Source: an optimization exercise on an open RTL-to-GDS flow (aim: small area and a short achievable clock period). Production flows keep margins and buffers that such runs may drop. Where RTL was checked, it was by simulation tests only, not by an equivalence proof against the original. The series may have gaps, and a smaller design here may also do less where the tests do not look. Only the layout flow was run in runs 2 to 4, 9, 10 and 12; the RTL was not checked for function there.

**flow/design.v**
```verilog
module fitness_eval #(
           parameter NUM_PARTICLE_TYPE        = 3  ,
           parameter DATA_WIDTH               = 4  ,
           parameter PARTICLE_LENGTH          = 2  ,
           parameter LATTICE_LENGTH           = 11 ,
           parameter SELF_FIT_LENGTH          = 10 ,
           parameter SELF_ENERGY_VEC_LENGTH   = NUM_PARTICLE_TYPE,
           parameter INTERACTION_MATRIX_LENGTH = (NUM_PARTICLE_TYPE**2),
           parameter INDIVIDUAL_LENGTH        = LATTICE_LENGTH * PARTICLE_LENGTH,
           parameter POP_SIZE                 = 50,
           parameter IDX_WIDTH                = 8,
           parameter PTR_LENGTH               = 2
       ) (
           input clk_i,
           input rst_n,
           input [DATA_WIDTH   -1 : 0 ]                 self_energy_i,
           input [DATA_WIDTH   -1 : 0]                  interact_energy_i,
           input [INDIVIDUAL_LENGTH   -1 :0]            individual_vec_i,
           input  wrSelfEnergyValid_i,
           input  wrInteractEnergyValid_i,
           input  in_valid_i,
           input [IDX_WIDTH -1 :0]  ind_idx_i,
           output reg out_valid_ff_o,
           output reg done_ff_o,
           output reg[SELF_FIT_LENGTH-1:0] total_energy_ff_o,
           output reg[INDIVIDUAL_LENGTH - 1 :0] individual_vec_ff_o,
           output reg[IDX_WIDTH-1:0] ind_wb_idx_ff_o
       );
localparam SE_DF_ADD1_PIPE_DEPTH = LATTICE_LENGTH;
localparam IE_DF_ADD1_PIPE_DEPTH = LATTICE_LENGTH - 1;
localparam LV1_SE_ADDER_NUM = 6;
localparam LV1_IE_ADDER_NUM = 5;
localparam LV2_SE_ADDER_NUM = 3;
localparam LV2_IE_ADDER_NUM = 3;
localparam LV3_ADDER_NUM = 3;
localparam LV1_ADD_RESULT_WIDTH  = DATA_WIDTH + 2;
localparam LV2_ADD_RESULT_WIDTH  = DATA_WIDTH + 3;
localparam LV3_ADD_RESULT_WIDTH  = DATA_WIDTH + 4;
localparam LV4_ADD_RESULT_WIDTH  = DATA_WIDTH + 5;
localparam LV5_ADD_RESULT_WIDTH  = SELF_FIT_LENGTH;
localparam DF_ADD1_PIPE_WIDTH    = DATA_WIDTH + 1;
localparam PARTIAL_ENERGY_PIPE_WIDTH   = LV3_ADD_RESULT_WIDTH;
localparam CNT_WIDTH = 8;
wire[PTR_LENGTH-1:0] interactMatrix_RowPtr;
wire[PTR_LENGTH-1:0] interactMatrix_ColPtr;
wire[PTR_LENGTH-1:0] selfEnergyPtr;
reg[PARTICLE_LENGTH - 1 :0] individual_buffer[0:LATTICE_LENGTH-1];
reg in_valid_buf;
reg[IDX_WIDTH-1:0] ind_idx_buf;
reg[DATA_WIDTH - 1 :0] self_energy_vec_rf[0:NUM_PARTICLE_TYPE-1];
reg[DATA_WIDTH - 1 :0] interact_matrix_rf[0:NUM_PARTICLE_TYPE-1][0:NUM_PARTICLE_TYPE-1];
reg[DF_ADD1_PIPE_WIDTH - 1: 0] self_energy_DF_ADD1_pipe[0:SE_DF_ADD1_PIPE_DEPTH-1];
reg[DF_ADD1_PIPE_WIDTH - 1: 0] interact_energy_DF_ADD1_pipe[0:IE_DF_ADD1_PIPE_DEPTH-1];
reg in_valid_DF_ADD1_pipe;
reg[IDX_WIDTH -1 :0] ind_idx_DF_ADD1_pipe;
reg[INDIVIDUAL_LENGTH  - 1 :0] individual_vec_DF_ADD1_pipe;
wire[LV1_ADD_RESULT_WIDTH-1:0]      self_energy_add_tree_lv1          [0:LV1_SE_ADDER_NUM -1];
wire[LV2_ADD_RESULT_WIDTH-1:0]      self_energy_add_tree_lv2          [0:LV2_SE_ADDER_NUM -1];
wire[LV1_ADD_RESULT_WIDTH-1:0]      interact_energy_add_tree_lv1      [0:LV1_IE_ADDER_NUM - 1];
wire[LV2_ADD_RESULT_WIDTH-1:0]      interact_energy_add_tree_lv2      [0:LV2_IE_ADDER_NUM - 1];
wire[LV3_ADD_RESULT_WIDTH-1:0]      partial_energy_add_tree_lv3       [0:LV3_ADDER_NUM-1];
reg[PARTIAL_ENERGY_PIPE_WIDTH-1 : 0]     partial_energy_ADD1_ADD2_pipe[0:LV3_ADDER_NUM-1];
reg[INDIVIDUAL_LENGTH        -1 : 0]     individual_vec_ADD1_ADD2_pipe;
reg[IDX_WIDTH-1:0]                       ind_idx_add1_add2_pipe;
reg in_valid_ADD1_ADD2_pipe;
reg[CNT_WIDTH -1:0] individual_cnt;
wire wrInteractMatrix_done_flag ;
wire wrSelfEnergy_done_flag;
wire[LV5_ADD_RESULT_WIDTH-1: 0] total_energy_wr;
wire done_flag;
wire wrInteractRight_bound_reach_flag = interactMatrix_ColPtr == NUM_PARTICLE_TYPE-1;
wire wrInteractLower_bound_reach_flag = interactMatrix_RowPtr == NUM_PARTICLE_TYPE-1;
genvar adder_idx;
integer pipe_idx;
integer i,j;
always @(posedge clk_i or negedge rst_n )
begin : IN_VALID_BUF
    if(~rst_n)
    begin
        in_valid_buf <= 1'b0;
        ind_idx_buf  <= 1'b0;
    end
    else
    begin
        in_valid_buf <= in_valid_i;
        ind_idx_buf  <= ind_idx_i;
    end
end
always @(posedge clk_i or negedge rst_n)
begin: IND_BUF
    if(~rst_n)
    begin
        for(i=0;i<LATTICE_LENGTH;i=i+1)
        begin
            individual_buffer[i] <= 'd0;
        end
    end
    else
    begin
        for(i=0;i<LATTICE_LENGTH;i=i+1)
        begin
            individual_buffer[i] <= in_valid_i ? individual_vec_i[INDIVIDUAL_LENGTH-1 - PARTICLE_LENGTH*i -: PARTICLE_LENGTH] : 'd0;
        end
    end
end
always @(posedge clk_i or negedge rst_n)
begin: SELF_ENERGY_VEC_RF
    if(~rst_n)
    begin
        for(i=0;i<NUM_PARTICLE_TYPE;i=i+1)
        begin
            self_energy_vec_rf[i] <= 'd0;
        end
    end
    else if(wrSelfEnergyValid_i)
    begin
        for(i=0;i<NUM_PARTICLE_TYPE;i=i+1)
        begin
            self_energy_vec_rf[selfEnergyPtr] <= self_energy_i;
        end
    end
    else
    begin
        for(i=0;i<NUM_PARTICLE_TYPE;i=i+1)
        begin
            self_energy_vec_rf[i] <= self_energy_vec_rf[i];
        end
    end
end
always @(posedge clk_i or negedge rst_n)
begin: INTERACT_MATRIX_RF
    if(~rst_n)
    begin
        for(i=0;i<NUM_PARTICLE_TYPE;i=i+1)
        begin
            for(j=0;j<NUM_PARTICLE_TYPE;j=j+1)
            begin
                interact_matrix_rf[i][j] <= 'd0;
            end
        end
    end
    else if(wrInteractEnergyValid_i)
    begin
        interact_matrix_rf[interactMatrix_RowPtr][interactMatrix_ColPtr] <= interact_energy_i;
    end
    else
    begin
        for(i=0;i<NUM_PARTICLE_TYPE;i=i+1)
        begin
            for(j=0;j<NUM_PARTICLE_TYPE;j=j+1)
            begin
                interact_matrix_rf[i][j] <= interact_matrix_rf[i][j];
            end
        end
    end
end
always @(posedge clk_i or negedge rst_n)
begin: SELF_ENERGY_DF_ADD1_PIPE
    if(~rst_n)
    begin
        for(i = 0; i < LATTICE_LENGTH ; i = i + 1)
        begin
            self_energy_DF_ADD1_pipe[i] <= 'd0;
        end
    end
    else
    begin
        for(i = 0; i < LATTICE_LENGTH ; i = i + 1)
        begin
            self_energy_DF_ADD1_pipe[i] <= self_energy_vec_rf[individual_buffer[i]];
        end
    end
end
always @(posedge clk_i or negedge rst_n)
begin: INTERACT_ENERGY_DF_ADD1_PIPE
    if(~rst_n)
    begin
        for(i=0;i<LATTICE_LENGTH-1;i=i+1)
        begin
            interact_energy_DF_ADD1_pipe[i] <= 'd0;
        end
    end
    else
    begin
        for(i=0;i<LATTICE_LENGTH-1;i=i+1)
        begin
            interact_energy_DF_ADD1_pipe[i] <= (interact_matrix_rf[individual_buffer[i]][individual_buffer[i+1]] << 1);
        end
    end
end
always @(posedge clk_i or negedge rst_n)
begin: INDIVIDUAL_VEC_DF_ADD1_PIPE
    if(~rst_n)
    begin
        individual_vec_DF_ADD1_pipe <= 'd0;
    end
    else
    begin
        for(i=0;i<LATTICE_LENGTH;i=i+1)
        begin
            individual_vec_DF_ADD1_pipe[INDIVIDUAL_LENGTH-1 - PARTICLE_LENGTH*i -: PARTICLE_LENGTH] <= individual_buffer[i];
        end
    end
end
always @(posedge clk_i or negedge rst_n )
begin: IN_VALID_DF_ADD1_PIPE
    if(~rst_n)
    begin
        in_valid_DF_ADD1_pipe<= 1'b0;
        ind_idx_DF_ADD1_pipe <= 1'b0;
    end
    else
    begin
        in_valid_DF_ADD1_pipe<= in_valid_buf;
        ind_idx_DF_ADD1_pipe <= ind_idx_buf;
    end
end
generate
    for(adder_idx =0; adder_idx < LV1_SE_ADDER_NUM-1; adder_idx = adder_idx +1)
    begin: LV1_SE_adder_Tree1
        assign self_energy_add_tree_lv1[adder_idx] = (self_energy_DF_ADD1_pipe[adder_idx*2] + self_energy_DF_ADD1_pipe[adder_idx*2+ 1]);
    end
    assign self_energy_add_tree_lv1[LV1_SE_ADDER_NUM-1] = {1'b0,self_energy_DF_ADD1_pipe[LATTICE_LENGTH-1]};
    for(adder_idx =0; adder_idx < LV1_IE_ADDER_NUM; adder_idx = adder_idx +1)
    begin: LV1_IE_adder_Tree1
        assign interact_energy_add_tree_lv1[adder_idx] = (interact_energy_DF_ADD1_pipe[adder_idx*2] + interact_energy_DF_ADD1_pipe[adder_idx*2 + 1]);
    end
endgenerate
generate
    for(adder_idx =0; adder_idx < LV2_SE_ADDER_NUM; adder_idx = adder_idx +1)
    begin: LV2_SE_adder_Tree2
        if(adder_idx == LV2_SE_ADDER_NUM-1)
        begin
            assign self_energy_add_tree_lv2[adder_idx] = (self_energy_add_tree_lv1[adder_idx*2] + {1'b0,self_energy_DF_ADD1_pipe[LATTICE_LENGTH-1]} );
        end
        else
        begin
            assign self_energy_add_tree_lv2[adder_idx] = (self_energy_add_tree_lv1[adder_idx*2] + self_energy_add_tree_lv1[adder_idx*2+1]);
        end
    end
    for(adder_idx =0; adder_idx < LV2_IE_ADDER_NUM; adder_idx = adder_idx +1)
    begin: LV2_IE_adder_Tree2
        if(adder_idx == 0)
        begin
            assign interact_energy_add_tree_lv2[0] = {1'b0,interact_energy_add_tree_lv1[0]} ;
        end
        else
        begin
            assign interact_energy_add_tree_lv2[adder_idx] = interact_energy_add_tree_lv1[adder_idx*2-1] + interact_energy_add_tree_lv1[adder_idx*2];
        end
    end
endgenerate
assign partial_energy_add_tree_lv3[0] = self_energy_add_tree_lv2[0]     + self_energy_add_tree_lv2[1];
assign partial_energy_add_tree_lv3[1] = self_energy_add_tree_lv2[2]     + interact_energy_add_tree_lv2[0];
assign partial_energy_add_tree_lv3[2] = interact_energy_add_tree_lv2[1] + interact_energy_add_tree_lv2[2];
always @(posedge clk_i or negedge rst_n)
begin: ADD1_ADD2_PIPE
    if(~rst_n)
    begin
        for(pipe_idx = 0 ; pipe_idx < LV3_ADDER_NUM ; pipe_idx = pipe_idx + 1)
        begin
            partial_energy_ADD1_ADD2_pipe[pipe_idx] <= 'd0;
        end
    end
    else
    begin
        for(pipe_idx = 0 ; pipe_idx < LV3_ADDER_NUM ; pipe_idx = pipe_idx + 1)
        begin
            partial_energy_ADD1_ADD2_pipe[pipe_idx] <= partial_energy_add_tree_lv3[pipe_idx];
        end
    end
end
always @(posedge clk_i or negedge rst_n)
begin: IN_VALID_ADD1_ADD2_PIPE
    if(~rst_n)
    begin
        in_valid_ADD1_ADD2_pipe<= 1'd0;
        ind_idx_add1_add2_pipe <= 1'd0;
    end
    else
    begin
        in_valid_ADD1_ADD2_pipe <= in_valid_DF_ADD1_pipe;
        ind_idx_add1_add2_pipe  <= ind_idx_DF_ADD1_pipe;
    end
end
always @(posedge clk_i or negedge rst_n)
begin: INDIVIDUAL_ADD1_ADD2_PIPE
    if(~rst_n)
    begin
        individual_vec_ADD1_ADD2_pipe <= 'd0;
    end
    else
    begin
        individual_vec_ADD1_ADD2_pipe <= individual_vec_DF_ADD1_pipe;
    end
end
assign total_energy_wr = (partial_energy_ADD1_ADD2_pipe[0] + partial_energy_ADD1_ADD2_pipe[1]) + {1'b0,partial_energy_ADD1_ADD2_pipe[2]};
always @(posedge clk_i or negedge rst_n)
begin: INDIVIDUAL_CNT
    if(~rst_n)
    begin
        individual_cnt <= 'd0;
    end
    else if(wrInteractEnergyValid_i || wrSelfEnergyValid_i)
    begin
        if(wrInteractMatrix_done_flag)
        begin
            individual_cnt <= 'd0;
        end
        else if(wrInteractRight_bound_reach_flag)
        begin
            individual_cnt[3:2] <= individual_cnt[3:2] + 'd1;
            individual_cnt[1:0] <= 'd0;
        end
        else
        begin
            individual_cnt <= individual_cnt + 'd1;
        end
    end
    else if(done_ff_o)
    begin
        individual_cnt <= 'd0;
    end
    else if(in_valid_ADD1_ADD2_pipe == 1'b1)
    begin
        individual_cnt <= individual_cnt + 'd1;
    end
    else
    begin
        individual_cnt <= individual_cnt;
    end
end
assign interactMatrix_RowPtr = individual_cnt[3:2];
assign interactMatrix_ColPtr = individual_cnt[1:0];
assign selfEnergyPtr         = individual_cnt[1:0];
assign wrInteractMatrix_done_flag       = (wrInteractRight_bound_reach_flag && wrInteractLower_bound_reach_flag);
assign wrSelfEnergy_done_flag           = (individual_cnt == SELF_ENERGY_VEC_LENGTH-1);
assign done_flag                        = (individual_cnt == POP_SIZE-1);
always @(posedge clk_i or negedge rst_n)
begin: TOTAL_ENERGY_O
    if(~rst_n)
    begin
        total_energy_ff_o <= 'd0;
    end
    else
    begin
        total_energy_ff_o <= total_energy_wr;
    end
end
always @(posedge clk_i or negedge rst_n)
begin: INDIVIDUAL_VEC_O
    if(~rst_n)
    begin
        individual_vec_ff_o <= 'd0;
    end
    else
    begin
        individual_vec_ff_o <= individual_vec_ADD1_ADD2_pipe ;
    end
end
always @(posedge clk_i or negedge rst_n)
begin: OUTPUT_INDICATOR_SIGNAL_O
    if(~rst_n)
    begin
        done_ff_o <= 1'b0;
        out_valid_ff_o <= 1'b0;
        ind_wb_idx_ff_o <= 1'b0;
    end
    else
    begin
        done_ff_o <= done_flag;
        out_valid_ff_o <=  in_valid_ADD1_ADD2_pipe;
        ind_wb_idx_ff_o <= ind_idx_add1_add2_pipe;
    end
end
endmodule
```
**flow/run.sh**
```bash
#!/bin/bash
# synth_recipe.tcl (not shown) runs the flow's synth.tcl, then flattens the netlist and writes it again
# the make line also repeats each setting of config.mk as NAME=value (left out here)
make -C /OpenROAD-flow-scripts/flow DESIGN_CONFIG=/design/flow/config.mk WORK_HOME=/design/flow/orfs CLKGATE_MAP_FILE= SYNTH_SCRIPT=/design/flow/synth_recipe.tcl finish
```
**flow/config.mk**
```make
export PLATFORM = sky130hd
export DESIGN_NAME = fitness_eval
export DESIGN_NICKNAME = fitness_eval
export VERILOG_FILES = /design/flow/design.v
export SDC_FILE = /design/flow/constraint.sdc
export NUM_CORES = 4
export LEC_CHECK = 0
export CAP_MARGIN = 20
export CORE_MARGIN = 2
export CORE_UTILIZATION = 40
export SLEW_MARGIN = 20
```
**flow/constraint.sdc**
```tcl
create_clock -name core_clock -period 5.0 [get_ports {clk_i}]
set_input_delay 1.0000 -clock core_clock [delete_from_list [all_inputs] [get_ports {clk_i}]]
set_output_delay 1.0000 -clock core_clock [all_outputs]
set_load 0.01 [all_outputs]
```
==> notes.md, run 1 <==
Synth
During synthesis, Yosys emitted a total of 7 warnings. Synthesis instantiated 66 different standard cells from the library. The adder-cell area share of the yosys netlist is ~16%. The basic-gate share of the synthesized area counting and, or, nand and nor cells is between 8 and 9%. The number of cells produced by synthesis is between 1000 and 1500.

Of the post-synthesis cell area, the part taken by muxes is 10.0%. The async set or reset register ratio after synthesis is 100%. After synthesis the cells add up to 16500 um^2.

Placed design
Summing all placed instances gives a cell area of 17600 um^2. The count of port buffers added during placement is 83. The number of cells after detailed placement is roughly 2000.

Critical path
Walking the worst path, the cells encountered are inv_1, fa_1, inv_1, fa_1, fa_1, inv_1, fa_1, inv_1, ha_1, a21o_1, a21oi_1, xnor2_1. STA classifies the critical path startpoint as a register. The worst setup path is of the register to register kind. The required arrival time at the worst endpoint is 5470 ps.

GRT
The first global-routing pass estimated 66900 um of wire.

STA
Measured against its own limit, the worst slew margin works out to 36.9%. The setup clock skew after layout is 19.5 ps. At the pin with the least slew margin, the transition time is 946 ps. Setup repair after global routing left no endpoint under its margin. The setup slack of the critical path after layout is 1450 ps.

Clock tree
TritonCTS built the clock tree. Once the clock tree was built, the setup fixing pass inserted 0 buffers. The source-to-sink clock delay at the later pin of the worst-skew pair is 570 ps. The clock root buffer is clkbuf_16.

Route
Once detail routing completed, the nets flagged for antenna violations numbered 0. The post-route met1 wirelength is 18800 um. The highest routing layer actually used is met4.

Status
The run finished with no timing, DRC or antenna violations.

Hold path
The startpoint identified for the worst hold timing path is individual_vec_DF_ADD1_pipe[0]$_DFF_PN0_.

Finish
Multi-input logic gates represent a cell area share of between 40 and 50%. The largest registers in the layout are self_energy_DF_ADD1_pipe x44, interact_energy_DF_ADD1_pipe x40, interact_matrix_rf x36. The final design utilization is 45.8%. The layout has 47 clock buffers.

Leaving out fill and tap cells, the most frequent cells in the layout are dfrtp_1 (295), inv_1 (149), nand2_1 (100). The sequential cells in the finished layout cover a total of 7380 um^2. The growth of design area from synthesis to finish is 13.1%.
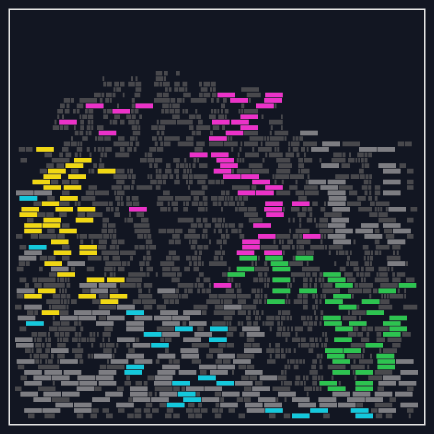
*Sequential cells coloured by netlist name, run 1*
Scale: 2 px per um. Other sequential cells in the stronger grey, the rest of the logic in the fainter grey.
Key: `interact_energy_DF_ADD1_pipe` = magenta [sequential cells 40]; `self_energy_DF_ADD1_pipe` = green [sequential cells 44, where south-east]; `interact_matrix_rf` = yellow [sequential cells 36, where west]; `individual_vec_ff_o` = cyan [sequential cells 22]

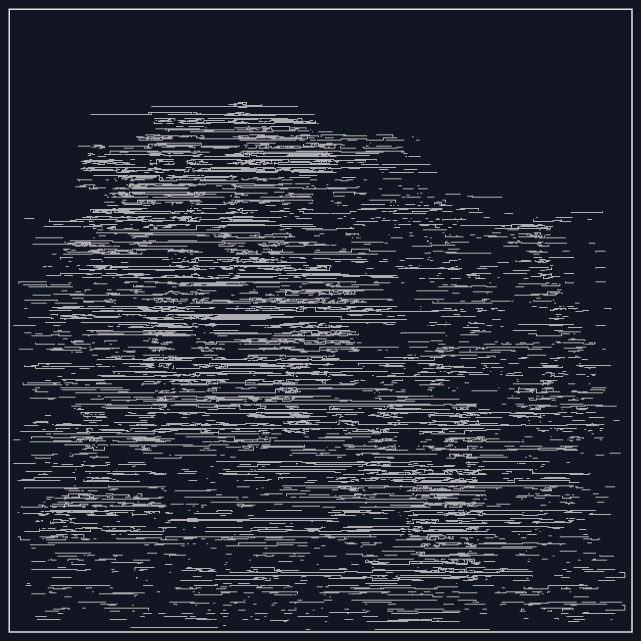
*The metal 1 layer, run 1*
Scale: 3 px per um.
The layer carries 18800 um of wire. The longest straight run is 71.1 um. The layer holds 44% of the routed length. The wires run mostly horizontal. 1576 nets have wire on it.

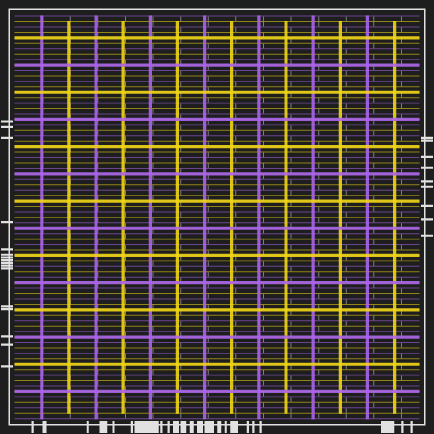
*Power grid, run 1*
Scale: 2 px per um. Pins as bars on the die edge. Tap cells in grey.
Key: VDD = yellow; VSS = purple
14 straps on met4. 14 straps on met5. 532 tap cells.

==> run 1 -> run 2 <==
==> flow/design.v (replaced) <==
module fitness_eval #(
           parameter NUM_PARTICLE_TYPE        = 3  ,
           parameter DATA_WIDTH               = 4  ,
           parameter PARTICLE_LENGTH          = 2  ,
           parameter LATTICE_LENGTH           = 11 ,
           parameter SELF_FIT_LENGTH          = 10 ,
           parameter SELF_ENERGY_VEC_LENGTH   = NUM_PARTICLE_TYPE,
           parameter INTERACTION_MATRIX_LENGTH = (NUM_PARTICLE_TYPE**2),
           parameter INDIVIDUAL_LENGTH        = LATTICE_LENGTH * PARTICLE_LENGTH,
           parameter POP_SIZE                 = 50,
           parameter IDX_WIDTH                = 8,
           parameter PTR_LENGTH               = 2
       ) (
           input clk_i,
           input rst_n,
           input [DATA_WIDTH   -1 : 0 ]                 self_energy_i,
           input [DATA_WIDTH   -1 : 0]                  interact_energy_i,
           input [INDIVIDUAL_LENGTH   -1 :0]            individual_vec_i,
           input  wrSelfEnergyValid_i,
           input  wrInteractEnergyValid_i,
           input  in_valid_i,
           input [IDX_WIDTH -1 :0]  ind_idx_i,
           output reg out_valid_ff_o,
           output reg done_ff_o,
           output reg[SELF_FIT_LENGTH-1:0] total_energy_ff_o,
           output reg[INDIVIDUAL_LENGTH - 1 :0] individual_vec_ff_o,
           output reg[IDX_WIDTH-1:0] ind_wb_idx_ff_o
       );
integer i;
reg [3:0] s_rf [0:2];
reg [3:0] m_rf [0:8];
always @(posedge clk_i) begin
    if (wrSelfEnergyValid_i) begin
        s_rf[0] <= s_rf[1];
        s_rf[1] <= s_rf[2];
        s_rf[2] <= self_energy_i;
    end
end
always @(posedge clk_i) begin
    if (wrInteractEnergyValid_i) begin
        for (i = 0; i < 8; i = i + 1)
            m_rf[i] <= m_rf[i+1];
        m_rf[8] <= interact_energy_i;
    end
end
reg v1, v2, v3;
always @(posedge clk_i or negedge rst_n) begin
    if (~rst_n) begin
        v1 <= 1'b0; v2 <= 1'b0; v3 <= 1'b0; out_valid_ff_o <= 1'b0;
    end else begin
        v1 <= in_valid_i; v2 <= v1; v3 <= v2; out_valid_ff_o <= v3;
    end
end
reg [21:0] x1, x2, x3;
reg [7:0]  id1, id2, id3;
always @(posedge clk_i) begin
    x1 <= individual_vec_i; x2 <= x1; x3 <= x2; individual_vec_ff_o <= x3;
    id1 <= ind_idx_i; id2 <= id1; id3 <= id2; ind_wb_idx_ff_o <= id3;
end
reg [5:0] cnt;
always @(posedge clk_i or negedge rst_n) begin
    if (~rst_n) begin
        cnt <= 6'd0; done_ff_o <= 1'b0;
    end else begin
        done_ff_o <= (cnt == 6'd49);
        if (wrInteractEnergyValid_i | wrSelfEnergyValid_i | done_ff_o)
            cnt <= 6'd0;
        else if (v3)
            cnt <= cnt + 6'd1;
    end
end
function [3:0] slook;
    input [1:0] a;
    begin
        slook = ({4{~a[1] & ~a[0]}} & s_rf[0]) | ({4{a[0]}} & s_rf[1]) | ({4{a[1]}} & s_rf[2]);
    end
endfunction
function [3:0] mlook;
    input [1:0] a;
    input [1:0] b;
    reg [2:0] ha, hb;
    integer p, q;
    begin
        ha = {a[1], a[0], ~a[1] & ~a[0]};
        hb = {b[1], b[0], ~b[1] & ~b[0]};
        mlook = 4'd0;
        for (p = 0; p < 3; p = p + 1)
            for (q = 0; q < 3; q = q + 1)
                mlook = mlook | ({4{ha[p] & hb[q]}} & m_rf[3*p+q]);
    end
endfunction
function [1:0] site;
    input [21:0] x;
    input integer k;
    begin
        site = x[21-2*k -: 2];
    end
endfunction
reg [5:0] a0, a1, a2, b0, b1;
reg [4:0] b2;
always @(posedge clk_i) begin
    a0 <= slook(site(x1,0)) + slook(site(x1,1)) + slook(site(x1,2)) + slook(site(x1,3));
    a1 <= slook(site(x1,4)) + slook(site(x1,5)) + slook(site(x1,6)) + slook(site(x1,7));
    a2 <= slook(site(x1,8)) + slook(site(x1,9)) + slook(site(x1,10));
    b0 <= mlook(site(x1,0),site(x1,1)) + mlook(site(x1,1),site(x1,2)) + mlook(site(x1,2),site(x1,3)) + mlook(site(x1,3),site(x1,4));
    b1 <= mlook(site(x1,4),site(x1,5)) + mlook(site(x1,5),site(x1,6)) + mlook(site(x1,6),site(x1,7)) + mlook(site(x1,7),site(x1,8));
    b2 <= mlook(site(x1,8),site(x1,9)) + mlook(site(x1,9),site(x1,10));
end
reg [7:0] ss, sm;
always @(posedge clk_i) begin
    ss <= a0 + a1 + a2;
    sm <= b0 + b1 + b2;
end
always @(posedge clk_i) begin
    total_energy_ff_o <= {2'b00, ss} + {1'b0, sm, 1'b0};
end
endmodule
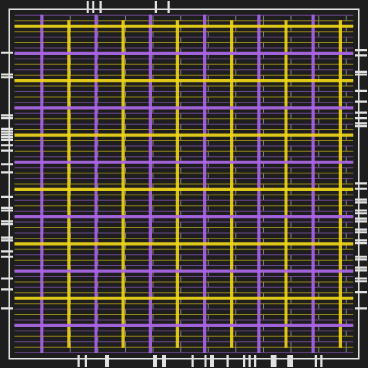
*Power grid, run 2*
Scale: 2 px per um. Pins as bars on the die edge. Tap cells in grey.
Key: VDD = yellow; VSS = purple
63 met1 rails follow the rows. 85 signal pins sit on the boundary. 384 tap cells. The core has 62 rows.

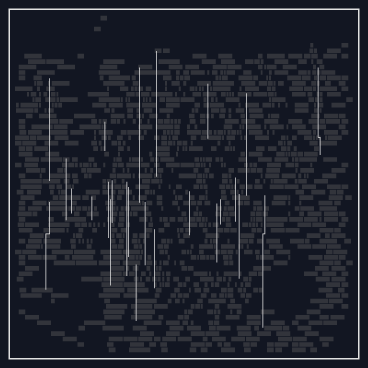
*Met4 routing, run 2*
Scale: 2 px per um. Cells faint in the background.
18 nets have wire on it. The wires run mostly vertical. The layer carries 873 um of wire.

==> run 2 against run 1 <==
  * Core utilization increased by 1.1 points
  * Critical endpoint is now b0[5]$_DFF_P_
  * Synthesized cell count fell by 24%
  * Clock skew shrank 10 ps
  * Highest routed layer unchanged
  * Still clean on timing, DRC and antenna
  * Final cell count shrank 25%
  * Cell area down 28%
  * Register-to-register slack got worse by 540 ps
  * Critical path depth is 1 lower
  * Routed wire length is 33% lower
==> notes.md, run 2 <==
Finish
From synthesis to final layout, the design area changed by 15.7%. Multi-input gates account for 40.7% of the area. The largest cell class by area is multi-input combinational cells. Across the whole layout, storage elements account for 5340 um^2. Once layout is complete, the utilization of the core stands at 46.9%. Leaving out fill and tap cells, the most frequent cells in the layout are dfxtp_1 (181), a22o_1 (120), nand2_1 (92).

The final-layout clock buffer total is 32.

Placed design
The instance area at placement is 12500 um^2. The count of port buffers added during placement is 84. The number of cells after detailed placement is 1486. At the end of routability-driven placement, the weighted congestion stood at around 0.88.

STA
The number of endpoints with negative hold slack in the final report came to 0. The setup slack of the critical path after layout is 910 ps. Setup repair after global routing left no endpoint under its margin. The setup clock skew after layout is roughly 9 ps. Measured against its own limit, the worst slew margin works out to around two fifths. The slew at the pin with the worst max-slew slack is slightly above 900 ps.

Floorplan
The core region is ~29000 um^2. The design received a total of 384 well taps at floorplan.

Synth
Yosys printed 3 warnings. Yosys mapped a number of flops with a built-in enable equal to 48. After synthesis, the share of cell area in mux cells is 0.0866%. The synthesized area per cell is between 10 and 15 um^2. Of the total synthesized cell area, the portion taken by full adders, half adders and majority gates is 14.1%.

The basic-gate share of the synthesized area counting and, or, nand and nor cells is 6.78%. Yosys mapped the design onto 56 distinct sky130hd cell types. After synthesis, the share of flip-flops with an asynchronous set or reset is 4.58%.

After synthesis the cells add up to 11600 um^2.

Route
The via count normalized by instance count is 5.64. The total vias in the final route is 8633. The post-route met1 wirelength is 12400 um. The count of antenna-violating nets left after detailed routing is 0. The average wire per standard cell is 18.6 um. Signal routing reaches up to met4.

Flow run
The max-capacitance violation count is 0.

Hold path
The worst hold path begins at x3[5]$_DFF_P_.

Critical path
STA puts the critical path data required time at 5470 ps. The cell family with the largest share of critical-path delay is adder cells. The signal on the critical path passes through nor2_1, a221o_1, a221o_1, fa_1, fa_1, ha_1, inv_1, fa_1, nor2b_1, o21ai_0, nand2b_1. The cell repeated most along the worst path is fa_1. The kind of start point of the critical path is a register. The startpoint-to-endpoint class of the critical path is register to register. The critical path runs through a total of 11 cells.

Clock tree
The post-CTS setup repair buffer count is 0. The clock root buffer is clkbuf_16. The number of levels in the clock H-tree is 1.

TritonCTS built the clock tree. The source-to-sink clock delay at the later pin of the worst-skew pair is ~530 ps.

Status
The run finished with no timing, DRC or antenna violations.

GRT
The global-route wire length before repair is between 40000 and 50000 um. The layer flagged by global routing as most heavily used is met2.
==> run 2 -> run 3 <==
--- a/flow/design.v
+++ b/flow/design.v
@@ -27,19 +27,17 @@
            output reg[IDX_WIDTH-1:0] ind_wb_idx_ff_o
        );
+reg [3:0] r0, r1, r2;
+reg [4:0] t_rf [0:8];
+wire [3:0] s_cur = wrSelfEnergyValid_i ? self_energy_i : r0;
+wire [4:0] t_in  = {1'b0, interact_energy_i} + {2'b00, s_cur[3:1]};
 integer i;
-reg [3:0] s_rf [0:2];
-reg [3:0] m_rf [0:8];
-always @(posedge clk_i) begin
-    if (wrSelfEnergyValid_i) begin
-        s_rf[0] <= s_rf[1];
-        s_rf[1] <= s_rf[2];
-        s_rf[2] <= self_energy_i;
-    end
-end
 always @(posedge clk_i) begin
     if (wrInteractEnergyValid_i) begin
+        r2 <= s_cur;
+        r1 <= r2;
+        r0 <= r1;
         for (i = 0; i < 8; i = i + 1)
-            m_rf[i] <= m_rf[i+1];
-        m_rf[8] <= interact_energy_i;
+            t_rf[i] <= t_rf[i+1];
+        t_rf[8] <= t_in;
     end
 end
@@ -70,22 +68,32 @@
     end
 end
+function [2:0] onehot;
+    input [1:0] a;
+    begin
+        onehot = {a[1], a[0], ~a[1] & ~a[0]};
+    end
+endfunction
 function [3:0] slook;
     input [1:0] a;
+    reg [2:0] h;
     begin
-        slook = ({4{~a[1] & ~a[0]}} & s_rf[0]) | ({4{a[0]}} & s_rf[1]) | ({4{a[1]}} & s_rf[2]);
+        h = onehot(a);
+        slook = ({4{h[0]}} & r0) | ({4{h[1]}} & r1) | ({4{h[2]}} & r2);
     end
 endfunction
-function [3:0] mlook;
+function [5:0] tlook;
     input [1:0] a;
     input [1:0] b;
     reg [2:0] ha, hb;
+    reg [4:0] hi;
     integer p, q;
     begin
-        ha = {a[1], a[0], ~a[1] & ~a[0]};
-        hb = {b[1], b[0], ~b[1] & ~b[0]};
-        mlook = 4'd0;
+        ha = onehot(a);
+        hb = onehot(b);
+        hi = 5'd0;
         for (p = 0; p < 3; p = p + 1)
             for (q = 0; q < 3; q = q + 1)
-                mlook = mlook | ({4{ha[p] & hb[q]}} & m_rf[3*p+q]);
+                hi = hi | ({5{ha[p] & hb[q]}} & t_rf[3*p+q]);
+        tlook = {hi, (hb[0] & r0[0]) | (hb[1] & r1[0]) | (hb[2] & r2[0])};
     end
 endfunction
@@ -97,21 +105,27 @@
     end
 endfunction
-reg [5:0] a0, a1, a2, b0, b1;
-reg [4:0] b2;
+function [5:0] tk;
+    input [21:0] x;
+    input integer k;
+    begin
+        tk = tlook(site(x,k), site(x,k+1));
+    end
+endfunction
+reg [6:0] p0, p1, p2, p3, p4;
 always @(posedge clk_i) begin
-    a0 <= slook(site(x1,0)) + slook(site(x1,1)) + slook(site(x1,2)) + slook(site(x1,3));
-    a1 <= slook(site(x1,4)) + slook(site(x1,5)) + slook(site(x1,6)) + slook(site(x1,7));
-    a2 <= slook(site(x1,8)) + slook(site(x1,9)) + slook(site(x1,10));
-    b0 <= mlook(site(x1,0),site(x1,1)) + mlook(site(x1,1),site(x1,2)) + mlook(site(x1,2),site(x1,3)) + mlook(site(x1,3),site(x1,4));
-    b1 <= mlook(site(x1,4),site(x1,5)) + mlook(site(x1,5),site(x1,6)) + mlook(site(x1,6),site(x1,7)) + mlook(site(x1,7),site(x1,8));
-    b2 <= mlook(site(x1,8),site(x1,9)) + mlook(site(x1,9),site(x1,10));
+    p0 <= tk(x1,0) + tk(x1,1);
+    p1 <= tk(x1,2) + tk(x1,3);
+    p2 <= tk(x1,4) + tk(x1,5);
+    p3 <= tk(x1,6) + tk(x1,7);
+    p4 <= tk(x1,8) + tk(x1,9);
 end
-reg [7:0] ss, sm;
+reg [8:0] q0;
+reg [7:0] q1;
 always @(posedge clk_i) begin
-    ss <= a0 + a1 + a2;
-    sm <= b0 + b1 + b2;
+    q0 <= p0 + p1 + p2;
+    q1 <= p3 + p4;
 end
 always @(posedge clk_i) begin
-    total_energy_ff_o <= {2'b00, ss} + {1'b0, sm, 1'b0};
+    total_energy_ff_o <= {1'b0, q0 + q1 + slook(site(x3,0))};
 end
 endmodule
--- a/flow/config.mk
+++ b/flow/config.mk
@@ -9,3 +9,4 @@
 export CORE_MARGIN = 2
 export CORE_UTILIZATION = 40
+export SETUP_SLACK_MARGIN = 0
 export SLEW_MARGIN = 20
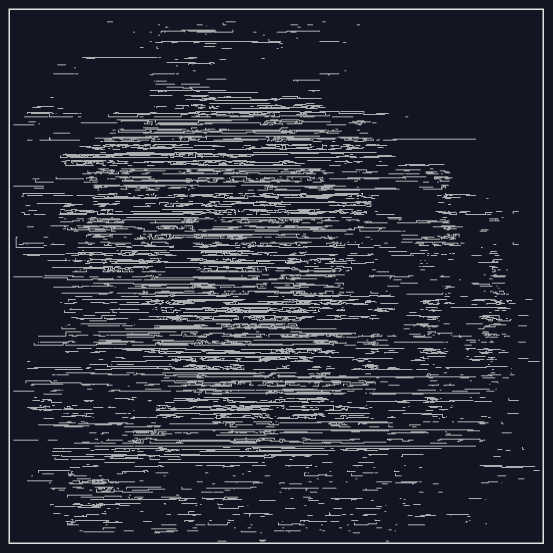
*The metal 1 layer, run 3*
Scale: 3 px per um.
1241 nets have wire on it. The layer carries 14100 um of wire. The layer holds 42% of the routed length. The wires run mostly horizontal.

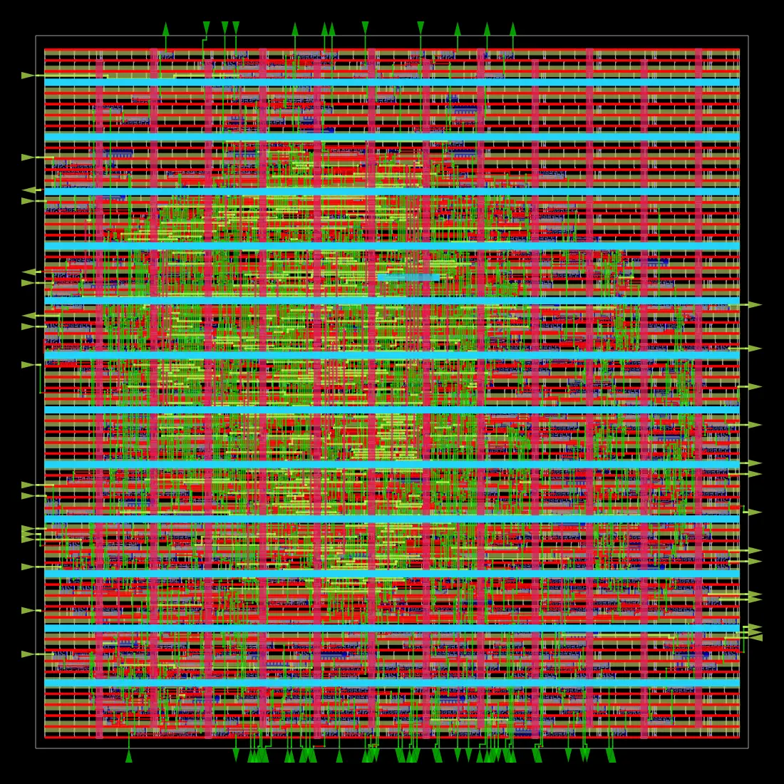
*Full-chip view from the flow's report step, run 3*
Die Span Y: 178 um
I/O Pins: 85
final core utilization: 46.5%
final instance count without filler cells: 1594

==> run 3 against run 2 <==
  * Still clean on timing, DRC and antenna
  * Non-clock buffer count decreased by 4
  * Setup slack improved by 1100 ps
  * Synthesized area increased by 4.2%
  * Largest cell class unchanged
  * Highest routed layer is now met5
==> notes.md, run 3 <==
Status
The flow ran to the end and the layout has no timing, DRC or antenna violations.

Finish
The area taken by flip-flops and latches is 5610 um^2. The library cells used most frequently in the layout, excluding fill and tap cells, are dfxtp_1 (181), a22o_1 (105), nand2_1 (86). The layout has 34 clock buffers.

Route
The total vias in the final route is approximately 9600. After detailed routing, the number of vias per cell comes to 6.00. The average wire per standard cell is 21.2 um.

The highest metal layer carrying signal wires in the routed design is met5. The count of nets left with antenna violations once routing finished came out at 0.

Critical path
The startpoint-to-endpoint class of the critical path is register to register. The cell family with the largest share of critical-path delay is compound AO/OA/AOI/OAI gates.

Flow run
The max-capacitance violation count is 0.

Synth
The share of synthesized area spent on multiplexers is 0.613%. The async set or reset register ratio after synthesis is 4.42%. The number of cells produced by synthesis is 1175. The basic-gate share of the synthesized area counting and, or, nand and nor cells is 7.65%. The synthesized cell area is 12000 um^2.

Clock tree
The source-to-sink clock delay at the later pin of the worst-skew pair is 560 ps. TritonCTS built the clock tree. CTS built an H-tree with a depth of 1. The cell sitting at the root of the clock tree is a clkbuf_16.

STA
The slew at the pin with the worst max-slew slack is 1010 ps. Setup repair after global routing left no endpoint under its margin.

Placed design
In this run, placement finished with an instance count of 1546.
==> run 3 -> run 4 <==
--- a/flow/config.mk
+++ b/flow/config.mk
@@ -9,4 +9,4 @@
 export CORE_MARGIN = 2
 export CORE_UTILIZATION = 40
-export SETUP_SLACK_MARGIN = 0
+export SETUP_SLACK_MARGIN = 2.6
 export SLEW_MARGIN = 20
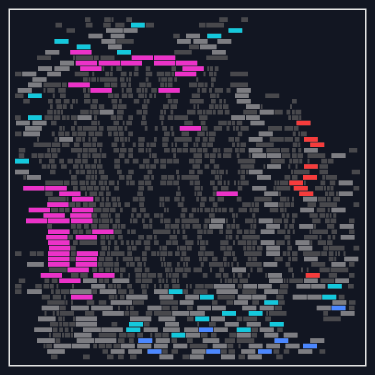
*Sequential cells coloured by netlist name, run 4*
Scale: 2 px per um. Other sequential cells in the stronger grey, the rest of the logic in the fainter grey.
Key: `q0` = red [sequential cells 9, where east]; `individual_vec_ff_o` = cyan [sequential cells 22, where spread over the die]; `id3` = blue [sequential cells 8]; `t_rf` = magenta [sequential cells 45]

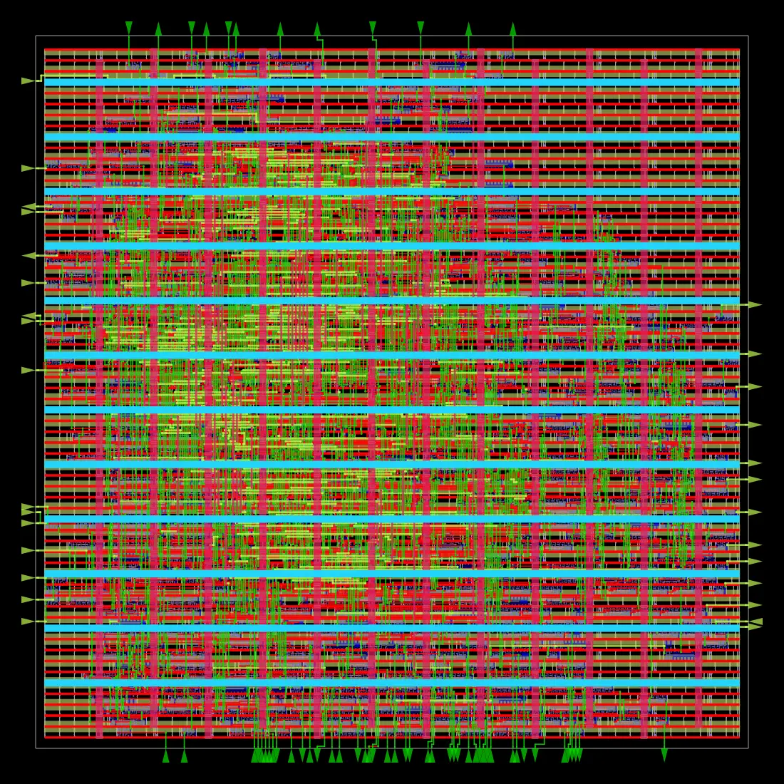
*Full-chip view from the flow's report step, run 4*
final instance area: 15000 um^2
overall die width: 178 um
FP Rows: 63
Die ar.: 31500 um^2

==> run 4 against run 3 <==
  * Register-to-register slack gained 490 ps
  * Fmax grew 20%
  * Final cell count grew 6.5%
  * Sequential share of layout area shrank 3.1 points
  * Largest cell class unchanged
==> notes.md, run 4 <==
Floorplan
The number of well taps is just under 400. The number of top-level pins is 85.

Synth
The number of cells produced by synthesis is ~1200. Measured against the total synthesized area, the mux share comes to less than 1%. During synthesis, Yosys emitted a total of 2 warnings. The adder-cell area share of the yosys netlist is roughly a tenth. For this run, asynchronously set or reset flops after synthesis account for 4.42%. The number of enable-type register cells in the synthesized netlist is 57. A synthesized cell averages 10.3 um^2.

Route
The detailed router placed 10100 vias in this run. The post-route met1 wirelength is 14500 um. The via count normalized by instance count is roughly 6.0. Signal routing reaches up to met4.

Status
The run finished with no timing, DRC or antenna violations.

Clock tree
The root buffer cell chosen for the clock tree is clkbuf_16. The post-CTS setup repair buffer count is 69. TritonCTS built the clock tree. The number of levels in the clock H-tree is 1.

The later pin in the worst-skew pair is clocked with a latency of approximately 560 ps.

Placed design
The instance area at placement is around 13000 um^2. The number of placed instances, taps included, is 1545.

Finish
The library cells used most frequently in the layout, excluding fill and tap cells, are dfxtp_1 (167), a22o_1 (105), buf_4 (86). In the final layout, flip-flops and latches occupy 5660 um^2. For this run, the share of the core covered by cells in the final layout is 50.8%.

Critical path
In this design, the largest share of critical-path delay is due to adder cells.

Flow run
The max-capacitance violation count is 0.
==> run 4 -> run 5 <==
--- a/flow/design.v
+++ b/flow/design.v
@@ -112,20 +112,37 @@
     end
 endfunction
-reg [6:0] p0, p1, p2, p3, p4;
+function [11:0] csa;
+    input [5:0] a, b, c;
+    begin
+        csa = {(a & b) | (a & c) | (b & c), a ^ b ^ c};
+    end
+endfunction
+function [17:0] csa9;
+    input [8:0] a, b, c;
+    begin
+        csa9 = {(a & b) | (a & c) | (b & c), a ^ b ^ c};
+    end
+endfunction
+reg [5:0] sa0, ca0, sa1, ca1, sa2, ca2, ta9;
+reg [3:0] sx0;
 always @(posedge clk_i) begin
-    p0 <= tk(x1,0) + tk(x1,1);
-    p1 <= tk(x1,2) + tk(x1,3);
-    p2 <= tk(x1,4) + tk(x1,5);
-    p3 <= tk(x1,6) + tk(x1,7);
-    p4 <= tk(x1,8) + tk(x1,9);
+    {ca0, sa0} <= csa(tk(x1,0), tk(x1,1), tk(x1,2));
+    {ca1, sa1} <= csa(tk(x1,3), tk(x1,4), tk(x1,5));
+    {ca2, sa2} <= csa(tk(x1,6), tk(x1,7), tk(x1,8));
+    ta9 <= tk(x1,9);
+    sx0 <= slook(site(x1,0));
 end
-reg [8:0] q0;
-reg [7:0] q1;
+reg [7:0] u0, u2;
+reg [8:0] u1;
+wire [17:0] k0 = csa9({3'b0, sa0}, {2'b0, ca0, 1'b0}, {3'b0, sa1});
+wire [17:0] k1 = csa9({2'b0, ca1, 1'b0}, {3'b0, sa2}, {2'b0, ca2, 1'b0});
 always @(posedge clk_i) begin
-    q0 <= p0 + p1 + p2;
-    q1 <= p3 + p4;
+    u0 <= k0[7:0] + {k0[15:9], 1'b0};
+    u1 <= k1[8:0] + {k1[16:9], 1'b0};
+    u2 <= ta9 + sx0;
 end
+wire [17:0] kc = csa9({1'b0, u0}, u1, {1'b0, u2});
 always @(posedge clk_i) begin
-    total_energy_ff_o <= {1'b0, q0 + q1 + slook(site(x3,0))};
+    total_energy_ff_o <= {1'b0, kc[8:0] + {kc[16:9], 1'b0}};
 end
 endmodule
--- a/flow/config.mk
+++ b/flow/config.mk
@@ -8,5 +8,5 @@
 export CAP_MARGIN = 20
 export CORE_MARGIN = 2
-export CORE_UTILIZATION = 40
-export SETUP_SLACK_MARGIN = 2.6
+export CORE_UTILIZATION = 65
+export SETUP_SLACK_MARGIN = 3.0
 export SLEW_MARGIN = 20
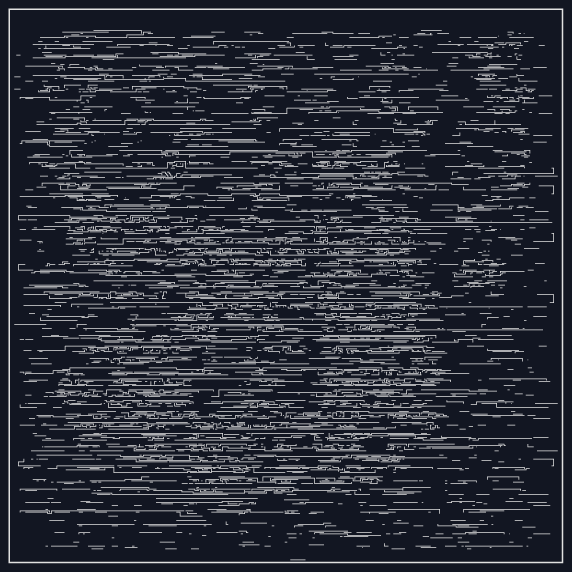
*The metal 1 layer, run 5*
Scale: 4 px per um.
1192 nets have wire on it. The wires run mostly horizontal.

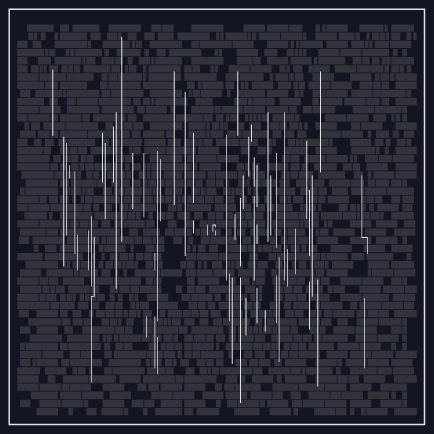
*Met4 routing, run 5*
Scale: 3 px per um. Cells faint in the background.
The layer carries 1450 um of wire. 47 nets have wire on it. The wires run mostly vertical. The layer holds 4.6% of the routed length.

==> run 5 against run 4 <==
  * Routed wire length shrank 12%
  * Cell area shrank 4.1%
  * Sequential share of layout area rose by 4.2 points
  * Synthesized cell count fell by 10%
  * Final cell count down 16%
  * Clock skew down 12 ps
  * Die area down 40%
  * Global-route usage grew 8.6 points
  * Critical endpoint unchanged
==> notes.md, run 5 <==
Clock tree
The number of levels in the clock H-tree is 1. The later pin in the worst-skew pair is clocked with a latency of between 500 and 600 ps. The clock tree from TritonCTS is built. In this run the post-CTS setup repair buffer count came out at 28. The clock root buffer is clkbuf_16.

Placed design
Once placement finished, the instance area stood at 12400 um^2. The number of cells after detailed placement is 1259. Input and output buffers added on the ports amount to 83. At the end of routability-driven placement, the weighted congestion stood at 0.919.

Synth
The share of synthesized area spent on multiplexers is less than 1%. Counting flops with an async set or reset pin after synthesis yields a share of 4.12%. In the synthesized netlist, the number of instances is 1052. For this run, the number of Yosys warnings is 2. The number of enable-type register cells in the synthesized netlist is 57. The basic-gate share of the synthesized area counting and, or, nand and nor cells is 6.01%. In the post-synthesis netlist, the biggest area contributors are dfxtp_1 (34%), edfxtp_1 (15%), a22o_1 (9.5%), fa_1 (6.9%), a22oi_1 (4.2%). The synthesized cell area is 11700 um^2. Counting distinct cell types in the post-synthesis netlist gives 58.

The adder-cell area share of the yosys netlist is between 10% and 20%. The synthesized area per cell is 11.1 um^2.

Finish
The growth of design area from synthesis to finish is 23.7%. Across the whole layout, multi-input logic makes up 36.5% of the cell area. The library cells used most frequently in the layout, excluding fill and tap cells, are dfxtp_1 (170), a22o_1 (127), buf_4 (102). The final design utilization is 82.8%. Excluding fillers, the count of instances in the completed layout stands at 1421. Across the whole layout, storage elements account for 6030 um^2. Once layout is done, the placed cells without fillers occupy 14400 um^2.

Route
The highest routing layer actually used is met4. The count of antenna-violating nets left after detailed routing is 0. After detailed routing, the average wire length per cell comes to 22.1 um.

The total vias in the final route is 9387. For this block, wires on met1 add up to between 10000 and 15000 um.

Hold path
The origin of the worst min-delay path is id1[0]$_DFF_P_.

STA
The clock arrives with around 16 ps of skew. The slew at the pin with the worst max-slew slack is between 700 and 800 ps. Setup repair after global routing could not meet its margin everywhere. The number of endpoints with negative hold slack in the final report came to 0.

The worst slew margin relative to its limit is 51.0%.

Status
The flow ran to the end and the layout has no timing, DRC or antenna violations.

Floorplan
The number of well taps is 225. The vertical extent of the die is 138 um. After floorplanning, the core was sized to cover 17400 um^2. The number of top-level pins is 85. The die area is 19000 um^2.

Critical path
The worst setup path is of the register to register kind. The required arrival time at the worst endpoint is around 5500 ps. On the critical path the largest part of the delay comes from adder cells.

The kind of start point of the critical path is a register.

Flow run
Across the run, the number of max-cap violations was 0.

GRT
The global-route wire length before repair is ~45000 um. The global routing stage identified its most utilized layer as met2.
==> run 5 -> run 6 <==
--- a/flow/config.mk
+++ b/flow/config.mk
@@ -8,5 +8,8 @@
 export CAP_MARGIN = 20
 export CORE_MARGIN = 2
-export CORE_UTILIZATION = 65
+export CORE_UTILIZATION = 40
+export CTS_BUF_LIST = sky130_fd_sc_hd__clkbuf_8 sky130_fd_sc_hd__clkbuf_16
+export CTS_CLUSTER_DIAMETER = 100
+export CTS_CLUSTER_SIZE = 30
 export SETUP_SLACK_MARGIN = 3.0
 export SLEW_MARGIN = 20
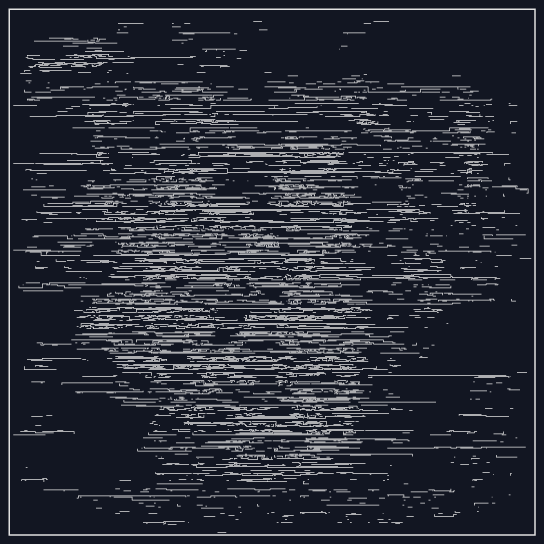
*The metal 1 layer, run 6*
Scale: 3 px per um.
The wires run mostly horizontal. 1195 nets have wire on it.

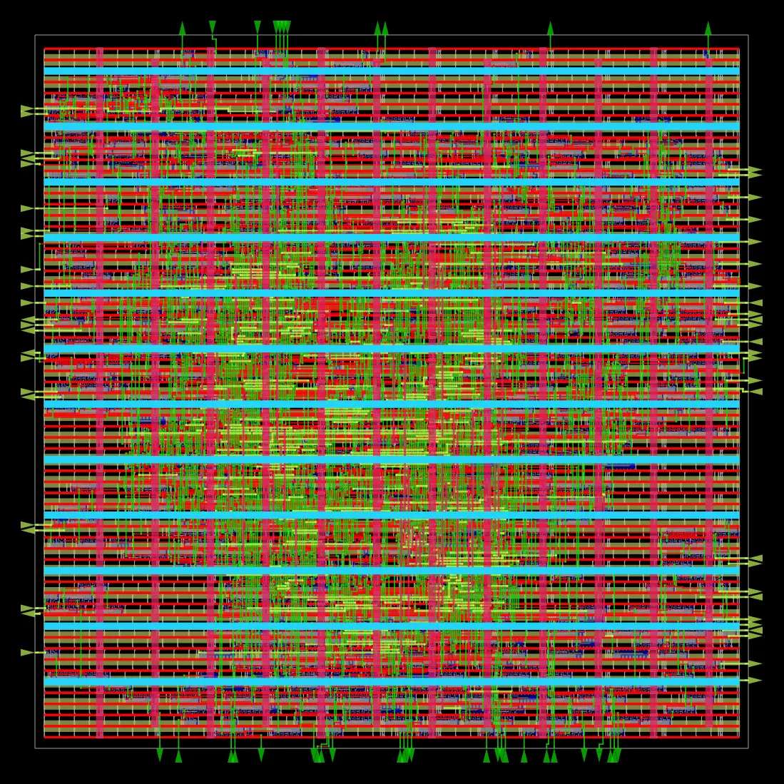
*Full-chip view from the flow's report step, run 6*
Die Span Y: 175 um
final instance count without filler cells: 1572

==> run 6 against run 5 <==
  * Die area increased by 60%
  * Routed wire length increased by 2.7%
  * Critical endpoint unchanged
  * Setup slack improved by 11 ps
  * Non-clock buffer count increased by 23
  * First-iteration DRC count decreased by 10%
  * Critical path type unchanged
  * Worst hold slack got worse by 3.5 ps
  * Synthesized cell count unchanged
  * Still clean
==> notes.md, run 6 <==
Finish
From synthesis to final layout, the design area changed by 23.1%. The cell area after layout is about 14000 um^2. The largest cell class by area is flip-flops and latches. Measured on the finished design, the core utilization comes to around half. The top cell types in the final layout, fill and taps aside, are dfxtp_1 (177), a22o_1 (127), buf_4 (114).

Synth
The synthesized area per cell is 11.1 um^2. The async set or reset register ratio after synthesis is slightly above 4%. After Yosys synthesis, full adders, half adders and majority gates account for 10.1% of the synthesized area.

The cell count after synthesis came out at 1052. The Yosys warning count is 2. In this run, distinct cell masters in the synthesized netlist total 58.

By area the synthesized netlist is led by dfxtp_1 (34%), edfxtp_1 (15%), a22o_1 (9.5%), fa_1 (6.9%), a22oi_1 (4.2%).

Status
The flow ran to the end and the layout has no timing, DRC or antenna violations.

Placed design
The final weighted congestion in routability-driven placement is slightly below 0.9. The number of cells after detailed placement is between 1000 and 1500. The count of port buffers added during placement is 83.

Clock tree
For the worst-skew pair, the clock arrives at the later sink with an insertion delay of around 500 ps. The clock root buffer is clkbuf_16. TritonCTS built the clock tree.

Route
The detailed router used layers up to and including met4. Once detail routing completed, the nets flagged for antenna violations numbered 0. The via count normalized by instance count is 5.85. After detailed routing, the average wire length per cell comes to just over 20 um. Across all layers, the routed design uses 9193 vias.

Critical path
The cell family with the largest share of critical-path delay is adder cells. The startpoint-to-endpoint class of the critical path is register to register. Walking the worst path, the cells encountered are fa_1, ha_2, inv_2, fa_2, nor2b_4, o31a_1, or4_1, nand3_1. In this run the number of cells on the critical path is 8.

The worst setup path is launched from a register. Data on the critical path is required at its endpoint by 5420 ps.

Floorplan
85 I/O pins were placed. The core footprint is 28700 um^2. In this run the horizontal extent of the chip is 175 um.

STA
The slew at the pin with the worst max-slew slack is 753 ps. The number of endpoints with negative hold slack in the final report is 0.
==> run 6 -> run 7 <==
--- a/flow/config.mk
+++ b/flow/config.mk
@@ -12,4 +12,4 @@
 export CTS_CLUSTER_DIAMETER = 100
 export CTS_CLUSTER_SIZE = 30
-export SETUP_SLACK_MARGIN = 3.0
+export SETUP_SLACK_MARGIN = 2.7
 export SLEW_MARGIN = 20
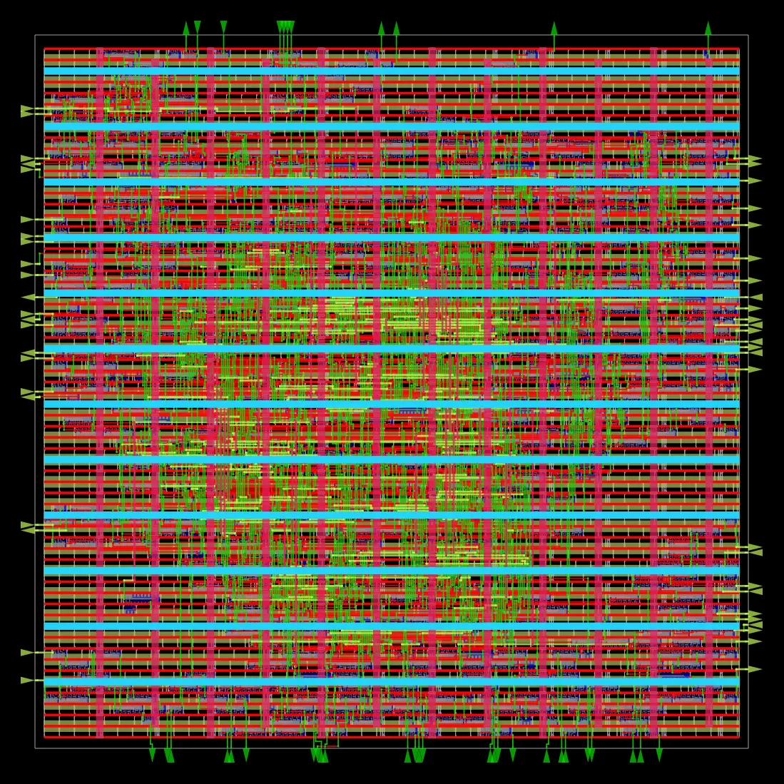
*Full-chip view from the flow's report step, run 7*
post-detailed-routing wire length: 28600 um
final instance count without filler cells: 1442
Die ar.: 30500 um^2
overall die width: 175 um

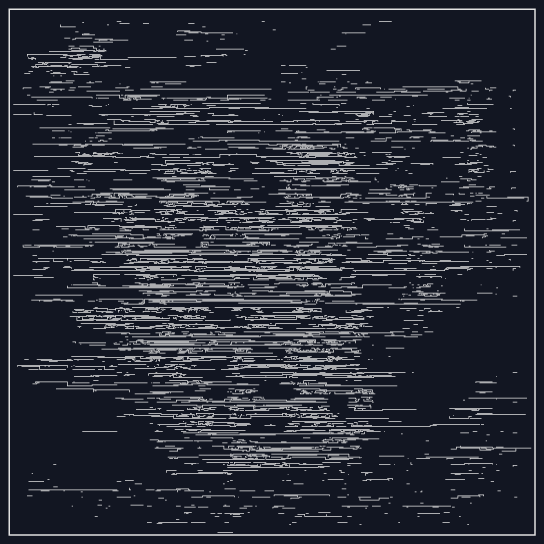
*The metal 1 layer, run 7*
Scale: 3 px per um.
The longest straight run is 44.2 um. The layer holds 44% of the routed length. 1080 nets have wire on it. The wires run mostly horizontal.

==> run 7 against run 6 <==
  * Final cell count decreased by 8.3%
  * Sequential share of layout area rose by 4.1 points
  * Clock-buffer cell count down 1
  * Critical endpoint is now t_rf[8][3]$_DFFE_PP_
  * Critical path type is now input port to register
  * Setup slack got worse by 100 ps
==> notes.md, run 7 <==
Status
The flow ran to the end and the layout has no timing, DRC or antenna violations.

Floorplan
The floorplan has 62 rows. The number of top-level pins is 85. The core footprint is 28700 um^2.

Clock tree
CTS built an H-tree with a depth of 1. In this run the post-CTS setup repair buffer count came out at 0. The tree is rooted in a clkbuf_16.

Synth
The distinct cell type count of the synthesized netlist is 58. The async set or reset register ratio after synthesis is 4.12%. The synthesized area per cell is 11.1 um^2. The synthesized design contains between 50 and 60 enable-type register cells. The synthesized netlist occupies a cell area of 11700 um^2. The Yosys warning count is 2.

Finish
The final design utilization is 45.2%. The proportion of cell area occupied by multi-input gates is 39.1%. The sequential cells in the finished layout cover a total of 5980 um^2. By area, the class that comes first in the final layout consists of flip-flops and latches.

The layout has 13 clock buffers. The library cells used most frequently in the layout, excluding fill and tap cells, are dfxtp_1 (193), a22o_1 (127), nand2_1 (95). The growth of design area from synthesis to finish is 11.4%. The cell area after layout is around 13000 um^2.

Critical path
The critical path crosses 7 cells after its start point. STA classifies the critical path startpoint as an input port. In this design, the largest share of critical-path delay is due to buffers and inverters. The startpoint-to-endpoint class of the critical path is input port to register.

Route
After detailed routing, the number of vias per cell comes to 5.84. For this block, the via count after detailed routing is 8417. The count of antenna-violating nets left after detailed routing is 0. The detailed router put a total of 12500 um of wire on met1.

STA
Clock skew on the completed layout was measured at 20.9 ps. Setup slack on the critical path of the routed design comes to between 2000 and 3000 ps. The number of endpoints with negative hold slack in the final report came to 0. The slew at the pin with the worst max-slew slack is 734 ps.

GRT
After global routing, the most crowded layer is met2.

Hold path
The startpoint identified for the worst hold timing path is x2[7]$_DFF_P_.

Flow run
The tool flagged a number of max-cap violations equal to 0.

Placed design
In this run, placement finished with an instance count of 1422. The final weighted congestion in routability-driven placement is 0.882.
==> run 7 -> run 8 <==
--- a/flow/config.mk
+++ b/flow/config.mk
@@ -12,4 +12,4 @@
 export CTS_CLUSTER_DIAMETER = 100
 export CTS_CLUSTER_SIZE = 30
-export SETUP_SLACK_MARGIN = 2.7
+export SETUP_SLACK_MARGIN = 2.85
 export SLEW_MARGIN = 20
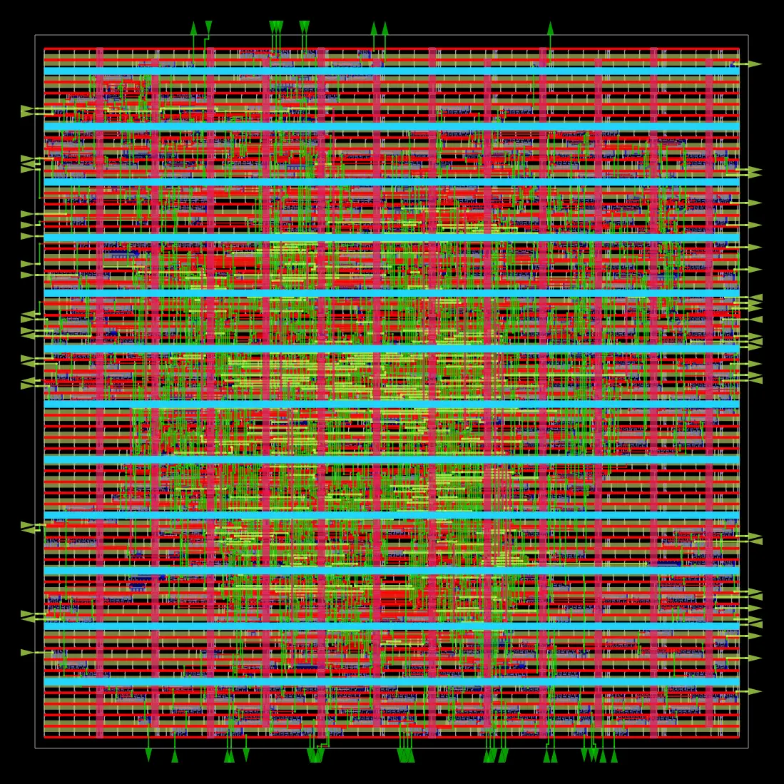
*Full-chip view from the flow's report step, run 8*
final core utilization: 47.0%
final instance count without filler cells: 1487
FP Rows: 62
final instance area: 13500 um^2

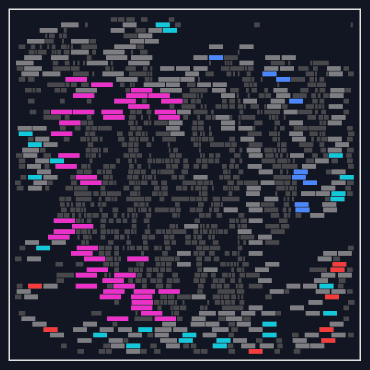
*Sequential cells coloured by netlist name, run 8*
Scale: 2 px per um. Other sequential cells in the stronger grey, the rest of the logic in the fainter grey.
Key: `individual_vec_ff_o` = cyan [sequential cells 22]; `u1` = blue [sequential cells 9, where east]; `id3` = red [sequential cells 8]; `t_rf` = magenta [sequential cells 45]
Another 183 sequential cells are not coloured.

==> run 8 against run 7 <==
  * Still clean on timing, DRC and antenna
  * Fmax up 3.4%
  * Core utilization is 1.8 points higher
  * Critical path depth grew 1
  * Clock-buffer cell count unchanged
  * Synthesized cell count is the same
  * Clock skew down 6.3 ps
  * Flip-flop and latch count is the same
  * Die area is the same
  * Critical endpoint is now total_energy_ff_o[7]$_DFF_P_
  * Largest cell class unchanged
  * Highest routed layer unchanged
==> notes.md, run 8 <==
Hold path
In this run the most critical hold path is launched from x2[15]$_DFF_P_.

Finish
Across the whole layout, storage elements account for 6000 um^2. The growth of design area from synthesis to finish is 15.7%. Of the total standard cell area in the layout, the multi-input combinational portion is 38.1%.

In the final design, more cell area goes to flip-flops and latches than to any other class.

Critical path
The required arrival time at the worst endpoint is 5430 ps. The kind of start point of the critical path is a register. Walking the worst path, the cells encountered are fa_1, ha_2, inv_2, fa_2, nor2b_4, o31a_1, or4_1, nand3_1. The startpoint-to-endpoint class of the critical path is register to register. The logic depth of the worst setup path including buffers is 8.

The cell family contributing the most delay on the critical path is adder cells.

STA
The worst slew margin relative to its limit is 48.3%. The number of endpoints with negative hold slack in the final report is 0. Once routing completed, OpenROAD measured the worst setup slack at about 2900 ps. Setup repair after global routing could not meet its margin everywhere.

For the final database, setup skew stands at 14.7 ps.

Clock tree
After clock tree synthesis, the setup repair step added 2 buffers. CTS placed an instance of clkbuf_16 at the clock tree root. The source-to-sink clock delay at the later pin of the worst-skew pair is approximately 500 ps. The number of levels in the clock H-tree is 1.

Placed design
After detailed placement, the design holds a cell count of 1420. Once placement finished, the instance area stood at about 13000 um^2. Input and output buffers added on the ports amount to 83. At the end of routability-driven placement, the weighted congestion stood at approximately 0.9.

Synth
The portion of synthesized area spent on multiplexers is less than 1%. The synthesized cell area is 11700 um^2. The synthesized design contains 57 enable-type register cells. Of the total synthesized cell area, the portion taken by AND, OR, NAND and NOR gates is 6.01%. The number of cells produced by synthesis is 1052. The average instance in the mapped netlist occupies 11.1 um^2. Of the total synthesized cell area, the portion taken by full adders, half adders and majority gates is 10.1%.

By area the synthesized netlist is led by dfxtp_1 (34%), edfxtp_1 (15%), a22o_1 (9.5%), fa_1 (6.9%), a22oi_1 (4.2%). The Yosys warning count is 2. In this run, distinct cell masters in the synthesized netlist total between 50 and 60.

Of all flip-flops after synthesis, the portion carrying an async set or reset was 4.12%.

Floorplan
The core region is 28700 um^2. Measured along the y axis, the die boundary spans 175 um. For this floorplan the total number of well-tap instances is 384.

The chip width is 175 um. 85 I/O pins were placed.

Route
The overall routed net length is 29700 um. In the routed layout, each cell is associated on average with a via count of 5.88. After detailed routing, the average wire length per cell comes to 20.0 um.

The total vias in the final route is about 8700. The post-route met1 wirelength is 12700 um. Once detail routing completed, the nets flagged for antenna violations numbered 0.

GRT
The global routing stage identified its most utilized layer as met2. The global-route wire length before repair is 45700 um.

Status
The flow ran to the end and the layout has no timing, DRC or antenna violations.

Flow run
Max-cap violations in this run came to 0.
==> run 8 -> run 9 <==
--- a/flow/design.v
+++ b/flow/design.v
@@ -125,5 +125,4 @@
 endfunction
 reg [5:0] sa0, ca0, sa1, ca1, sa2, ca2, ta9;
-reg [3:0] sx0;
 always @(posedge clk_i) begin
     {ca0, sa0} <= csa(tk(x1,0), tk(x1,1), tk(x1,2));
@@ -131,5 +130,4 @@
     {ca2, sa2} <= csa(tk(x1,6), tk(x1,7), tk(x1,8));
     ta9 <= tk(x1,9);
-    sx0 <= slook(site(x1,0));
 end
 reg [7:0] u0, u2;
@@ -140,5 +138,5 @@
     u0 <= k0[7:0] + {k0[15:9], 1'b0};
     u1 <= k1[8:0] + {k1[16:9], 1'b0};
-    u2 <= ta9 + sx0;
+    u2 <= ta9 + slook(site(x2,0));
 end
 wire [17:0] kc = csa9({1'b0, u0}, u1, {1'b0, u2});
--- a/flow/config.mk
+++ b/flow/config.mk
@@ -12,4 +12,4 @@
 export CTS_CLUSTER_DIAMETER = 100
 export CTS_CLUSTER_SIZE = 30
-export SETUP_SLACK_MARGIN = 2.85
+export SETUP_SLACK_MARGIN = 2.8
 export SLEW_MARGIN = 20
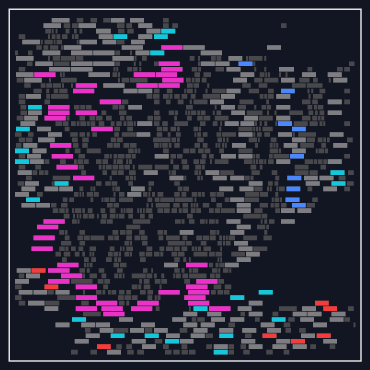
*Sequential cells coloured by netlist name, run 9*
Scale: 2 px per um. Other sequential cells in the stronger grey, the rest of the logic in the fainter grey.
Key: `individual_vec_ff_o` = cyan [sequential cells 22, where spread over the die]; `id3` = red [sequential cells 8]; `u1` = blue [sequential cells 9]; `t_rf` = magenta [sequential cells 45]

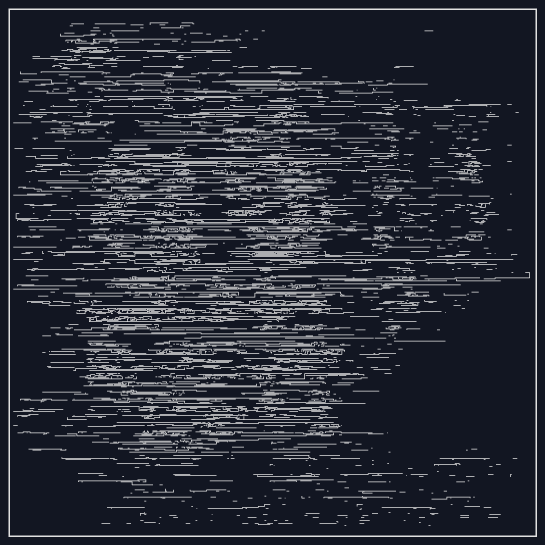
*The metal 1 layer, run 9*
Scale: 3 px per um.
The longest straight run is 61.6 um. The layer carries 13100 um of wire. The layer holds 44% of the routed length. The wires run mostly horizontal. 1088 nets have wire on it.

==> run 9 against run 8 <==
  * Still clean on timing, DRC and antenna
  * Die area is 0.43% higher
  * Routed wire length increased by 0.56%
  * Final cell count decreased by 2.0%
  * Fmax decreased by 1.6%
  * Non-clock buffer count shrank 30
  * Critical path type unchanged
  * Highest routed layer unchanged
==> notes.md, run 9 <==
Synth
In the post-synthesis netlist, the biggest area contributors are dfxtp_1 (33%), edfxtp_1 (15%), a22o_1 (9.9%), fa_1 (6.8%), a22oi_1 (3.9%). The number of enable-type register cells in the synthesized netlist is between 50 and 60. Of the total synthesized cell area, the portion taken by AND, OR, NAND and NOR gates is 6.60%. Synthesis instantiated 58 different standard cells from the library.

In this run the cell area of the synthesized design comes to 11700 um^2. Of the total synthesized cell area, the portion taken by full adders, half adders and majority gates is about a tenth. The Yosys warning count is 2.

STA
Clock skew on the completed layout was measured at 38.2 ps. The worst slew margin relative to its limit is 49.3%. The slew at the pin with the worst max-slew slack is 760 ps. The setup slack of the critical path after layout is 2830 ps. The number of endpoints with negative hold slack in the final report is 0.

Route
Once detail routing completed, the nets flagged for antenna violations numbered 0. The highest routing layer actually used is met4.

Finish
In the final design, more cell area goes to flip-flops and latches than to any other class. The final design utilization is 45.9%. Summing all flip-flop and latch instances after layout gives 5910 um^2.

Multi-input gates account for 39.1% of the area.

Floorplan
The number of top-level pins is 85. The floorplan step set the die height to 175 um. In this run the core area contains 62 standard-cell rows. The region available for standard cell placement spans 28800 um^2.

Clock tree
The clock root buffer is clkbuf_16. The post-CTS setup repair buffer count is 5. CTS built an H-tree with a depth of 1. For the worst-skew pair, the clock arrives at the later sink with an insertion delay of 490 ps.

Critical path
Walking the worst path, the cells encountered are fa_1, ha_2, inv_1, fa_2, nor2b_4, o31a_1, or4_1, nand3_1. The cell family with the largest share of critical-path delay is adder cells. STA classifies the critical path startpoint as a register.

The required arrival time at the worst endpoint is approximately 5400 ps.

GRT
The routing layer with the top usage in global route is met2.

Status
The run finished with no timing, DRC or antenna violations.

Placed design
The count of port buffers added during placement is just over 80. The final weighted congestion in routability-driven placement is 0.884.

Flow run
The max-capacitance violation count is 0.
==> run 9 -> run 10 <==
--- a/flow/config.mk
+++ b/flow/config.mk
@@ -8,5 +8,5 @@
 export CAP_MARGIN = 20
 export CORE_MARGIN = 2
-export CORE_UTILIZATION = 40
+export CORE_UTILIZATION = 60
 export CTS_BUF_LIST = sky130_fd_sc_hd__clkbuf_8 sky130_fd_sc_hd__clkbuf_16
 export CTS_CLUSTER_DIAMETER = 100
@@ -14,2 +14,3 @@
 export SETUP_SLACK_MARGIN = 2.8
 export SLEW_MARGIN = 20
+export TNS_END_PERCENT = 10
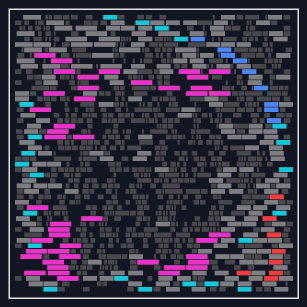
*Sequential cells coloured by netlist name, run 10*
Scale: 2 px per um. Other sequential cells in the stronger grey, the rest of the logic in the fainter grey.
Key: `id3` = red [sequential cells 8, where south-east]; `u1` = blue [sequential cells 9, where north-east]; `individual_vec_ff_o` = cyan [sequential cells 22, where spread over the die]; `t_rf` = magenta [sequential cells 45]
Another 179 sequential cells are not coloured.

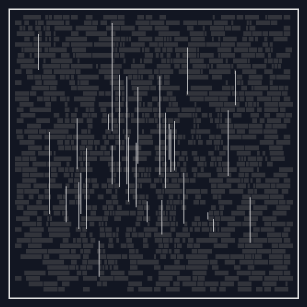
*Met4 routing, run 10*
Scale: 2 px per um. Cells faint in the background.
The layer carries 801 um of wire. The wires run mostly vertical. The longest straight run is 55.8 um. 27 nets have wire on it. The layer holds 2.8% of the routed length.

==> run 10 against run 9 <==
  * Final cell count decreased by 9.5%
  * Still clean on timing, DRC and antenna
  * Cell area is 2.7% lower
  * Die area down 33%
  * Synthesized cell count did not move
  * First-iteration DRC count grew 2.7%
  * Core utilization rose by 21 points
  * Fmax down 8.4%
  * Via count is essentially flat
  * Clock-buffer cell count unchanged
==> notes.md, run 10 <==
STA
Across the routed clock network, the largest skew measured is 26.7 ps. The slew at the pin with the worst max-slew slack is 934 ps. The number of endpoints with negative hold slack in the final report is 0.

Floorplan
The chip width is between 100 and 150 um. From bottom edge to top edge, the die measures ~140 um. The count of standard-cell rows is 51.

GRT
The global-route wire length before repair is 44300 um.

Route
The overall routed net length is ~29000 um. The highest routing layer actually used is met4.

Finish
The area taken by flip-flops and latches is 5900 um^2. The cell area after layout is 12900 um^2. The growth of design area from synthesis to finish is 9.77%. Ranked by total area, the top cell class in this layout is flip-flops and latches.

Clock tree
For the worst-skew pair, the clock arrives at the later sink with an insertion delay of 490 ps. The post-CTS setup repair buffer count is 0. TritonCTS built the clock tree.

Critical path
The startpoint-to-endpoint class of the critical path is register to output port. The required arrival time at the worst endpoint is 4000 ps. The signal on the critical path passes through clkdlybuf4s50_1.

Synth
The distinct cell type count of the synthesized netlist is 58. A synthesized cell averages 11.1 um^2. Of the total synthesized cell area, the portion taken by AND, OR, NAND and NOR gates is 6.60%.

Sorting the synthesized cells by area gives the leading types as dfxtp_1 (33%), edfxtp_1 (15%), a22o_1 (9.9%), fa_1 (6.8%), a22oi_1 (3.9%). The number of enable-type register cells in the synthesized netlist is 57.

Placed design
The number of cells after detailed placement is 1298.

Flow run
The max-capacitance violation count is 0.

Status
The flow ran to the end and the layout has no timing, DRC or antenna violations.
==> run 10 -> run 11 <==
--- a/flow/design.v
+++ b/flow/design.v
@@ -125,4 +125,5 @@
 endfunction
 reg [5:0] sa0, ca0, sa1, ca1, sa2, ca2, ta9;
+reg [3:0] sx0;
 always @(posedge clk_i) begin
     {ca0, sa0} <= csa(tk(x1,0), tk(x1,1), tk(x1,2));
@@ -130,4 +131,5 @@
     {ca2, sa2} <= csa(tk(x1,6), tk(x1,7), tk(x1,8));
     ta9 <= tk(x1,9);
+    sx0 <= slook(site(x1,0));
 end
 reg [7:0] u0, u2;
@@ -138,5 +140,5 @@
     u0 <= k0[7:0] + {k0[15:9], 1'b0};
     u1 <= k1[8:0] + {k1[16:9], 1'b0};
-    u2 <= ta9 + slook(site(x2,0));
+    u2 <= ta9 + sx0;
 end
 wire [17:0] kc = csa9({1'b0, u0}, u1, {1'b0, u2});
==> flow/config.mk (replaced) <==
export PLATFORM = sky130hd
export DESIGN_NAME = fitness_eval
export DESIGN_NICKNAME = fitness_eval
export VERILOG_FILES = /design/flow/design.v
export SDC_FILE = /design/flow/constraint.sdc
export NUM_CORES = 4
export LEC_CHECK = 0
export CAP_MARGIN = 20
export CORE_MARGIN = 2
export CORE_UTILIZATION = 40
export SETUP_SLACK_MARGIN = 3.0
export SLEW_MARGIN = 20
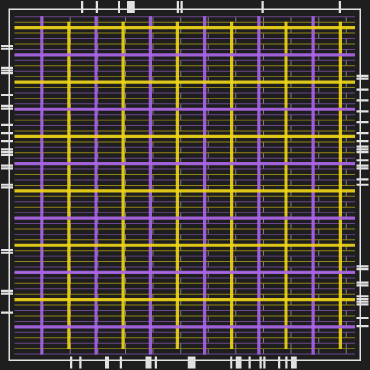
*Power grid, run 11*
Scale: 2 px per um. Pins as bars on the die edge. Tap cells in grey.
Key: VSS = purple; VDD = yellow
85 signal pins sit on the boundary. 63 met1 rails follow the rows.

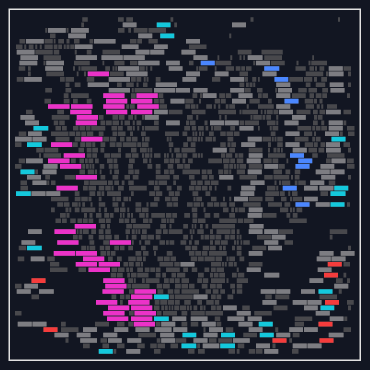
*Sequential cells coloured by netlist name, run 11*
Scale: 2 px per um. Other sequential cells in the stronger grey, the rest of the logic in the fainter grey.
Key: `individual_vec_ff_o` = cyan [sequential cells 22, where spread over the die]; `u1` = blue [sequential cells 9]; `t_rf` = magenta [sequential cells 45]; `id3` = red [sequential cells 8]

==> run 11 against run 10 <==
  * Still clean
  * Routed wire length increased by 14%
  * Core utilization decreased by 14 points
  * Critical path type is now register to register
  * Critical endpoint is now total_energy_ff_o[7]$_DFF_P_
  * Highest routed layer unchanged
==> notes.md, run 11 <==
Finish
The proportion of cell area occupied by multi-input gates is 34.8%. The cell area after layout is 15000 um^2. The largest cell class by area is flip-flops and latches. Counting the inverters off the clock network in the layout gives 40. The library cells used most frequently in the layout, excluding fill and tap cells, are dfxtp_1 (172), a22o_1 (127), buf_4 (118). The growth of design area from synthesis to finish is 28.5%. The final-layout clock buffer total is 43.

In the final layout, flip-flops and latches occupy between 6000 and 7000 um^2. Cells fill 52.2% of the core in the end.

Route
The post-route met1 wirelength is 13300 um. The highest layer touched by signal routing is met4. The overall routed net length is 32600 um. The average wire per standard cell is about 20 um. The count of antenna-violating nets left after detailed routing is 0.

Dividing the detail-routed via count by the number of cells gives 5.82. For this block, the via count after detailed routing is approximately 9300.

Critical path
The launch instance of the worst register-to-register path is u0[1]$_DFF_P_. The startpoint-to-endpoint class of the critical path is register to register. The kind of start point of the critical path is a register.

Data on the critical path is required at its endpoint by 5470 ps. Counting buffers and inverters, the worst setup path is 8 cells deep.

Floorplan
During tapcell insertion the tool placed between 300 and 400 well taps. between 80 and 90 I/O pins were placed. The initialized floorplan defines 62 standard-cell rows. The die covers roughly 30000 um^2. The die is 175 um wide. In this run the vertical extent of the chip is 175 um. The core region is 28700 um^2.

Flow run
Max-cap violations in this run came to 0.

Synth
The basic-gate share of the synthesized area counting and, or, nand and nor cells is 6.01%. The portion of synthesized area spent on multiplexers is 0.375%. The synthesized cell area is 11700 um^2. The async set or reset register ratio after synthesis is 4.12%.

The number of enable-type register cells in the synthesized netlist is 57. The adder-cell area share of the yosys netlist is 10.1%. In the synthesized netlist, the number of instances is 1052.

Placed design
Port buffering added 83 buffers. The final weighted congestion in routability-driven placement is 0.867. The instance area at placement is between 10000 and 15000 um^2.

STA
The number of endpoints with negative hold slack in the final report is 0. For the final database, setup skew stands at 22.6 ps. The worst slew margin relative to its limit is 48.6%. For the pin with the worst max-slew slack, the measured transition is between 700 and 800 ps.

Clock tree
The number of setup buffers added after CTS is 52. The clock tree from TritonCTS is built. The number of levels in the clock H-tree is 1.

GRT
The routing layer with the top usage in global route is met2. The first global-routing pass estimated 48300 um of wire.

Status
The run finished with no timing, DRC or antenna violations.

Hold path
The worst hold path begins at x2[11]$_DFF_P_.
==> run 11 -> run 12 <==
--- a/flow/design.v
+++ b/flow/design.v
@@ -125,5 +125,4 @@
 endfunction
 reg [5:0] sa0, ca0, sa1, ca1, sa2, ca2, ta9;
-reg [3:0] sx0;
 always @(posedge clk_i) begin
     {ca0, sa0} <= csa(tk(x1,0), tk(x1,1), tk(x1,2));
@@ -131,5 +130,4 @@
     {ca2, sa2} <= csa(tk(x1,6), tk(x1,7), tk(x1,8));
     ta9 <= tk(x1,9);
-    sx0 <= slook(site(x1,0));
 end
 reg [7:0] u0, u2;
@@ -140,5 +138,5 @@
     u0 <= k0[7:0] + {k0[15:9], 1'b0};
     u1 <= k1[8:0] + {k1[16:9], 1'b0};
-    u2 <= ta9 + sx0;
+    u2 <= ta9 + slook(site(x2,0));
 end
 wire [17:0] kc = csa9({1'b0, u0}, u1, {1'b0, u2});
==> flow/flow/run.sh (new file) <==
#!/bin/bash
# Own layout flow: the standard ORFS flow (standard.sh, unchanged synthesis and
# steps) with one change: port buffers use sky130_fd_sc_hd__buf_2 (BUFFER_PORTS_ARGS)
# instead of the cell buffer_ports picks by default. Every input and output port still
# gets its buffer, and later repair may resize it.
# make's full output goes to standard.log here; each ORFS step logs under orfs/logs.
set -euo pipefail
export BUFFER_PORTS_ARGS="-buffer_cell sky130_fd_sc_hd__buf_2"
bash standard.sh > standard.log 2>&1
==> flow/standard.sh (new file) <==
#!/bin/bash
# synth_recipe.tcl (not shown) runs the flow's synth.tcl, then flattens the netlist and writes it again
# the make line also repeats each setting of config.mk as NAME=value (left out here)
make -C /OpenROAD-flow-scripts/flow DESIGN_CONFIG=/design/flow/config.mk WORK_HOME=/design/flow/orfs CLKGATE_MAP_FILE= SYNTH_SCRIPT=/design/flow/synth_recipe.tcl "${@:-finish}"
--- a/flow/config.mk
+++ b/flow/config.mk
@@ -9,4 +9,7 @@
 export CORE_MARGIN = 2
 export CORE_UTILIZATION = 40
-export SETUP_SLACK_MARGIN = 3.0
+export CTS_BUF_LIST = sky130_fd_sc_hd__clkbuf_8 sky130_fd_sc_hd__clkbuf_16
+export CTS_CLUSTER_DIAMETER = 100
+export CTS_CLUSTER_SIZE = 30
+export SETUP_SLACK_MARGIN = 2.8
 export SLEW_MARGIN = 20
removed: flow/run.sh
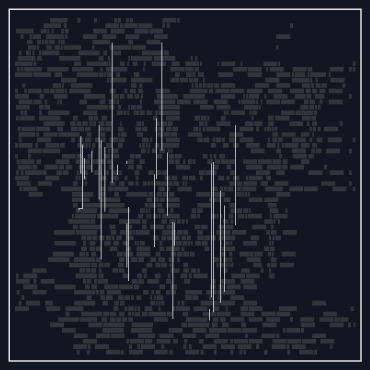
*Met4 routing, run 12*
Scale: 2 px per um. Cells faint in the background.
The layer holds 2.7% of the routed length. 22 nets have wire on it. The longest straight run is 74.8 um. The layer carries 841 um of wire. The wires run mostly vertical.

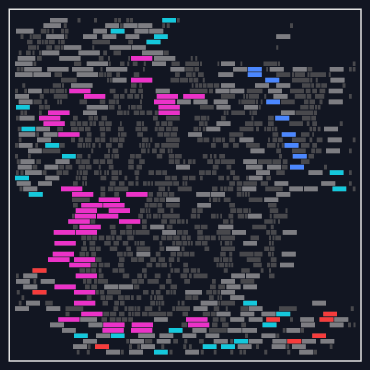
*Sequential cells coloured by netlist name, run 12*
Scale: 2 px per um. Other sequential cells in the stronger grey, the rest of the logic in the fainter grey.
Key: `t_rf` = magenta [sequential cells 45]; `individual_vec_ff_o` = cyan [sequential cells 22, where spread over the die]; `id3` = red [sequential cells 8]; `u1` = blue [sequential cells 9]

==> run 12 against run 11 <==
  * Critical path type unchanged
  * Synthesized area up 0.44%
  * Die area up 0.43%
  * Worst hold slack worse by 2.0 ps
  * Critical endpoint is now sa0[4]$_DFF_P_
  * Sequential share of layout area up 5.8 points
  * First-iteration DRC count down 1.7%
  * Still clean on timing, DRC and antenna
  * Register-to-register slack worse by 140 ps
  * Synthesized cell count up 0.48%
  * Clock-buffer cell count down 30
==> notes.md, run 12 <==
Synth
The portion of synthesized area spent on multiplexers is less than 1%. The average instance in the mapped netlist occupies 11.1 um^2. The synthesized cell area is 11700 um^2.

The async set or reset register ratio after synthesis is 4.18%. During synthesis, Yosys emitted a total of 2 warnings.

Floorplan
The die covers 30700 um^2. The floorplan has 62 rows. The core region is 28800 um^2. Measured along the y axis, the die boundary spans ~180 um. During I/O placement, the number of pins put on the boundary was 85. The number of well taps is 384.

Measured along the x axis, the die boundary spans 175 um.

Route
The routed design has 31700 um of wire. The highest layer touched by signal routing is met4. The post-route met1 wirelength is 13700 um.

The count of antenna-violating nets left after detailed routing is 0. The average wire per standard cell is about 22 um. After detailed routing, the number of vias per cell comes to 5.87.

STA
The slew at the pin with the worst max-slew slack is 863 ps. The setup clock skew after layout is approximately 33 ps. The setup slack of the critical path after layout is 2780 ps. The worst slew margin relative to its limit is 42.4%. The number of endpoints with negative hold slack in the final report is 0. Setup repair after global routing could not meet its margin everywhere.

Critical path
The critical path crosses 3 cells after its start point. STA classifies the critical path startpoint as a register.

Placed design
The final weighted congestion in routability-driven placement is 0.874.

Clock tree
In this run the number of H-tree levels came out at 1. For the worst-skew pair, the clock arrives at the later sink with an insertion delay of 510 ps. The post-CTS setup repair buffer count is 3.

The clock tree from TritonCTS is built.

Finish
After layout, the clock buffer instance count stands at 13. The area taken by flip-flops and latches is 5920 um^2. The final cell count without fillers is 1467. Compared with the post-synthesis result, the final layout area differs by 9.98%. Multi-input gates account for 40.1% of the area. The number of signal-net inverters in the final layout is 40.

The cell area after layout is 12900 um^2. Ranked by total area, the top cell class in this layout is flip-flops and latches. In the layout the commonest cells are dfxtp_1 (184), a22o_1 (133), nand2_1 (89). For this run, the share of the core covered by cells in the final layout is 44.8%.

GRT
The first global-routing pass estimated approximately 48000 um of wire.

Status
The flow ran to the end and the layout has no timing, DRC or antenna violations.

Hold path
The origin of the worst min-delay path is x3[2]$_DFF_P_.
==> run 12 -> run 13 <==
--- a/flow/design.v
+++ b/flow/design.v
@@ -125,4 +125,5 @@
 endfunction
 reg [5:0] sa0, ca0, sa1, ca1, sa2, ca2, ta9;
+reg [3:0] sx0;
 always @(posedge clk_i) begin
     {ca0, sa0} <= csa(tk(x1,0), tk(x1,1), tk(x1,2));
@@ -130,4 +131,5 @@
     {ca2, sa2} <= csa(tk(x1,6), tk(x1,7), tk(x1,8));
     ta9 <= tk(x1,9);
+    sx0 <= slook(site(x1,0));
 end
 reg [7:0] u0, u2;
@@ -138,5 +140,5 @@
     u0 <= k0[7:0] + {k0[15:9], 1'b0};
     u1 <= k1[8:0] + {k1[16:9], 1'b0};
-    u2 <= ta9 + slook(site(x2,0));
+    u2 <= ta9 + sx0;
 end
 wire [17:0] kc = csa9({1'b0, u0}, u1, {1'b0, u2});
==> flow/flow/run.sh (replaced) <==
#!/bin/bash
# Own layout flow: the standard ORFS flow with two changes.
#  1. Synthesis maps logic with an area-oriented ABC script (flow/abc_area_map.script)
#     instead of the speed script; everything else in synthesis (including the
#     -nofsm -noshare synth calls, flattening and renaming) is synth_recipe.tcl unchanged.
#  2. Port buffers use a small buffer cell (BUFFER_PORTS_ARGS); every port still
#     gets its buffer, and repair may resize it.
# Each tool's output goes to its own log here and under orfs/logs.
set -euo pipefail
HERE=$(pwd)
ABC_SCRIPT="$HERE/flow/abc_area_map.script"
{
  head -n 1 synth_recipe.tcl
  cat <<EOT
proc abc {args} {
  set i [lsearch \$args -script]
  if {\$i >= 0} { lset args [expr {\$i+1}] $ABC_SCRIPT }
  yosys abc {*}\$args
}
EOT
  tail -n +2 synth_recipe.tcl
} > own_synth.tcl
sed "s#SYNTH_SCRIPT=[^ ]*synth_recipe.tcl#SYNTH_SCRIPT=$HERE/own_synth.tcl#" standard.sh > own_standard.sh
grep -q "SYNTH_SCRIPT=$HERE/own_synth.tcl" own_standard.sh
export BUFFER_PORTS_ARGS="${OWN_BUFFER_PORTS_ARGS:--buffer_cell sky130_fd_sc_hd__buf_2}"
bash own_standard.sh > own_standard.log 2>&1
==> flow/flow/abc_area_map.script (new file) <==
strash
dch
map -a
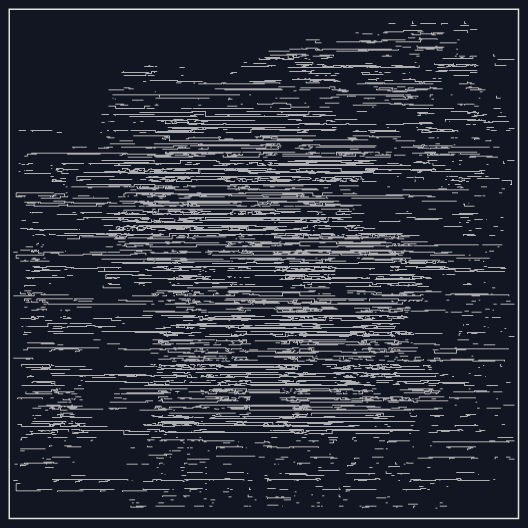
*The metal 1 layer, run 13*
Scale: 3 px per um.
The longest straight run is 56.4 um. The layer holds 40% of the routed length. The layer carries 14100 um of wire. 1197 nets have wire on it.

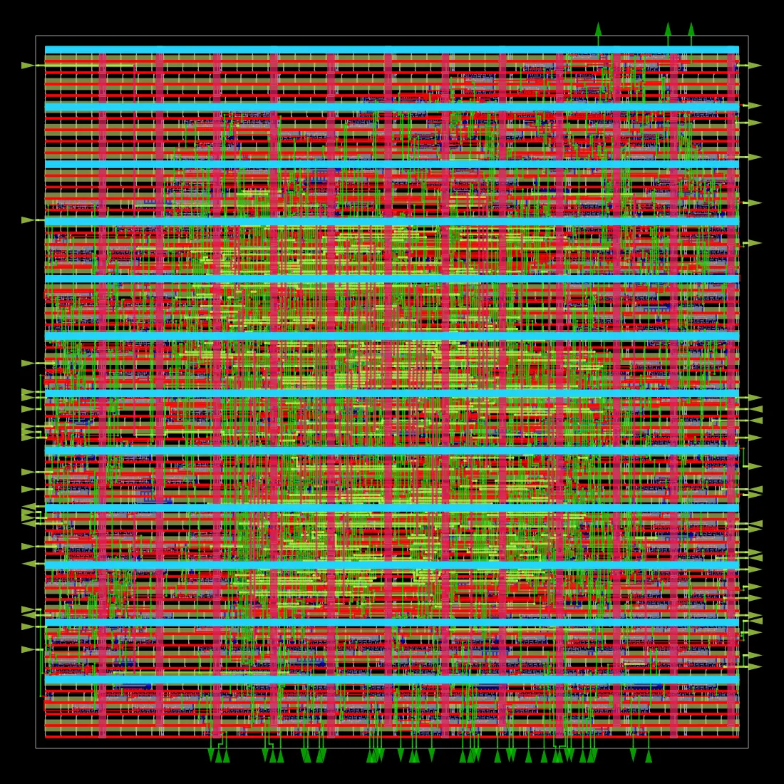
*Full-chip view from the flow's report step, run 13*
overall die width: 169 um
Die ar.: 28600 um^2
final instance area: 13200 um^2
final instance count without filler cells: 1531
post-detailed-routing wire length: 35600 um

==> run 13 against run 12 <==
  * Critical path type unchanged
  * Critical path depth grew 2
  * Flip-flop and latch count up 4
  * Register-to-register slack lost 50 ps
  * Worst hold slack about the same
  * Still clean on timing, DRC and antenna
==> notes.md, run 13 <==
Floorplan
The number of well taps is 341. The core footprint is around 27000 um^2.

Synth
The async set or reset register ratio after synthesis is 4.12%. Counting flops with a built-in enable in the synthesized netlist gives 57. For this run, the number of Yosys warnings is 2. The synthesized cell area is 10900 um^2.

Averaged over all synthesized cells, the footprint is 10.6 um^2. Synthesis handed over a netlist of 1034 instances. By area the synthesized netlist is led by dfxtp_1 (36%), edfxtp_1 (16%), fa_1 (7.3%), a22oi_1 (5.6%), clkinv_1 (5.5%). The basic-gate share of the synthesized area counting and, or, nand and nor cells is 7.89%.

Clock tree
The root buffer cell chosen for the clock tree is clkbuf_16. The clock tree from TritonCTS is built. The source-to-sink clock delay at the later pin of the worst-skew pair is approximately 500 ps.

Placed design
Including well taps, the total number of placed cells is 1458. The final weighted congestion in routability-driven placement is ~1.0. The count of port buffers added during placement is 83. Summing all placed instances gives a cell area of 11800 um^2.

Finish
The largest cell class by area is flip-flops and latches. The growth of design area from synthesis to finish is 20.8%. The non-clock inverters instantiated in the layout total 159.

The final-layout clock buffer total is 15. The proportion of cell area occupied by multi-input gates is 36.5%. Registers take 5990 um^2. The final design utilization is 49.1%.

Route
For this block, the via count after detailed routing is 8940. Routed signal wires occupy layers up through met4.

STA
Setup slack on the critical path of the routed design comes to 2730 ps. The worst slew margin relative to its limit is 48.2%. The slew at the pin with the worst max-slew slack is about 780 ps.

Hold path
In this run the most critical hold path is launched from x2[18]$_DFF_P_.

Critical path
STA classifies the critical path startpoint as a register.

Status
The run finished with no timing, DRC or antenna violations.
==> run 13 -> run 14 <==
--- a/flow/design.v
+++ b/flow/design.v
@@ -112,37 +112,46 @@
     end
 endfunction
-function [11:0] csa;
-    input [5:0] a, b, c;
+function [17:0] csa;
+    input [8:0] a, b, c;
     begin
-        csa = {(a & b) | (a & c) | (b & c), a ^ b ^ c};
+        csa = {((a & b) | (a & c) | (b & c)) << 1, a ^ b ^ c};
     end
 endfunction
-function [17:0] csa9;
-    input [8:0] a, b, c;
+function [8:0] tw;
+    input [21:0] x;
+    input integer k;
     begin
-        csa9 = {(a & b) | (a & c) | (b & c), a ^ b ^ c};
+        tw = {3'b000, tk(x,k)};
     end
 endfunction
-reg [5:0] sa0, ca0, sa1, ca1, sa2, ca2, ta9;
-reg [3:0] sx0;
+reg [8:0] a0, a1, a2, a3, a4, a5, a6;
+function [3:0] slook3;
+    input [1:0] a;
+    input [3:0] s0, s1, s2;
+    begin
+        slook3 = ({4{~a[1] & ~a[0]}} & s0) | ({4{a[0]}} & s1) | ({4{a[1]}} & s2);
+    end
+endfunction
+wire [8:0] a7 = {5'b0, slook3(x2[21:20], r0, r1, r2)};
 always @(posedge clk_i) begin
-    {ca0, sa0} <= csa(tk(x1,0), tk(x1,1), tk(x1,2));
-    {ca1, sa1} <= csa(tk(x1,3), tk(x1,4), tk(x1,5));
-    {ca2, sa2} <= csa(tk(x1,6), tk(x1,7), tk(x1,8));
-    ta9 <= tk(x1,9);
-    sx0 <= slook(site(x1,0));
+    {a0, a1} <= csa(tw(x1,0), tw(x1,1), tw(x1,2));
+    {a2, a3} <= csa(tw(x1,3), tw(x1,4), tw(x1,5));
+    {a4, a5} <= csa(tw(x1,6), tw(x1,7), tw(x1,8));
+    a6 <= tw(x1,9);
 end
-reg [7:0] u0, u2;
-reg [8:0] u1;
-wire [17:0] k0 = csa9({3'b0, sa0}, {2'b0, ca0, 1'b0}, {3'b0, sa1});
-wire [17:0] k1 = csa9({2'b0, ca1, 1'b0}, {3'b0, sa2}, {2'b0, ca2, 1'b0});
+wire [8:0] l1a, l1b, l1c, l1d, l2a, l2b, l2c, l2d, l3a, l3b;
+assign {l1a, l1b} = csa(a0, a1, a2);
+assign {l1c, l1d} = csa(a3, a4, a5);
+assign {l2a, l2b} = csa(l1a, l1b, l1c);
+assign {l2c, l2d} = csa(l1d, a6, a7);
+assign {l3a, l3b} = csa(l2a, l2b, l2c);
+reg [8:0] b0, b1, b2;
 always @(posedge clk_i) begin
-    u0 <= k0[7:0] + {k0[15:9], 1'b0};
-    u1 <= k1[8:0] + {k1[16:9], 1'b0};
-    u2 <= ta9 + sx0;
+    b0 <= l3a; b1 <= l3b; b2 <= l2d;
 end
-wire [17:0] kc = csa9({1'b0, u0}, u1, {1'b0, u2});
+wire [8:0] c0, c1;
+assign {c0, c1} = csa(b0, b1, b2);
 always @(posedge clk_i) begin
-    total_energy_ff_o <= {1'b0, kc[8:0] + {kc[16:9], 1'b0}};
+    total_energy_ff_o <= {1'b0, c0 + c1};
 end
 endmodule
==> flow/run.sh (new file) <==
#!/bin/bash
# synth_recipe.tcl (not shown) runs the flow's synth.tcl, then flattens the netlist and writes it again
# the make line also repeats each setting of config.mk as NAME=value (left out here)
make -C /OpenROAD-flow-scripts/flow DESIGN_CONFIG=/design/flow/config.mk WORK_HOME=/design/flow/orfs CLKGATE_MAP_FILE= SYNTH_SCRIPT=/design/flow/synth_recipe.tcl finish
removed: flow/flow/run.sh
removed: flow/flow/abc_area_map.script
removed: flow/standard.sh
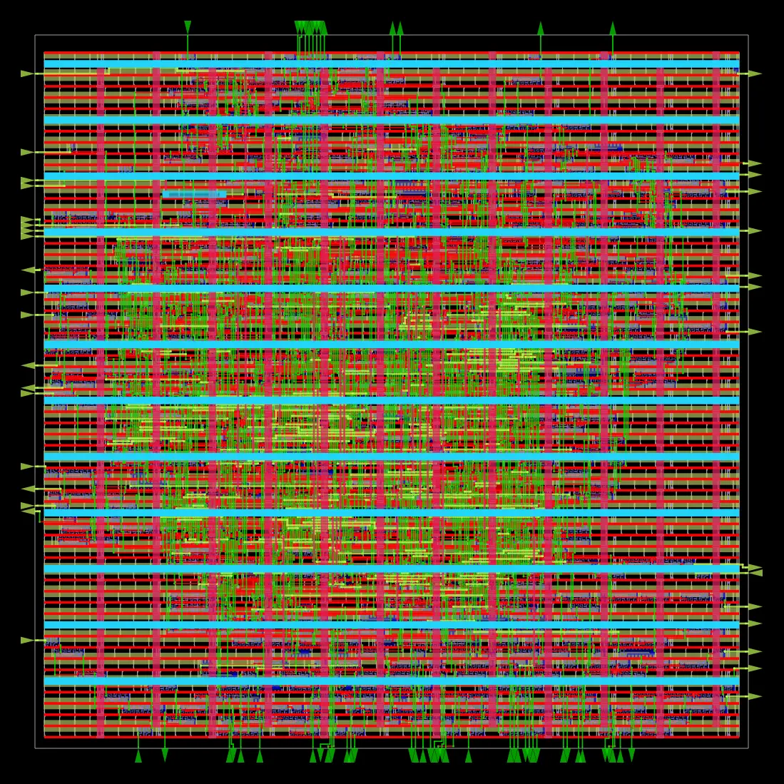
*Full-chip view from the flow's report step, run 14*
Die Span Y: 173 um
final instance area: 12900 um^2
post-detailed-routing wire length: 30000 um

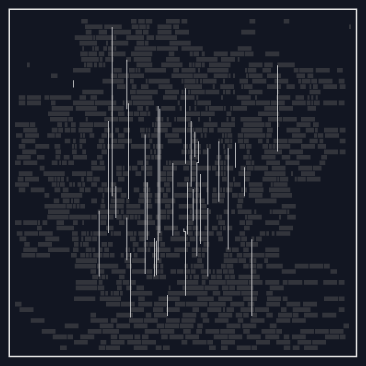
*Met4 routing, run 14*
Scale: 2 px per um. Cells faint in the background.
The wires run mostly vertical. The layer holds 3.8% of the routed length. The layer carries 1140 um of wire. The longest straight run is 84.3 um. 27 nets have wire on it.

==> run 14 against run 13 <==
  * Die area up 4.4%
  * Core utilization down 2.9 points
  * First-iteration DRC count up 11%
  * Routed wire length down 16%
  * Worst hold slack about the same
  * Global-route usage down 5.4 points
  * Still clean on timing, DRC and antenna
  * Clock skew down 1.6 ps
  * Fmax up 5.5%
==> notes.md, run 14 <==
Status
The run finished with no timing, DRC or antenna violations.

Critical path
The startpoint-to-endpoint class of the critical path is register to output port. The kind of start point of the critical path is a register. The worst register-to-register path begins at t_rf[0][3]$_DFFE_PP_.

Among cell families on the critical path, the largest total delay comes from flip-flops. The critical path goes through dlygate4sd2_1. The logic depth of the worst setup path including buffers is 1.

STA puts the critical path data required time at 4000 ps.

Clock tree
Clock tree synthesis selected as its root buffer the cell clkbuf_16. At the later pin of the worst-skew pair, clock insertion delay measures 490 ps. The number of setup buffers added after CTS is 1. The number of levels in the clock H-tree is 1. TritonCTS built the clock tree.

Flow run
The max-capacitance violation count is 0.

Hold path
The startpoint identified for the worst hold timing path is x2[12]$_DFF_P_.

Placed design
The number of cells after detailed placement is 1367. The count of buffers added on input and output ports is 83. The final weighted congestion in routability-driven placement is between 0.8 and 0.9.

Route
The routed layout has 8301 vias. Dividing the detail-routed via count by the number of cells gives 5.95. The post-route met1 wirelength is 12400 um.

The average wire per standard cell is 21.5 um. After detailed routing, no signal wire sits above met5.

Synth
The distinct cell type count of the synthesized netlist is 52. The synthesized netlist devotes 5.32% of its cell area to simple gates. The async set or reset register ratio after synthesis is 4.21%.

The average instance in the mapped netlist occupies 11.3 um^2. Summing every instance area after synthesis gives about 11000 um^2. After synthesis, the share of cell area in mux cells is 0.482%. Ranked by total cell area, the synthesized netlist is headed by dfxtp_1 (34%), edfxtp_1 (15%), a22o_1 (11%), fa_1 (8.6%), a22oi_1 (3.4%). Counting flops with a built-in enable in the synthesized netlist gives 57.

Synthesis produced roughly 1000 cells. The Yosys warning count is 2. Of the total synthesized cell area, the portion taken by full adders, half adders and majority gates is about 11%.

Finish
From synthesis to final layout, the design area changed by 13.1%. Among all cell classes, the greatest summed area belongs to flip-flops and latches. The final design utilization is 46.2%. The proportion of cell area occupied by multi-input gates is 37.7%. The top cell types in the final layout, fill and taps aside, are dfxtp_1 (184), a22o_1 (140), nand2_1 (75). The layout has 13 clock buffers. Summing all flip-flop and latch instances after layout gives 5880 um^2. The number of signal-net inverters in the final layout is 54.

Floorplan
The number of well taps is 378. The initialized floorplan defines 61 standard-cell rows. The chip width is 173 um. The core footprint is 27900 um^2. The die covers about 30000 um^2.

GRT
The layer flagged by global routing as most heavily used is met2. The global-route wire length before repair is about 46000 um.

STA
For the pin with the worst max-slew slack, the measured transition is 1260 ps. The worst slew margin relative to its limit is 15.4%. The setup slack of the critical path after layout is 2840 ps. The setup clock skew after layout is 19.1 ps.
==> run 14 -> run 15 <==
==> flow/flow/run.sh (new file) <==
#!/bin/bash
# Own layout flow: the standard ORFS flow (standard.sh, unchanged synthesis and
# steps) with one change: port buffers use sky130_fd_sc_hd__buf_2 (BUFFER_PORTS_ARGS)
# instead of the cell buffer_ports picks by default. Every input and output port still
# gets its buffer, and later repair may resize it.
# make's full output goes to standard.log here; each ORFS step logs under orfs/logs.
set -euo pipefail
export BUFFER_PORTS_ARGS="-buffer_cell sky130_fd_sc_hd__buf_2"
bash standard.sh > standard.log 2>&1
==> flow/standard.sh (new file) <==
#!/bin/bash
# synth_recipe.tcl (not shown) runs the flow's synth.tcl, then flattens the netlist and writes it again
# the make line also repeats each setting of config.mk as NAME=value (left out here)
make -C /OpenROAD-flow-scripts/flow DESIGN_CONFIG=/design/flow/config.mk WORK_HOME=/design/flow/orfs CLKGATE_MAP_FILE= SYNTH_SCRIPT=/design/flow/synth_recipe.tcl "${@:-finish}"
--- a/flow/config.mk
+++ b/flow/config.mk
@@ -12,4 +12,4 @@
 export CTS_CLUSTER_DIAMETER = 100
 export CTS_CLUSTER_SIZE = 30
-export SETUP_SLACK_MARGIN = 2.8
+export SETUP_SLACK_MARGIN = 2.95
 export SLEW_MARGIN = 20
removed: flow/run.sh
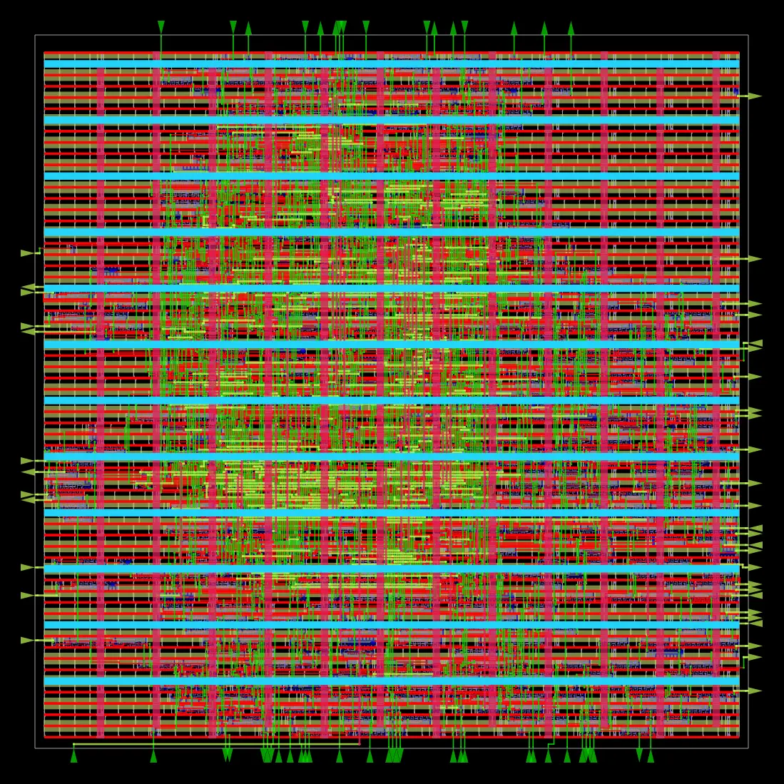
*Full-chip view from the flow's report step, run 15*
post-detailed-routing wire length: 30500 um
final instance area: 13200 um^2
Die ar.: 29900 um^2

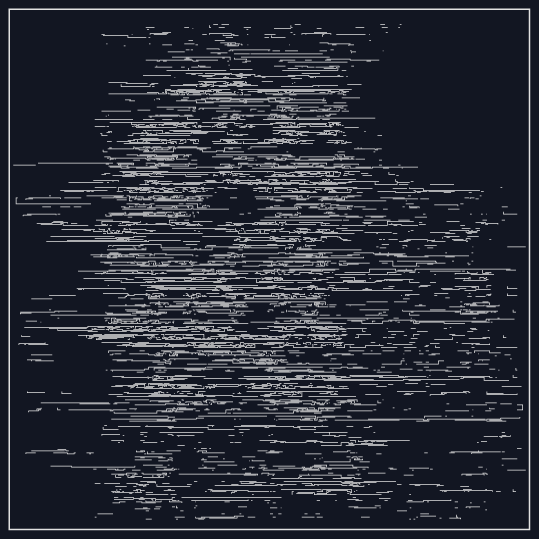
*The metal 1 layer, run 15*
Scale: 3 px per um.
The layer holds 41% of the routed length. The wires run mostly horizontal. 1112 nets have wire on it. The layer carries 12500 um of wire. The longest straight run is 44.2 um.

==> run 15 against run 14 <==
  * Core utilization is 1.2 points higher
  * First-iteration DRC count is 16% higher
  * Fmax is 5.4% higher
  * Via count is 4.0% higher
  * Clock-buffer cell count stayed put
  * Critical path depth is 4 higher
  * Synthesized cell count stayed put
  * Synthesized area stayed put
  * Setup slack better by 110 ps
  * Final cell count is 5.3% higher
  * Non-clock buffer count is 73 higher
  * Register-to-register slack better by 110 ps
  * Critical path type is now register to register
==> notes.md, run 15 <==
Status
The flow ran to the end and the layout has no timing, DRC or antenna violations.

GRT
The global routing stage identified its most utilized layer as met2.

Placed design
The number of cells after detailed placement is 1360. The instance area at placement is 11900 um^2.

Synth
The number of enable-type register cells in the synthesized netlist is 57. Synthesis produced a netlist whose cell count is around 1000. Of the post-synthesis cell area, the part taken by muxes is less than 1%. The async set or reset register ratio after synthesis is 4.21%.

Finish
The largest cell class by area is flip-flops and latches. In the final layout, multi-input gates take up 37.5% of the cell area. The library cells used most frequently in the layout, excluding fill and tap cells, are dfxtp_1 (172), a22o_1 (140), buf_2 (83).

The area taken by flip-flops and latches is 5910 um^2.

Route
The via count normalized by instance count is 5.88. The highest routing layer actually used is met4. The post-route met1 wirelength is approximately 12000 um.

The average wire per standard cell is slightly above 20 um. The total vias in the final route is approximately 8600.

Floorplan
After floorplanning, the core was divided into between 60 and 70 placement rows. The core footprint is 27900 um^2. The vertical extent of the die is 173 um.

Clock tree
CTS built an H-tree with a depth of 1. At the later pin of the worst-skew pair, clock insertion delay measures a little over 500 ps.

STA
The number of endpoints with negative hold slack in the final report was 0. The worst slew margin relative to its limit is 43.9%. The setup slack of the critical path after layout is 2960 ps.

Setup repair after global routing could not meet its margin everywhere.
==> run 15 -> run 16 <==
--- a/flow/config.mk
+++ b/flow/config.mk
@@ -12,4 +12,5 @@
 export CTS_CLUSTER_DIAMETER = 100
 export CTS_CLUSTER_SIZE = 30
-export SETUP_SLACK_MARGIN = 2.95
+export PLACE_DENSITY = 0.8
+export SETUP_SLACK_MARGIN = 2.8
 export SLEW_MARGIN = 20
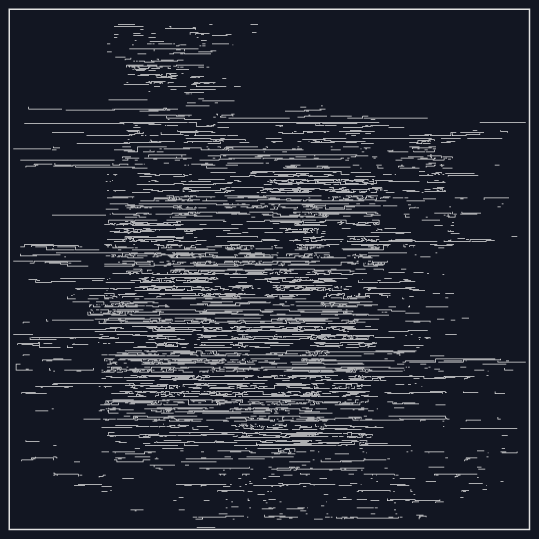
*The metal 1 layer, run 16*
Scale: 3 px per um.
The layer holds 41% of the routed length. The layer carries 11500 um of wire.

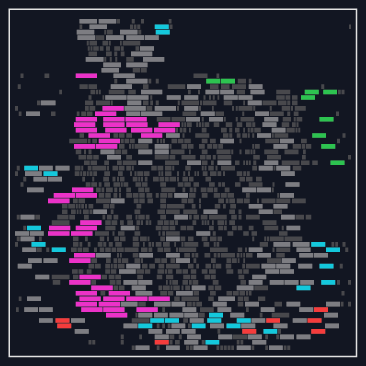
*Sequential cells coloured by netlist name, run 16*
Scale: 2 px per um. Other sequential cells in the stronger grey, the rest of the logic in the fainter grey.
Key: `id3` = red [sequential cells 8]; `individual_vec_ff_o` = cyan [sequential cells 22]; `t_rf` = magenta [sequential cells 45]; `total_energy_ff_o` = green [sequential cells 9, where north-east]

==> run 16 against run 15 <==
  * Die area stayed put
  * Worst hold slack got worse by 3.8 ps
  * Via count fell by 4.6%
  * Core utilization decreased by 2.6 points
  * Routed wire length down 8.1%
  * Sequential share of layout area grew 2.5 points
  * Global-route usage is 1.2 points lower
  * First-iteration DRC count is 8.8% lower
  * Synthesized cell count unchanged
  * Largest cell class unchanged
==> notes.md, run 16 <==
Synth
The cell count after synthesis came out at 1006. The distinct cell type count of the synthesized netlist is 52. For this run, asynchronously set or reset flops after synthesis account for 4.21%. The synthesized area per cell is roughly 11 um^2. The Yosys warning count is 2. The number of enable-type register cells in the synthesized netlist is between 50 and 60.

After Yosys synthesis, and, or, nand and nor cells account for 5.32% of the synthesized area.

Clock tree
The cell sitting at the root of the clock tree is a clkbuf_16. The number of levels in the clock H-tree is 1. The clock tree from TritonCTS is built. Buffers added to address setup during post-CTS repair amount to 0. The source-to-sink clock delay at the later pin of the worst-skew pair is 510 ps.

Finish
After routing the design area is between 10000 and 15000 um^2. The area taken by flip-flops and latches is 5890 um^2. The final-layout clock buffer total is 13. The final cell count without fillers is 1393. In the layout the commonest cells are dfxtp_1 (180), a22o_1 (140), buf_2 (83). Multi-input logic gates represent a cell area share of 38.8%.

Floorplan
The vertical extent of the die is between 150 and 200 um. The count of standard-cell rows is 61. The number of top-level pins is 85. Tap insertion was completed with 378 tapcells.

In this run the horizontal extent of the chip is 173 um. The die area is 29900 um^2. The core footprint is roughly 28000 um^2.

Critical path
The kind of cell with the highest combined delay along the critical path is compound AO/OA/AOI/OAI gates. Counting buffers and inverters, the worst setup path is 7 cells deep. In this run the critical register-to-register path is launched from x1[9]$_DFF_P_. Walking the worst path, the cells encountered are buf_12, nor2_2, buf_4, a22o_1, a222oi_1, nand2_1, fa_1.

The required arrival time at the worst endpoint is 5460 ps. The worst setup path is launched from a register.

Route
After detailed routing, the total wire length is 28000 um. In this run the remaining antenna-violating nets after routing total 0. In the final routed layout, each cell accounts on average for 20.1 um.

For this block, wires on met1 add up to 11500 um. The via count normalized by instance count is 5.91. Signal routing reaches up to met4.

Hold path
The origin of the worst min-delay path is x2[12]$_DFF_P_.

STA
Across all setup checks in the final design, the least slack found is 2860 ps. The number of endpoints with negative hold slack in the final report is 0. At the pin with the least slew margin, the transition time is 776 ps. The setup clock skew after layout is about 17 ps. The worst slew margin relative to its limit is roughly half.

Status
The flow ran to the end and the layout has no timing, DRC or antenna violations.

Flow run
The max-capacitance violation count is 0.

Placed design
The instance area at placement is 11900 um^2. Input and output buffers added on the ports amount to 83.
==> run 16 -> run 17 <==
--- a/flow/config.mk
+++ b/flow/config.mk
@@ -12,5 +12,4 @@
 export CTS_CLUSTER_DIAMETER = 100
 export CTS_CLUSTER_SIZE = 30
-export PLACE_DENSITY = 0.8
 export SETUP_SLACK_MARGIN = 2.8
 export SLEW_MARGIN = 20
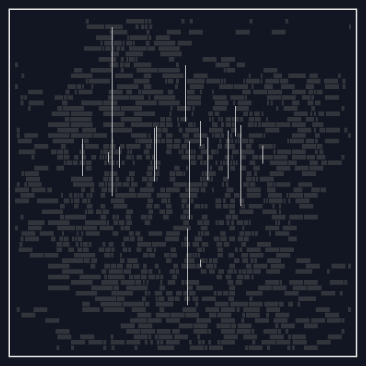
*Met4 routing, run 17*
Scale: 2 px per um. Cells faint in the background.
The layer holds 1.4% of the routed length. The layer carries 394 um of wire.

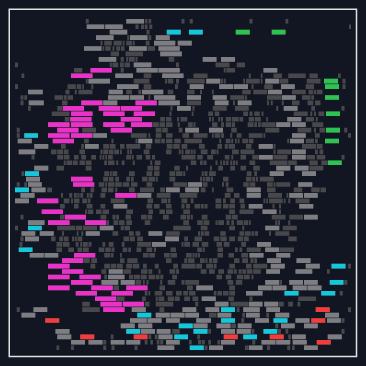
*Sequential cells coloured by netlist name, run 17*
Scale: 2 px per um. Other sequential cells in the stronger grey, the rest of the logic in the fainter grey.
Key: `t_rf` = magenta [sequential cells 45]; `total_energy_ff_o` = green [sequential cells 9]; `id3` = red [sequential cells 8]; `individual_vec_ff_o` = cyan [sequential cells 22]

==> run 17 against run 16 <==
  * First-iteration DRC count down 16%
  * Clock skew decreased by 3.7 ps
  * Sequential share of layout area rose by 0.52 points
  * Via count down 2.4%
  * Core utilization down 0.51 points
  * Critical path type unchanged
  * Critical endpoint is now a0[6]$_DFF_P_
==> notes.md, run 17 <==
Status
The run finished with no timing, DRC or antenna violations.

GRT
In this run the most used layer during global routing was met2.

Synth
In the synthesized netlist the async set-or-reset flop fraction comes to under 10%. Ranked by total cell area, the synthesized netlist is headed by dfxtp_1 (34%), edfxtp_1 (15%), a22o_1 (11%), fa_1 (8.6%), a22oi_1 (3.4%). The synthesized area per cell is between 10 and 15 um^2. In the synthesized netlist, the number of instances is 1006.

Counting flops with a built-in enable in the synthesized netlist gives 57. Counting distinct cell types in the post-synthesis netlist gives 52. The synthesized cell area is 11400 um^2. The share of synthesized area spent on multiplexers is 0.482%. The Yosys warning count is 2. The adder-cell area share of the yosys netlist is 11.0%.

Finish
The final-layout clock buffer total is 13. The proportion of cell area occupied by multi-input gates is 39.4%. The final cell count without fillers is 1382. The area taken by flip-flops and latches is 5890 um^2.

The number of filler cells placed in the layout is around 2600. Measured on the finished design, the core utilization comes to ~44%. After routing the design area is ~12000 um^2. The library cells used most frequently in the layout, excluding fill and tap cells, are dfxtp_1 (180), a22o_1 (140), buf_2 (83). Ranked by total area, the top cell class in this layout is flip-flops and latches. The number of signal-net inverters in the final layout is 54.

Clock tree
Clock latency on the worst-skew pair, taken at its later pin, is 490 ps. CTS built an H-tree with a depth of 1. Clock tree synthesis selected as its root buffer the cell clkbuf_16.

STA
Setup repair after global routing left no endpoint under its margin. The number of endpoints with negative hold slack in the final report was 0. For the pin with the worst max-slew slack, the measured transition is 761 ps. The worst slew margin relative to its limit is 49.1%.

Floorplan
The vertical extent of the die is 173 um. The die area is about 30000 um^2. The number of top-level pins is 85. The chip width is roughly 170 um. The core footprint is between 20000 and 30000 um^2. The flow inserted 378 tap cells. The count of standard-cell rows is 61.

Flow run
Across the run, the number of max-cap violations was 0.

Critical path
The launch instance of the worst register-to-register path is t_rf[4][4]$_DFFE_PP_. The logic depth of the worst setup path including buffers is 4. The required arrival time at the worst endpoint is 5360 ps.

The cell repeated most along the worst path is a221o_1. The critical path is of the register to register type. On the critical path the largest part of the delay comes from flip-flops.

Placed design
The number of placed instances, taps included, is between 1000 and 1500. The instance area at placement is approximately 12000 um^2. In this run the tool buffered the top-level ports with 83 buffer cells.

Hold path
The startpoint identified for the worst hold timing path is id2[1]$_DFF_P_.

Route
The post-route met1 wirelength is 12500 um. The total vias in the final route is 8039. The count of nets left with antenna violations once routing finished came out at 0.

Wires add up to 27500 um.
==> run 17 -> run 18 <==
--- a/flow/config.mk
+++ b/flow/config.mk
@@ -6,5 +6,5 @@
 export NUM_CORES = 4
 export LEC_CHECK = 0
-export CAP_MARGIN = 20
+export CAP_MARGIN = 0
 export CORE_MARGIN = 2
 export CORE_UTILIZATION = 40
@@ -12,4 +12,5 @@
 export CTS_CLUSTER_DIAMETER = 100
 export CTS_CLUSTER_SIZE = 30
+export PLACE_DENSITY = 0.8
 export SETUP_SLACK_MARGIN = 2.8
-export SLEW_MARGIN = 20
+export SLEW_MARGIN = 0
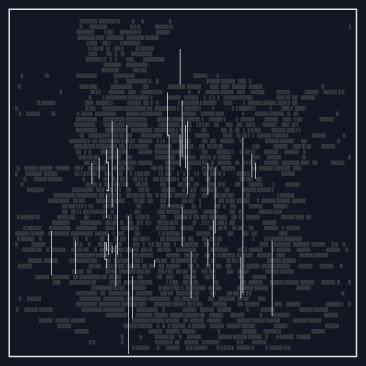
*Met4 routing, run 18*
Scale: 2 px per um. Cells faint in the background.
The layer holds 3.0% of the routed length. The layer carries 846 um of wire. The longest straight run is 77.5 um. The wires run mostly vertical.

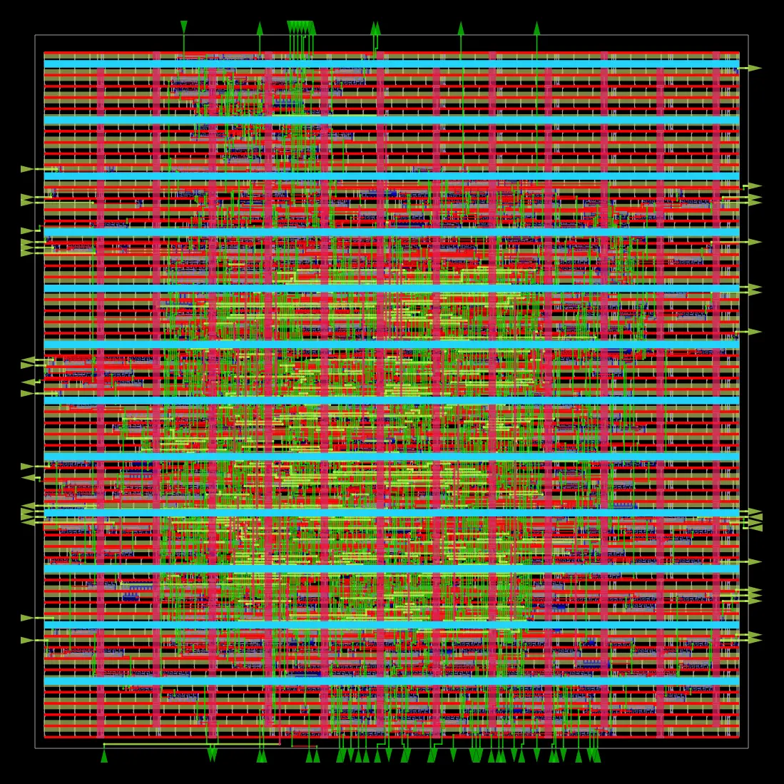
*Full-chip view from the flow's report step, run 18*
final core utilization: 44.8%
overall die width: 173 um
final instance area: 12500 um^2
post-detailed-routing wire length: 28000 um
final instance count without filler cells: 1393

==> run 18 against run 17 <==
  * Via count rose by 2.4%
  * Setup slack better by 41 ps
  * Critical path depth rose by 3
  * Core utilization grew 0.51 points
  * Final cell count rose by 0.80%
  * Routed wire length up 1.9%
  * Fmax increased by 1.9%
  * Sequential share of layout area is 0.52 points lower
==> notes.md, run 18 <==
STA
The number of endpoints with negative hold slack in the final report is 0. The setup slack of the critical path after layout is 2860 ps. The worst slew margin relative to its limit is 48.1%.

Clock tree
The clock tree from TritonCTS is built. CTS built an H-tree with a depth of 1. The tree is rooted in a clkbuf_16.

Finish
The growth of design area from synthesis to finish is 9.59%. The top cell types in the final layout, fill and taps aside, are dfxtp_1 (180), a22o_1 (140), buf_2 (83). The number of signal-net inverters in the final layout is 54.

The sequential cells in the finished layout cover a total of 5890 um^2. The number of filler cells placed in the layout is 2603. The largest cell class by area is flip-flops and latches.

Floorplan
After floorplanning, the core was divided into 61 placement rows. The core footprint is 27900 um^2. The floorplan step defined a die boundary enclosing 29900 um^2.

Placed design
Port buffering added 83 buffers. The number of cells after detailed placement is 1362.

Synth
The basic-gate share of the synthesized area counting and, or, nand and nor cells is under 10%. The synthesized design contains between 50 and 60 enable-type register cells. The share of synthesized area spent on multiplexers is 0.482%. The adder-cell area share of the yosys netlist is 11.0%.

Averaged over all synthesized cells, the footprint is between 10 and 15 um^2. Yosys attributes the largest share of cell area to dfxtp_1 (34%), edfxtp_1 (15%), a22o_1 (11%), fa_1 (8.6%), a22oi_1 (3.4%). The async set or reset register ratio after synthesis is 4.21%. The Yosys step of the flow raised 2 warnings.

Route
Once detail routing completed, the nets flagged for antenna violations numbered 0. Dividing the detail-routed via count by the number of cells gives between 5 and 6. In the final routing, the length of wire on met1 measures 11500 um. Signal routing reaches up to met4.

Hold path
The origin of the worst min-delay path is x2[12]$_DFF_P_.

Flow run
The tool flagged a number of max-cap violations equal to 0.

Status
The flow ran to the end and the layout has no timing, DRC or antenna violations.

Critical path
The kind of start point of the critical path is a register. The startpoint identified for the worst register-to-register timing path is x1[9]$_DFF_P_. For the worst setup path, the data required time is 5460 ps. Grouping stages by cell kind, the critical path spends the most delay in compound AO/OA/AOI/OAI gates.

GRT
The layer flagged by global routing as most heavily used is met2.

separate check: timing with driven ports:
The results above use ideal ports. As a check the final layouts listed here were re-extracted and re-timed, cells and wires unchanged.
Step 1 assumes that a clkbuf_16 drives the clock port and a buf_2 every other input.
Step 2 adds t to the input delays and takes it off the output delays; t is the mean of the earliest and latest rising clock arrival at the registers after step 1. Input paths then give back, and output paths get back, about the clock's delay inside the block.
Three values: no drivers, after step 1, after step 2; two values: the first two.
run	t, ns	setup slack, ns	worst setup path at the end
run 1	0.606	1.448 / 1.448 / 1.448	register to register
run 2	0.568	0.910 / 0.910 / 0.910	register to register
run 3	0.605	1.999 / 1.999 / 1.979	input to register
run 4	0.595	2.491 / 2.491 / 2.278	input to register
run 5	0.577	2.881 / 2.881 / 2.501	input to register
run 6	0.544	2.892 / 2.892 / 2.478	input to register
run 7	0.535	2.789 / 2.798 / 2.279	input to register
run 8	0.540	2.862 / 2.845 / 2.414	input to register
run 9	0.528	2.828 / 2.800 / 2.363	input to register
run 10	0.526	2.628 / 2.582 / 2.299	input to register
run 11	0.588	2.925 / 2.908 / 2.479	input to register
run 12	0.544	2.781 / 2.781 / 2.490	input to register
run 13	0.538	2.727 / 2.727 / 2.553	input to register
run 14	0.532	2.845 / 2.794 / 2.355	input to register
run 15	0.541	2.955 / 2.935 / 2.522	input to register
run 16	0.544	2.863 / 2.863 / 2.494	input to register
run 17	0.532	2.822 / 2.822 / 2.475	input to register
run 18	0.544	2.863 / 2.863 / 2.494	input to register
After both steps every run listed still meets setup and hold. For run 7, which loses most, drivers alone change the setup slack by +0.009 ns; drivers and shift together by -0.510 ns.
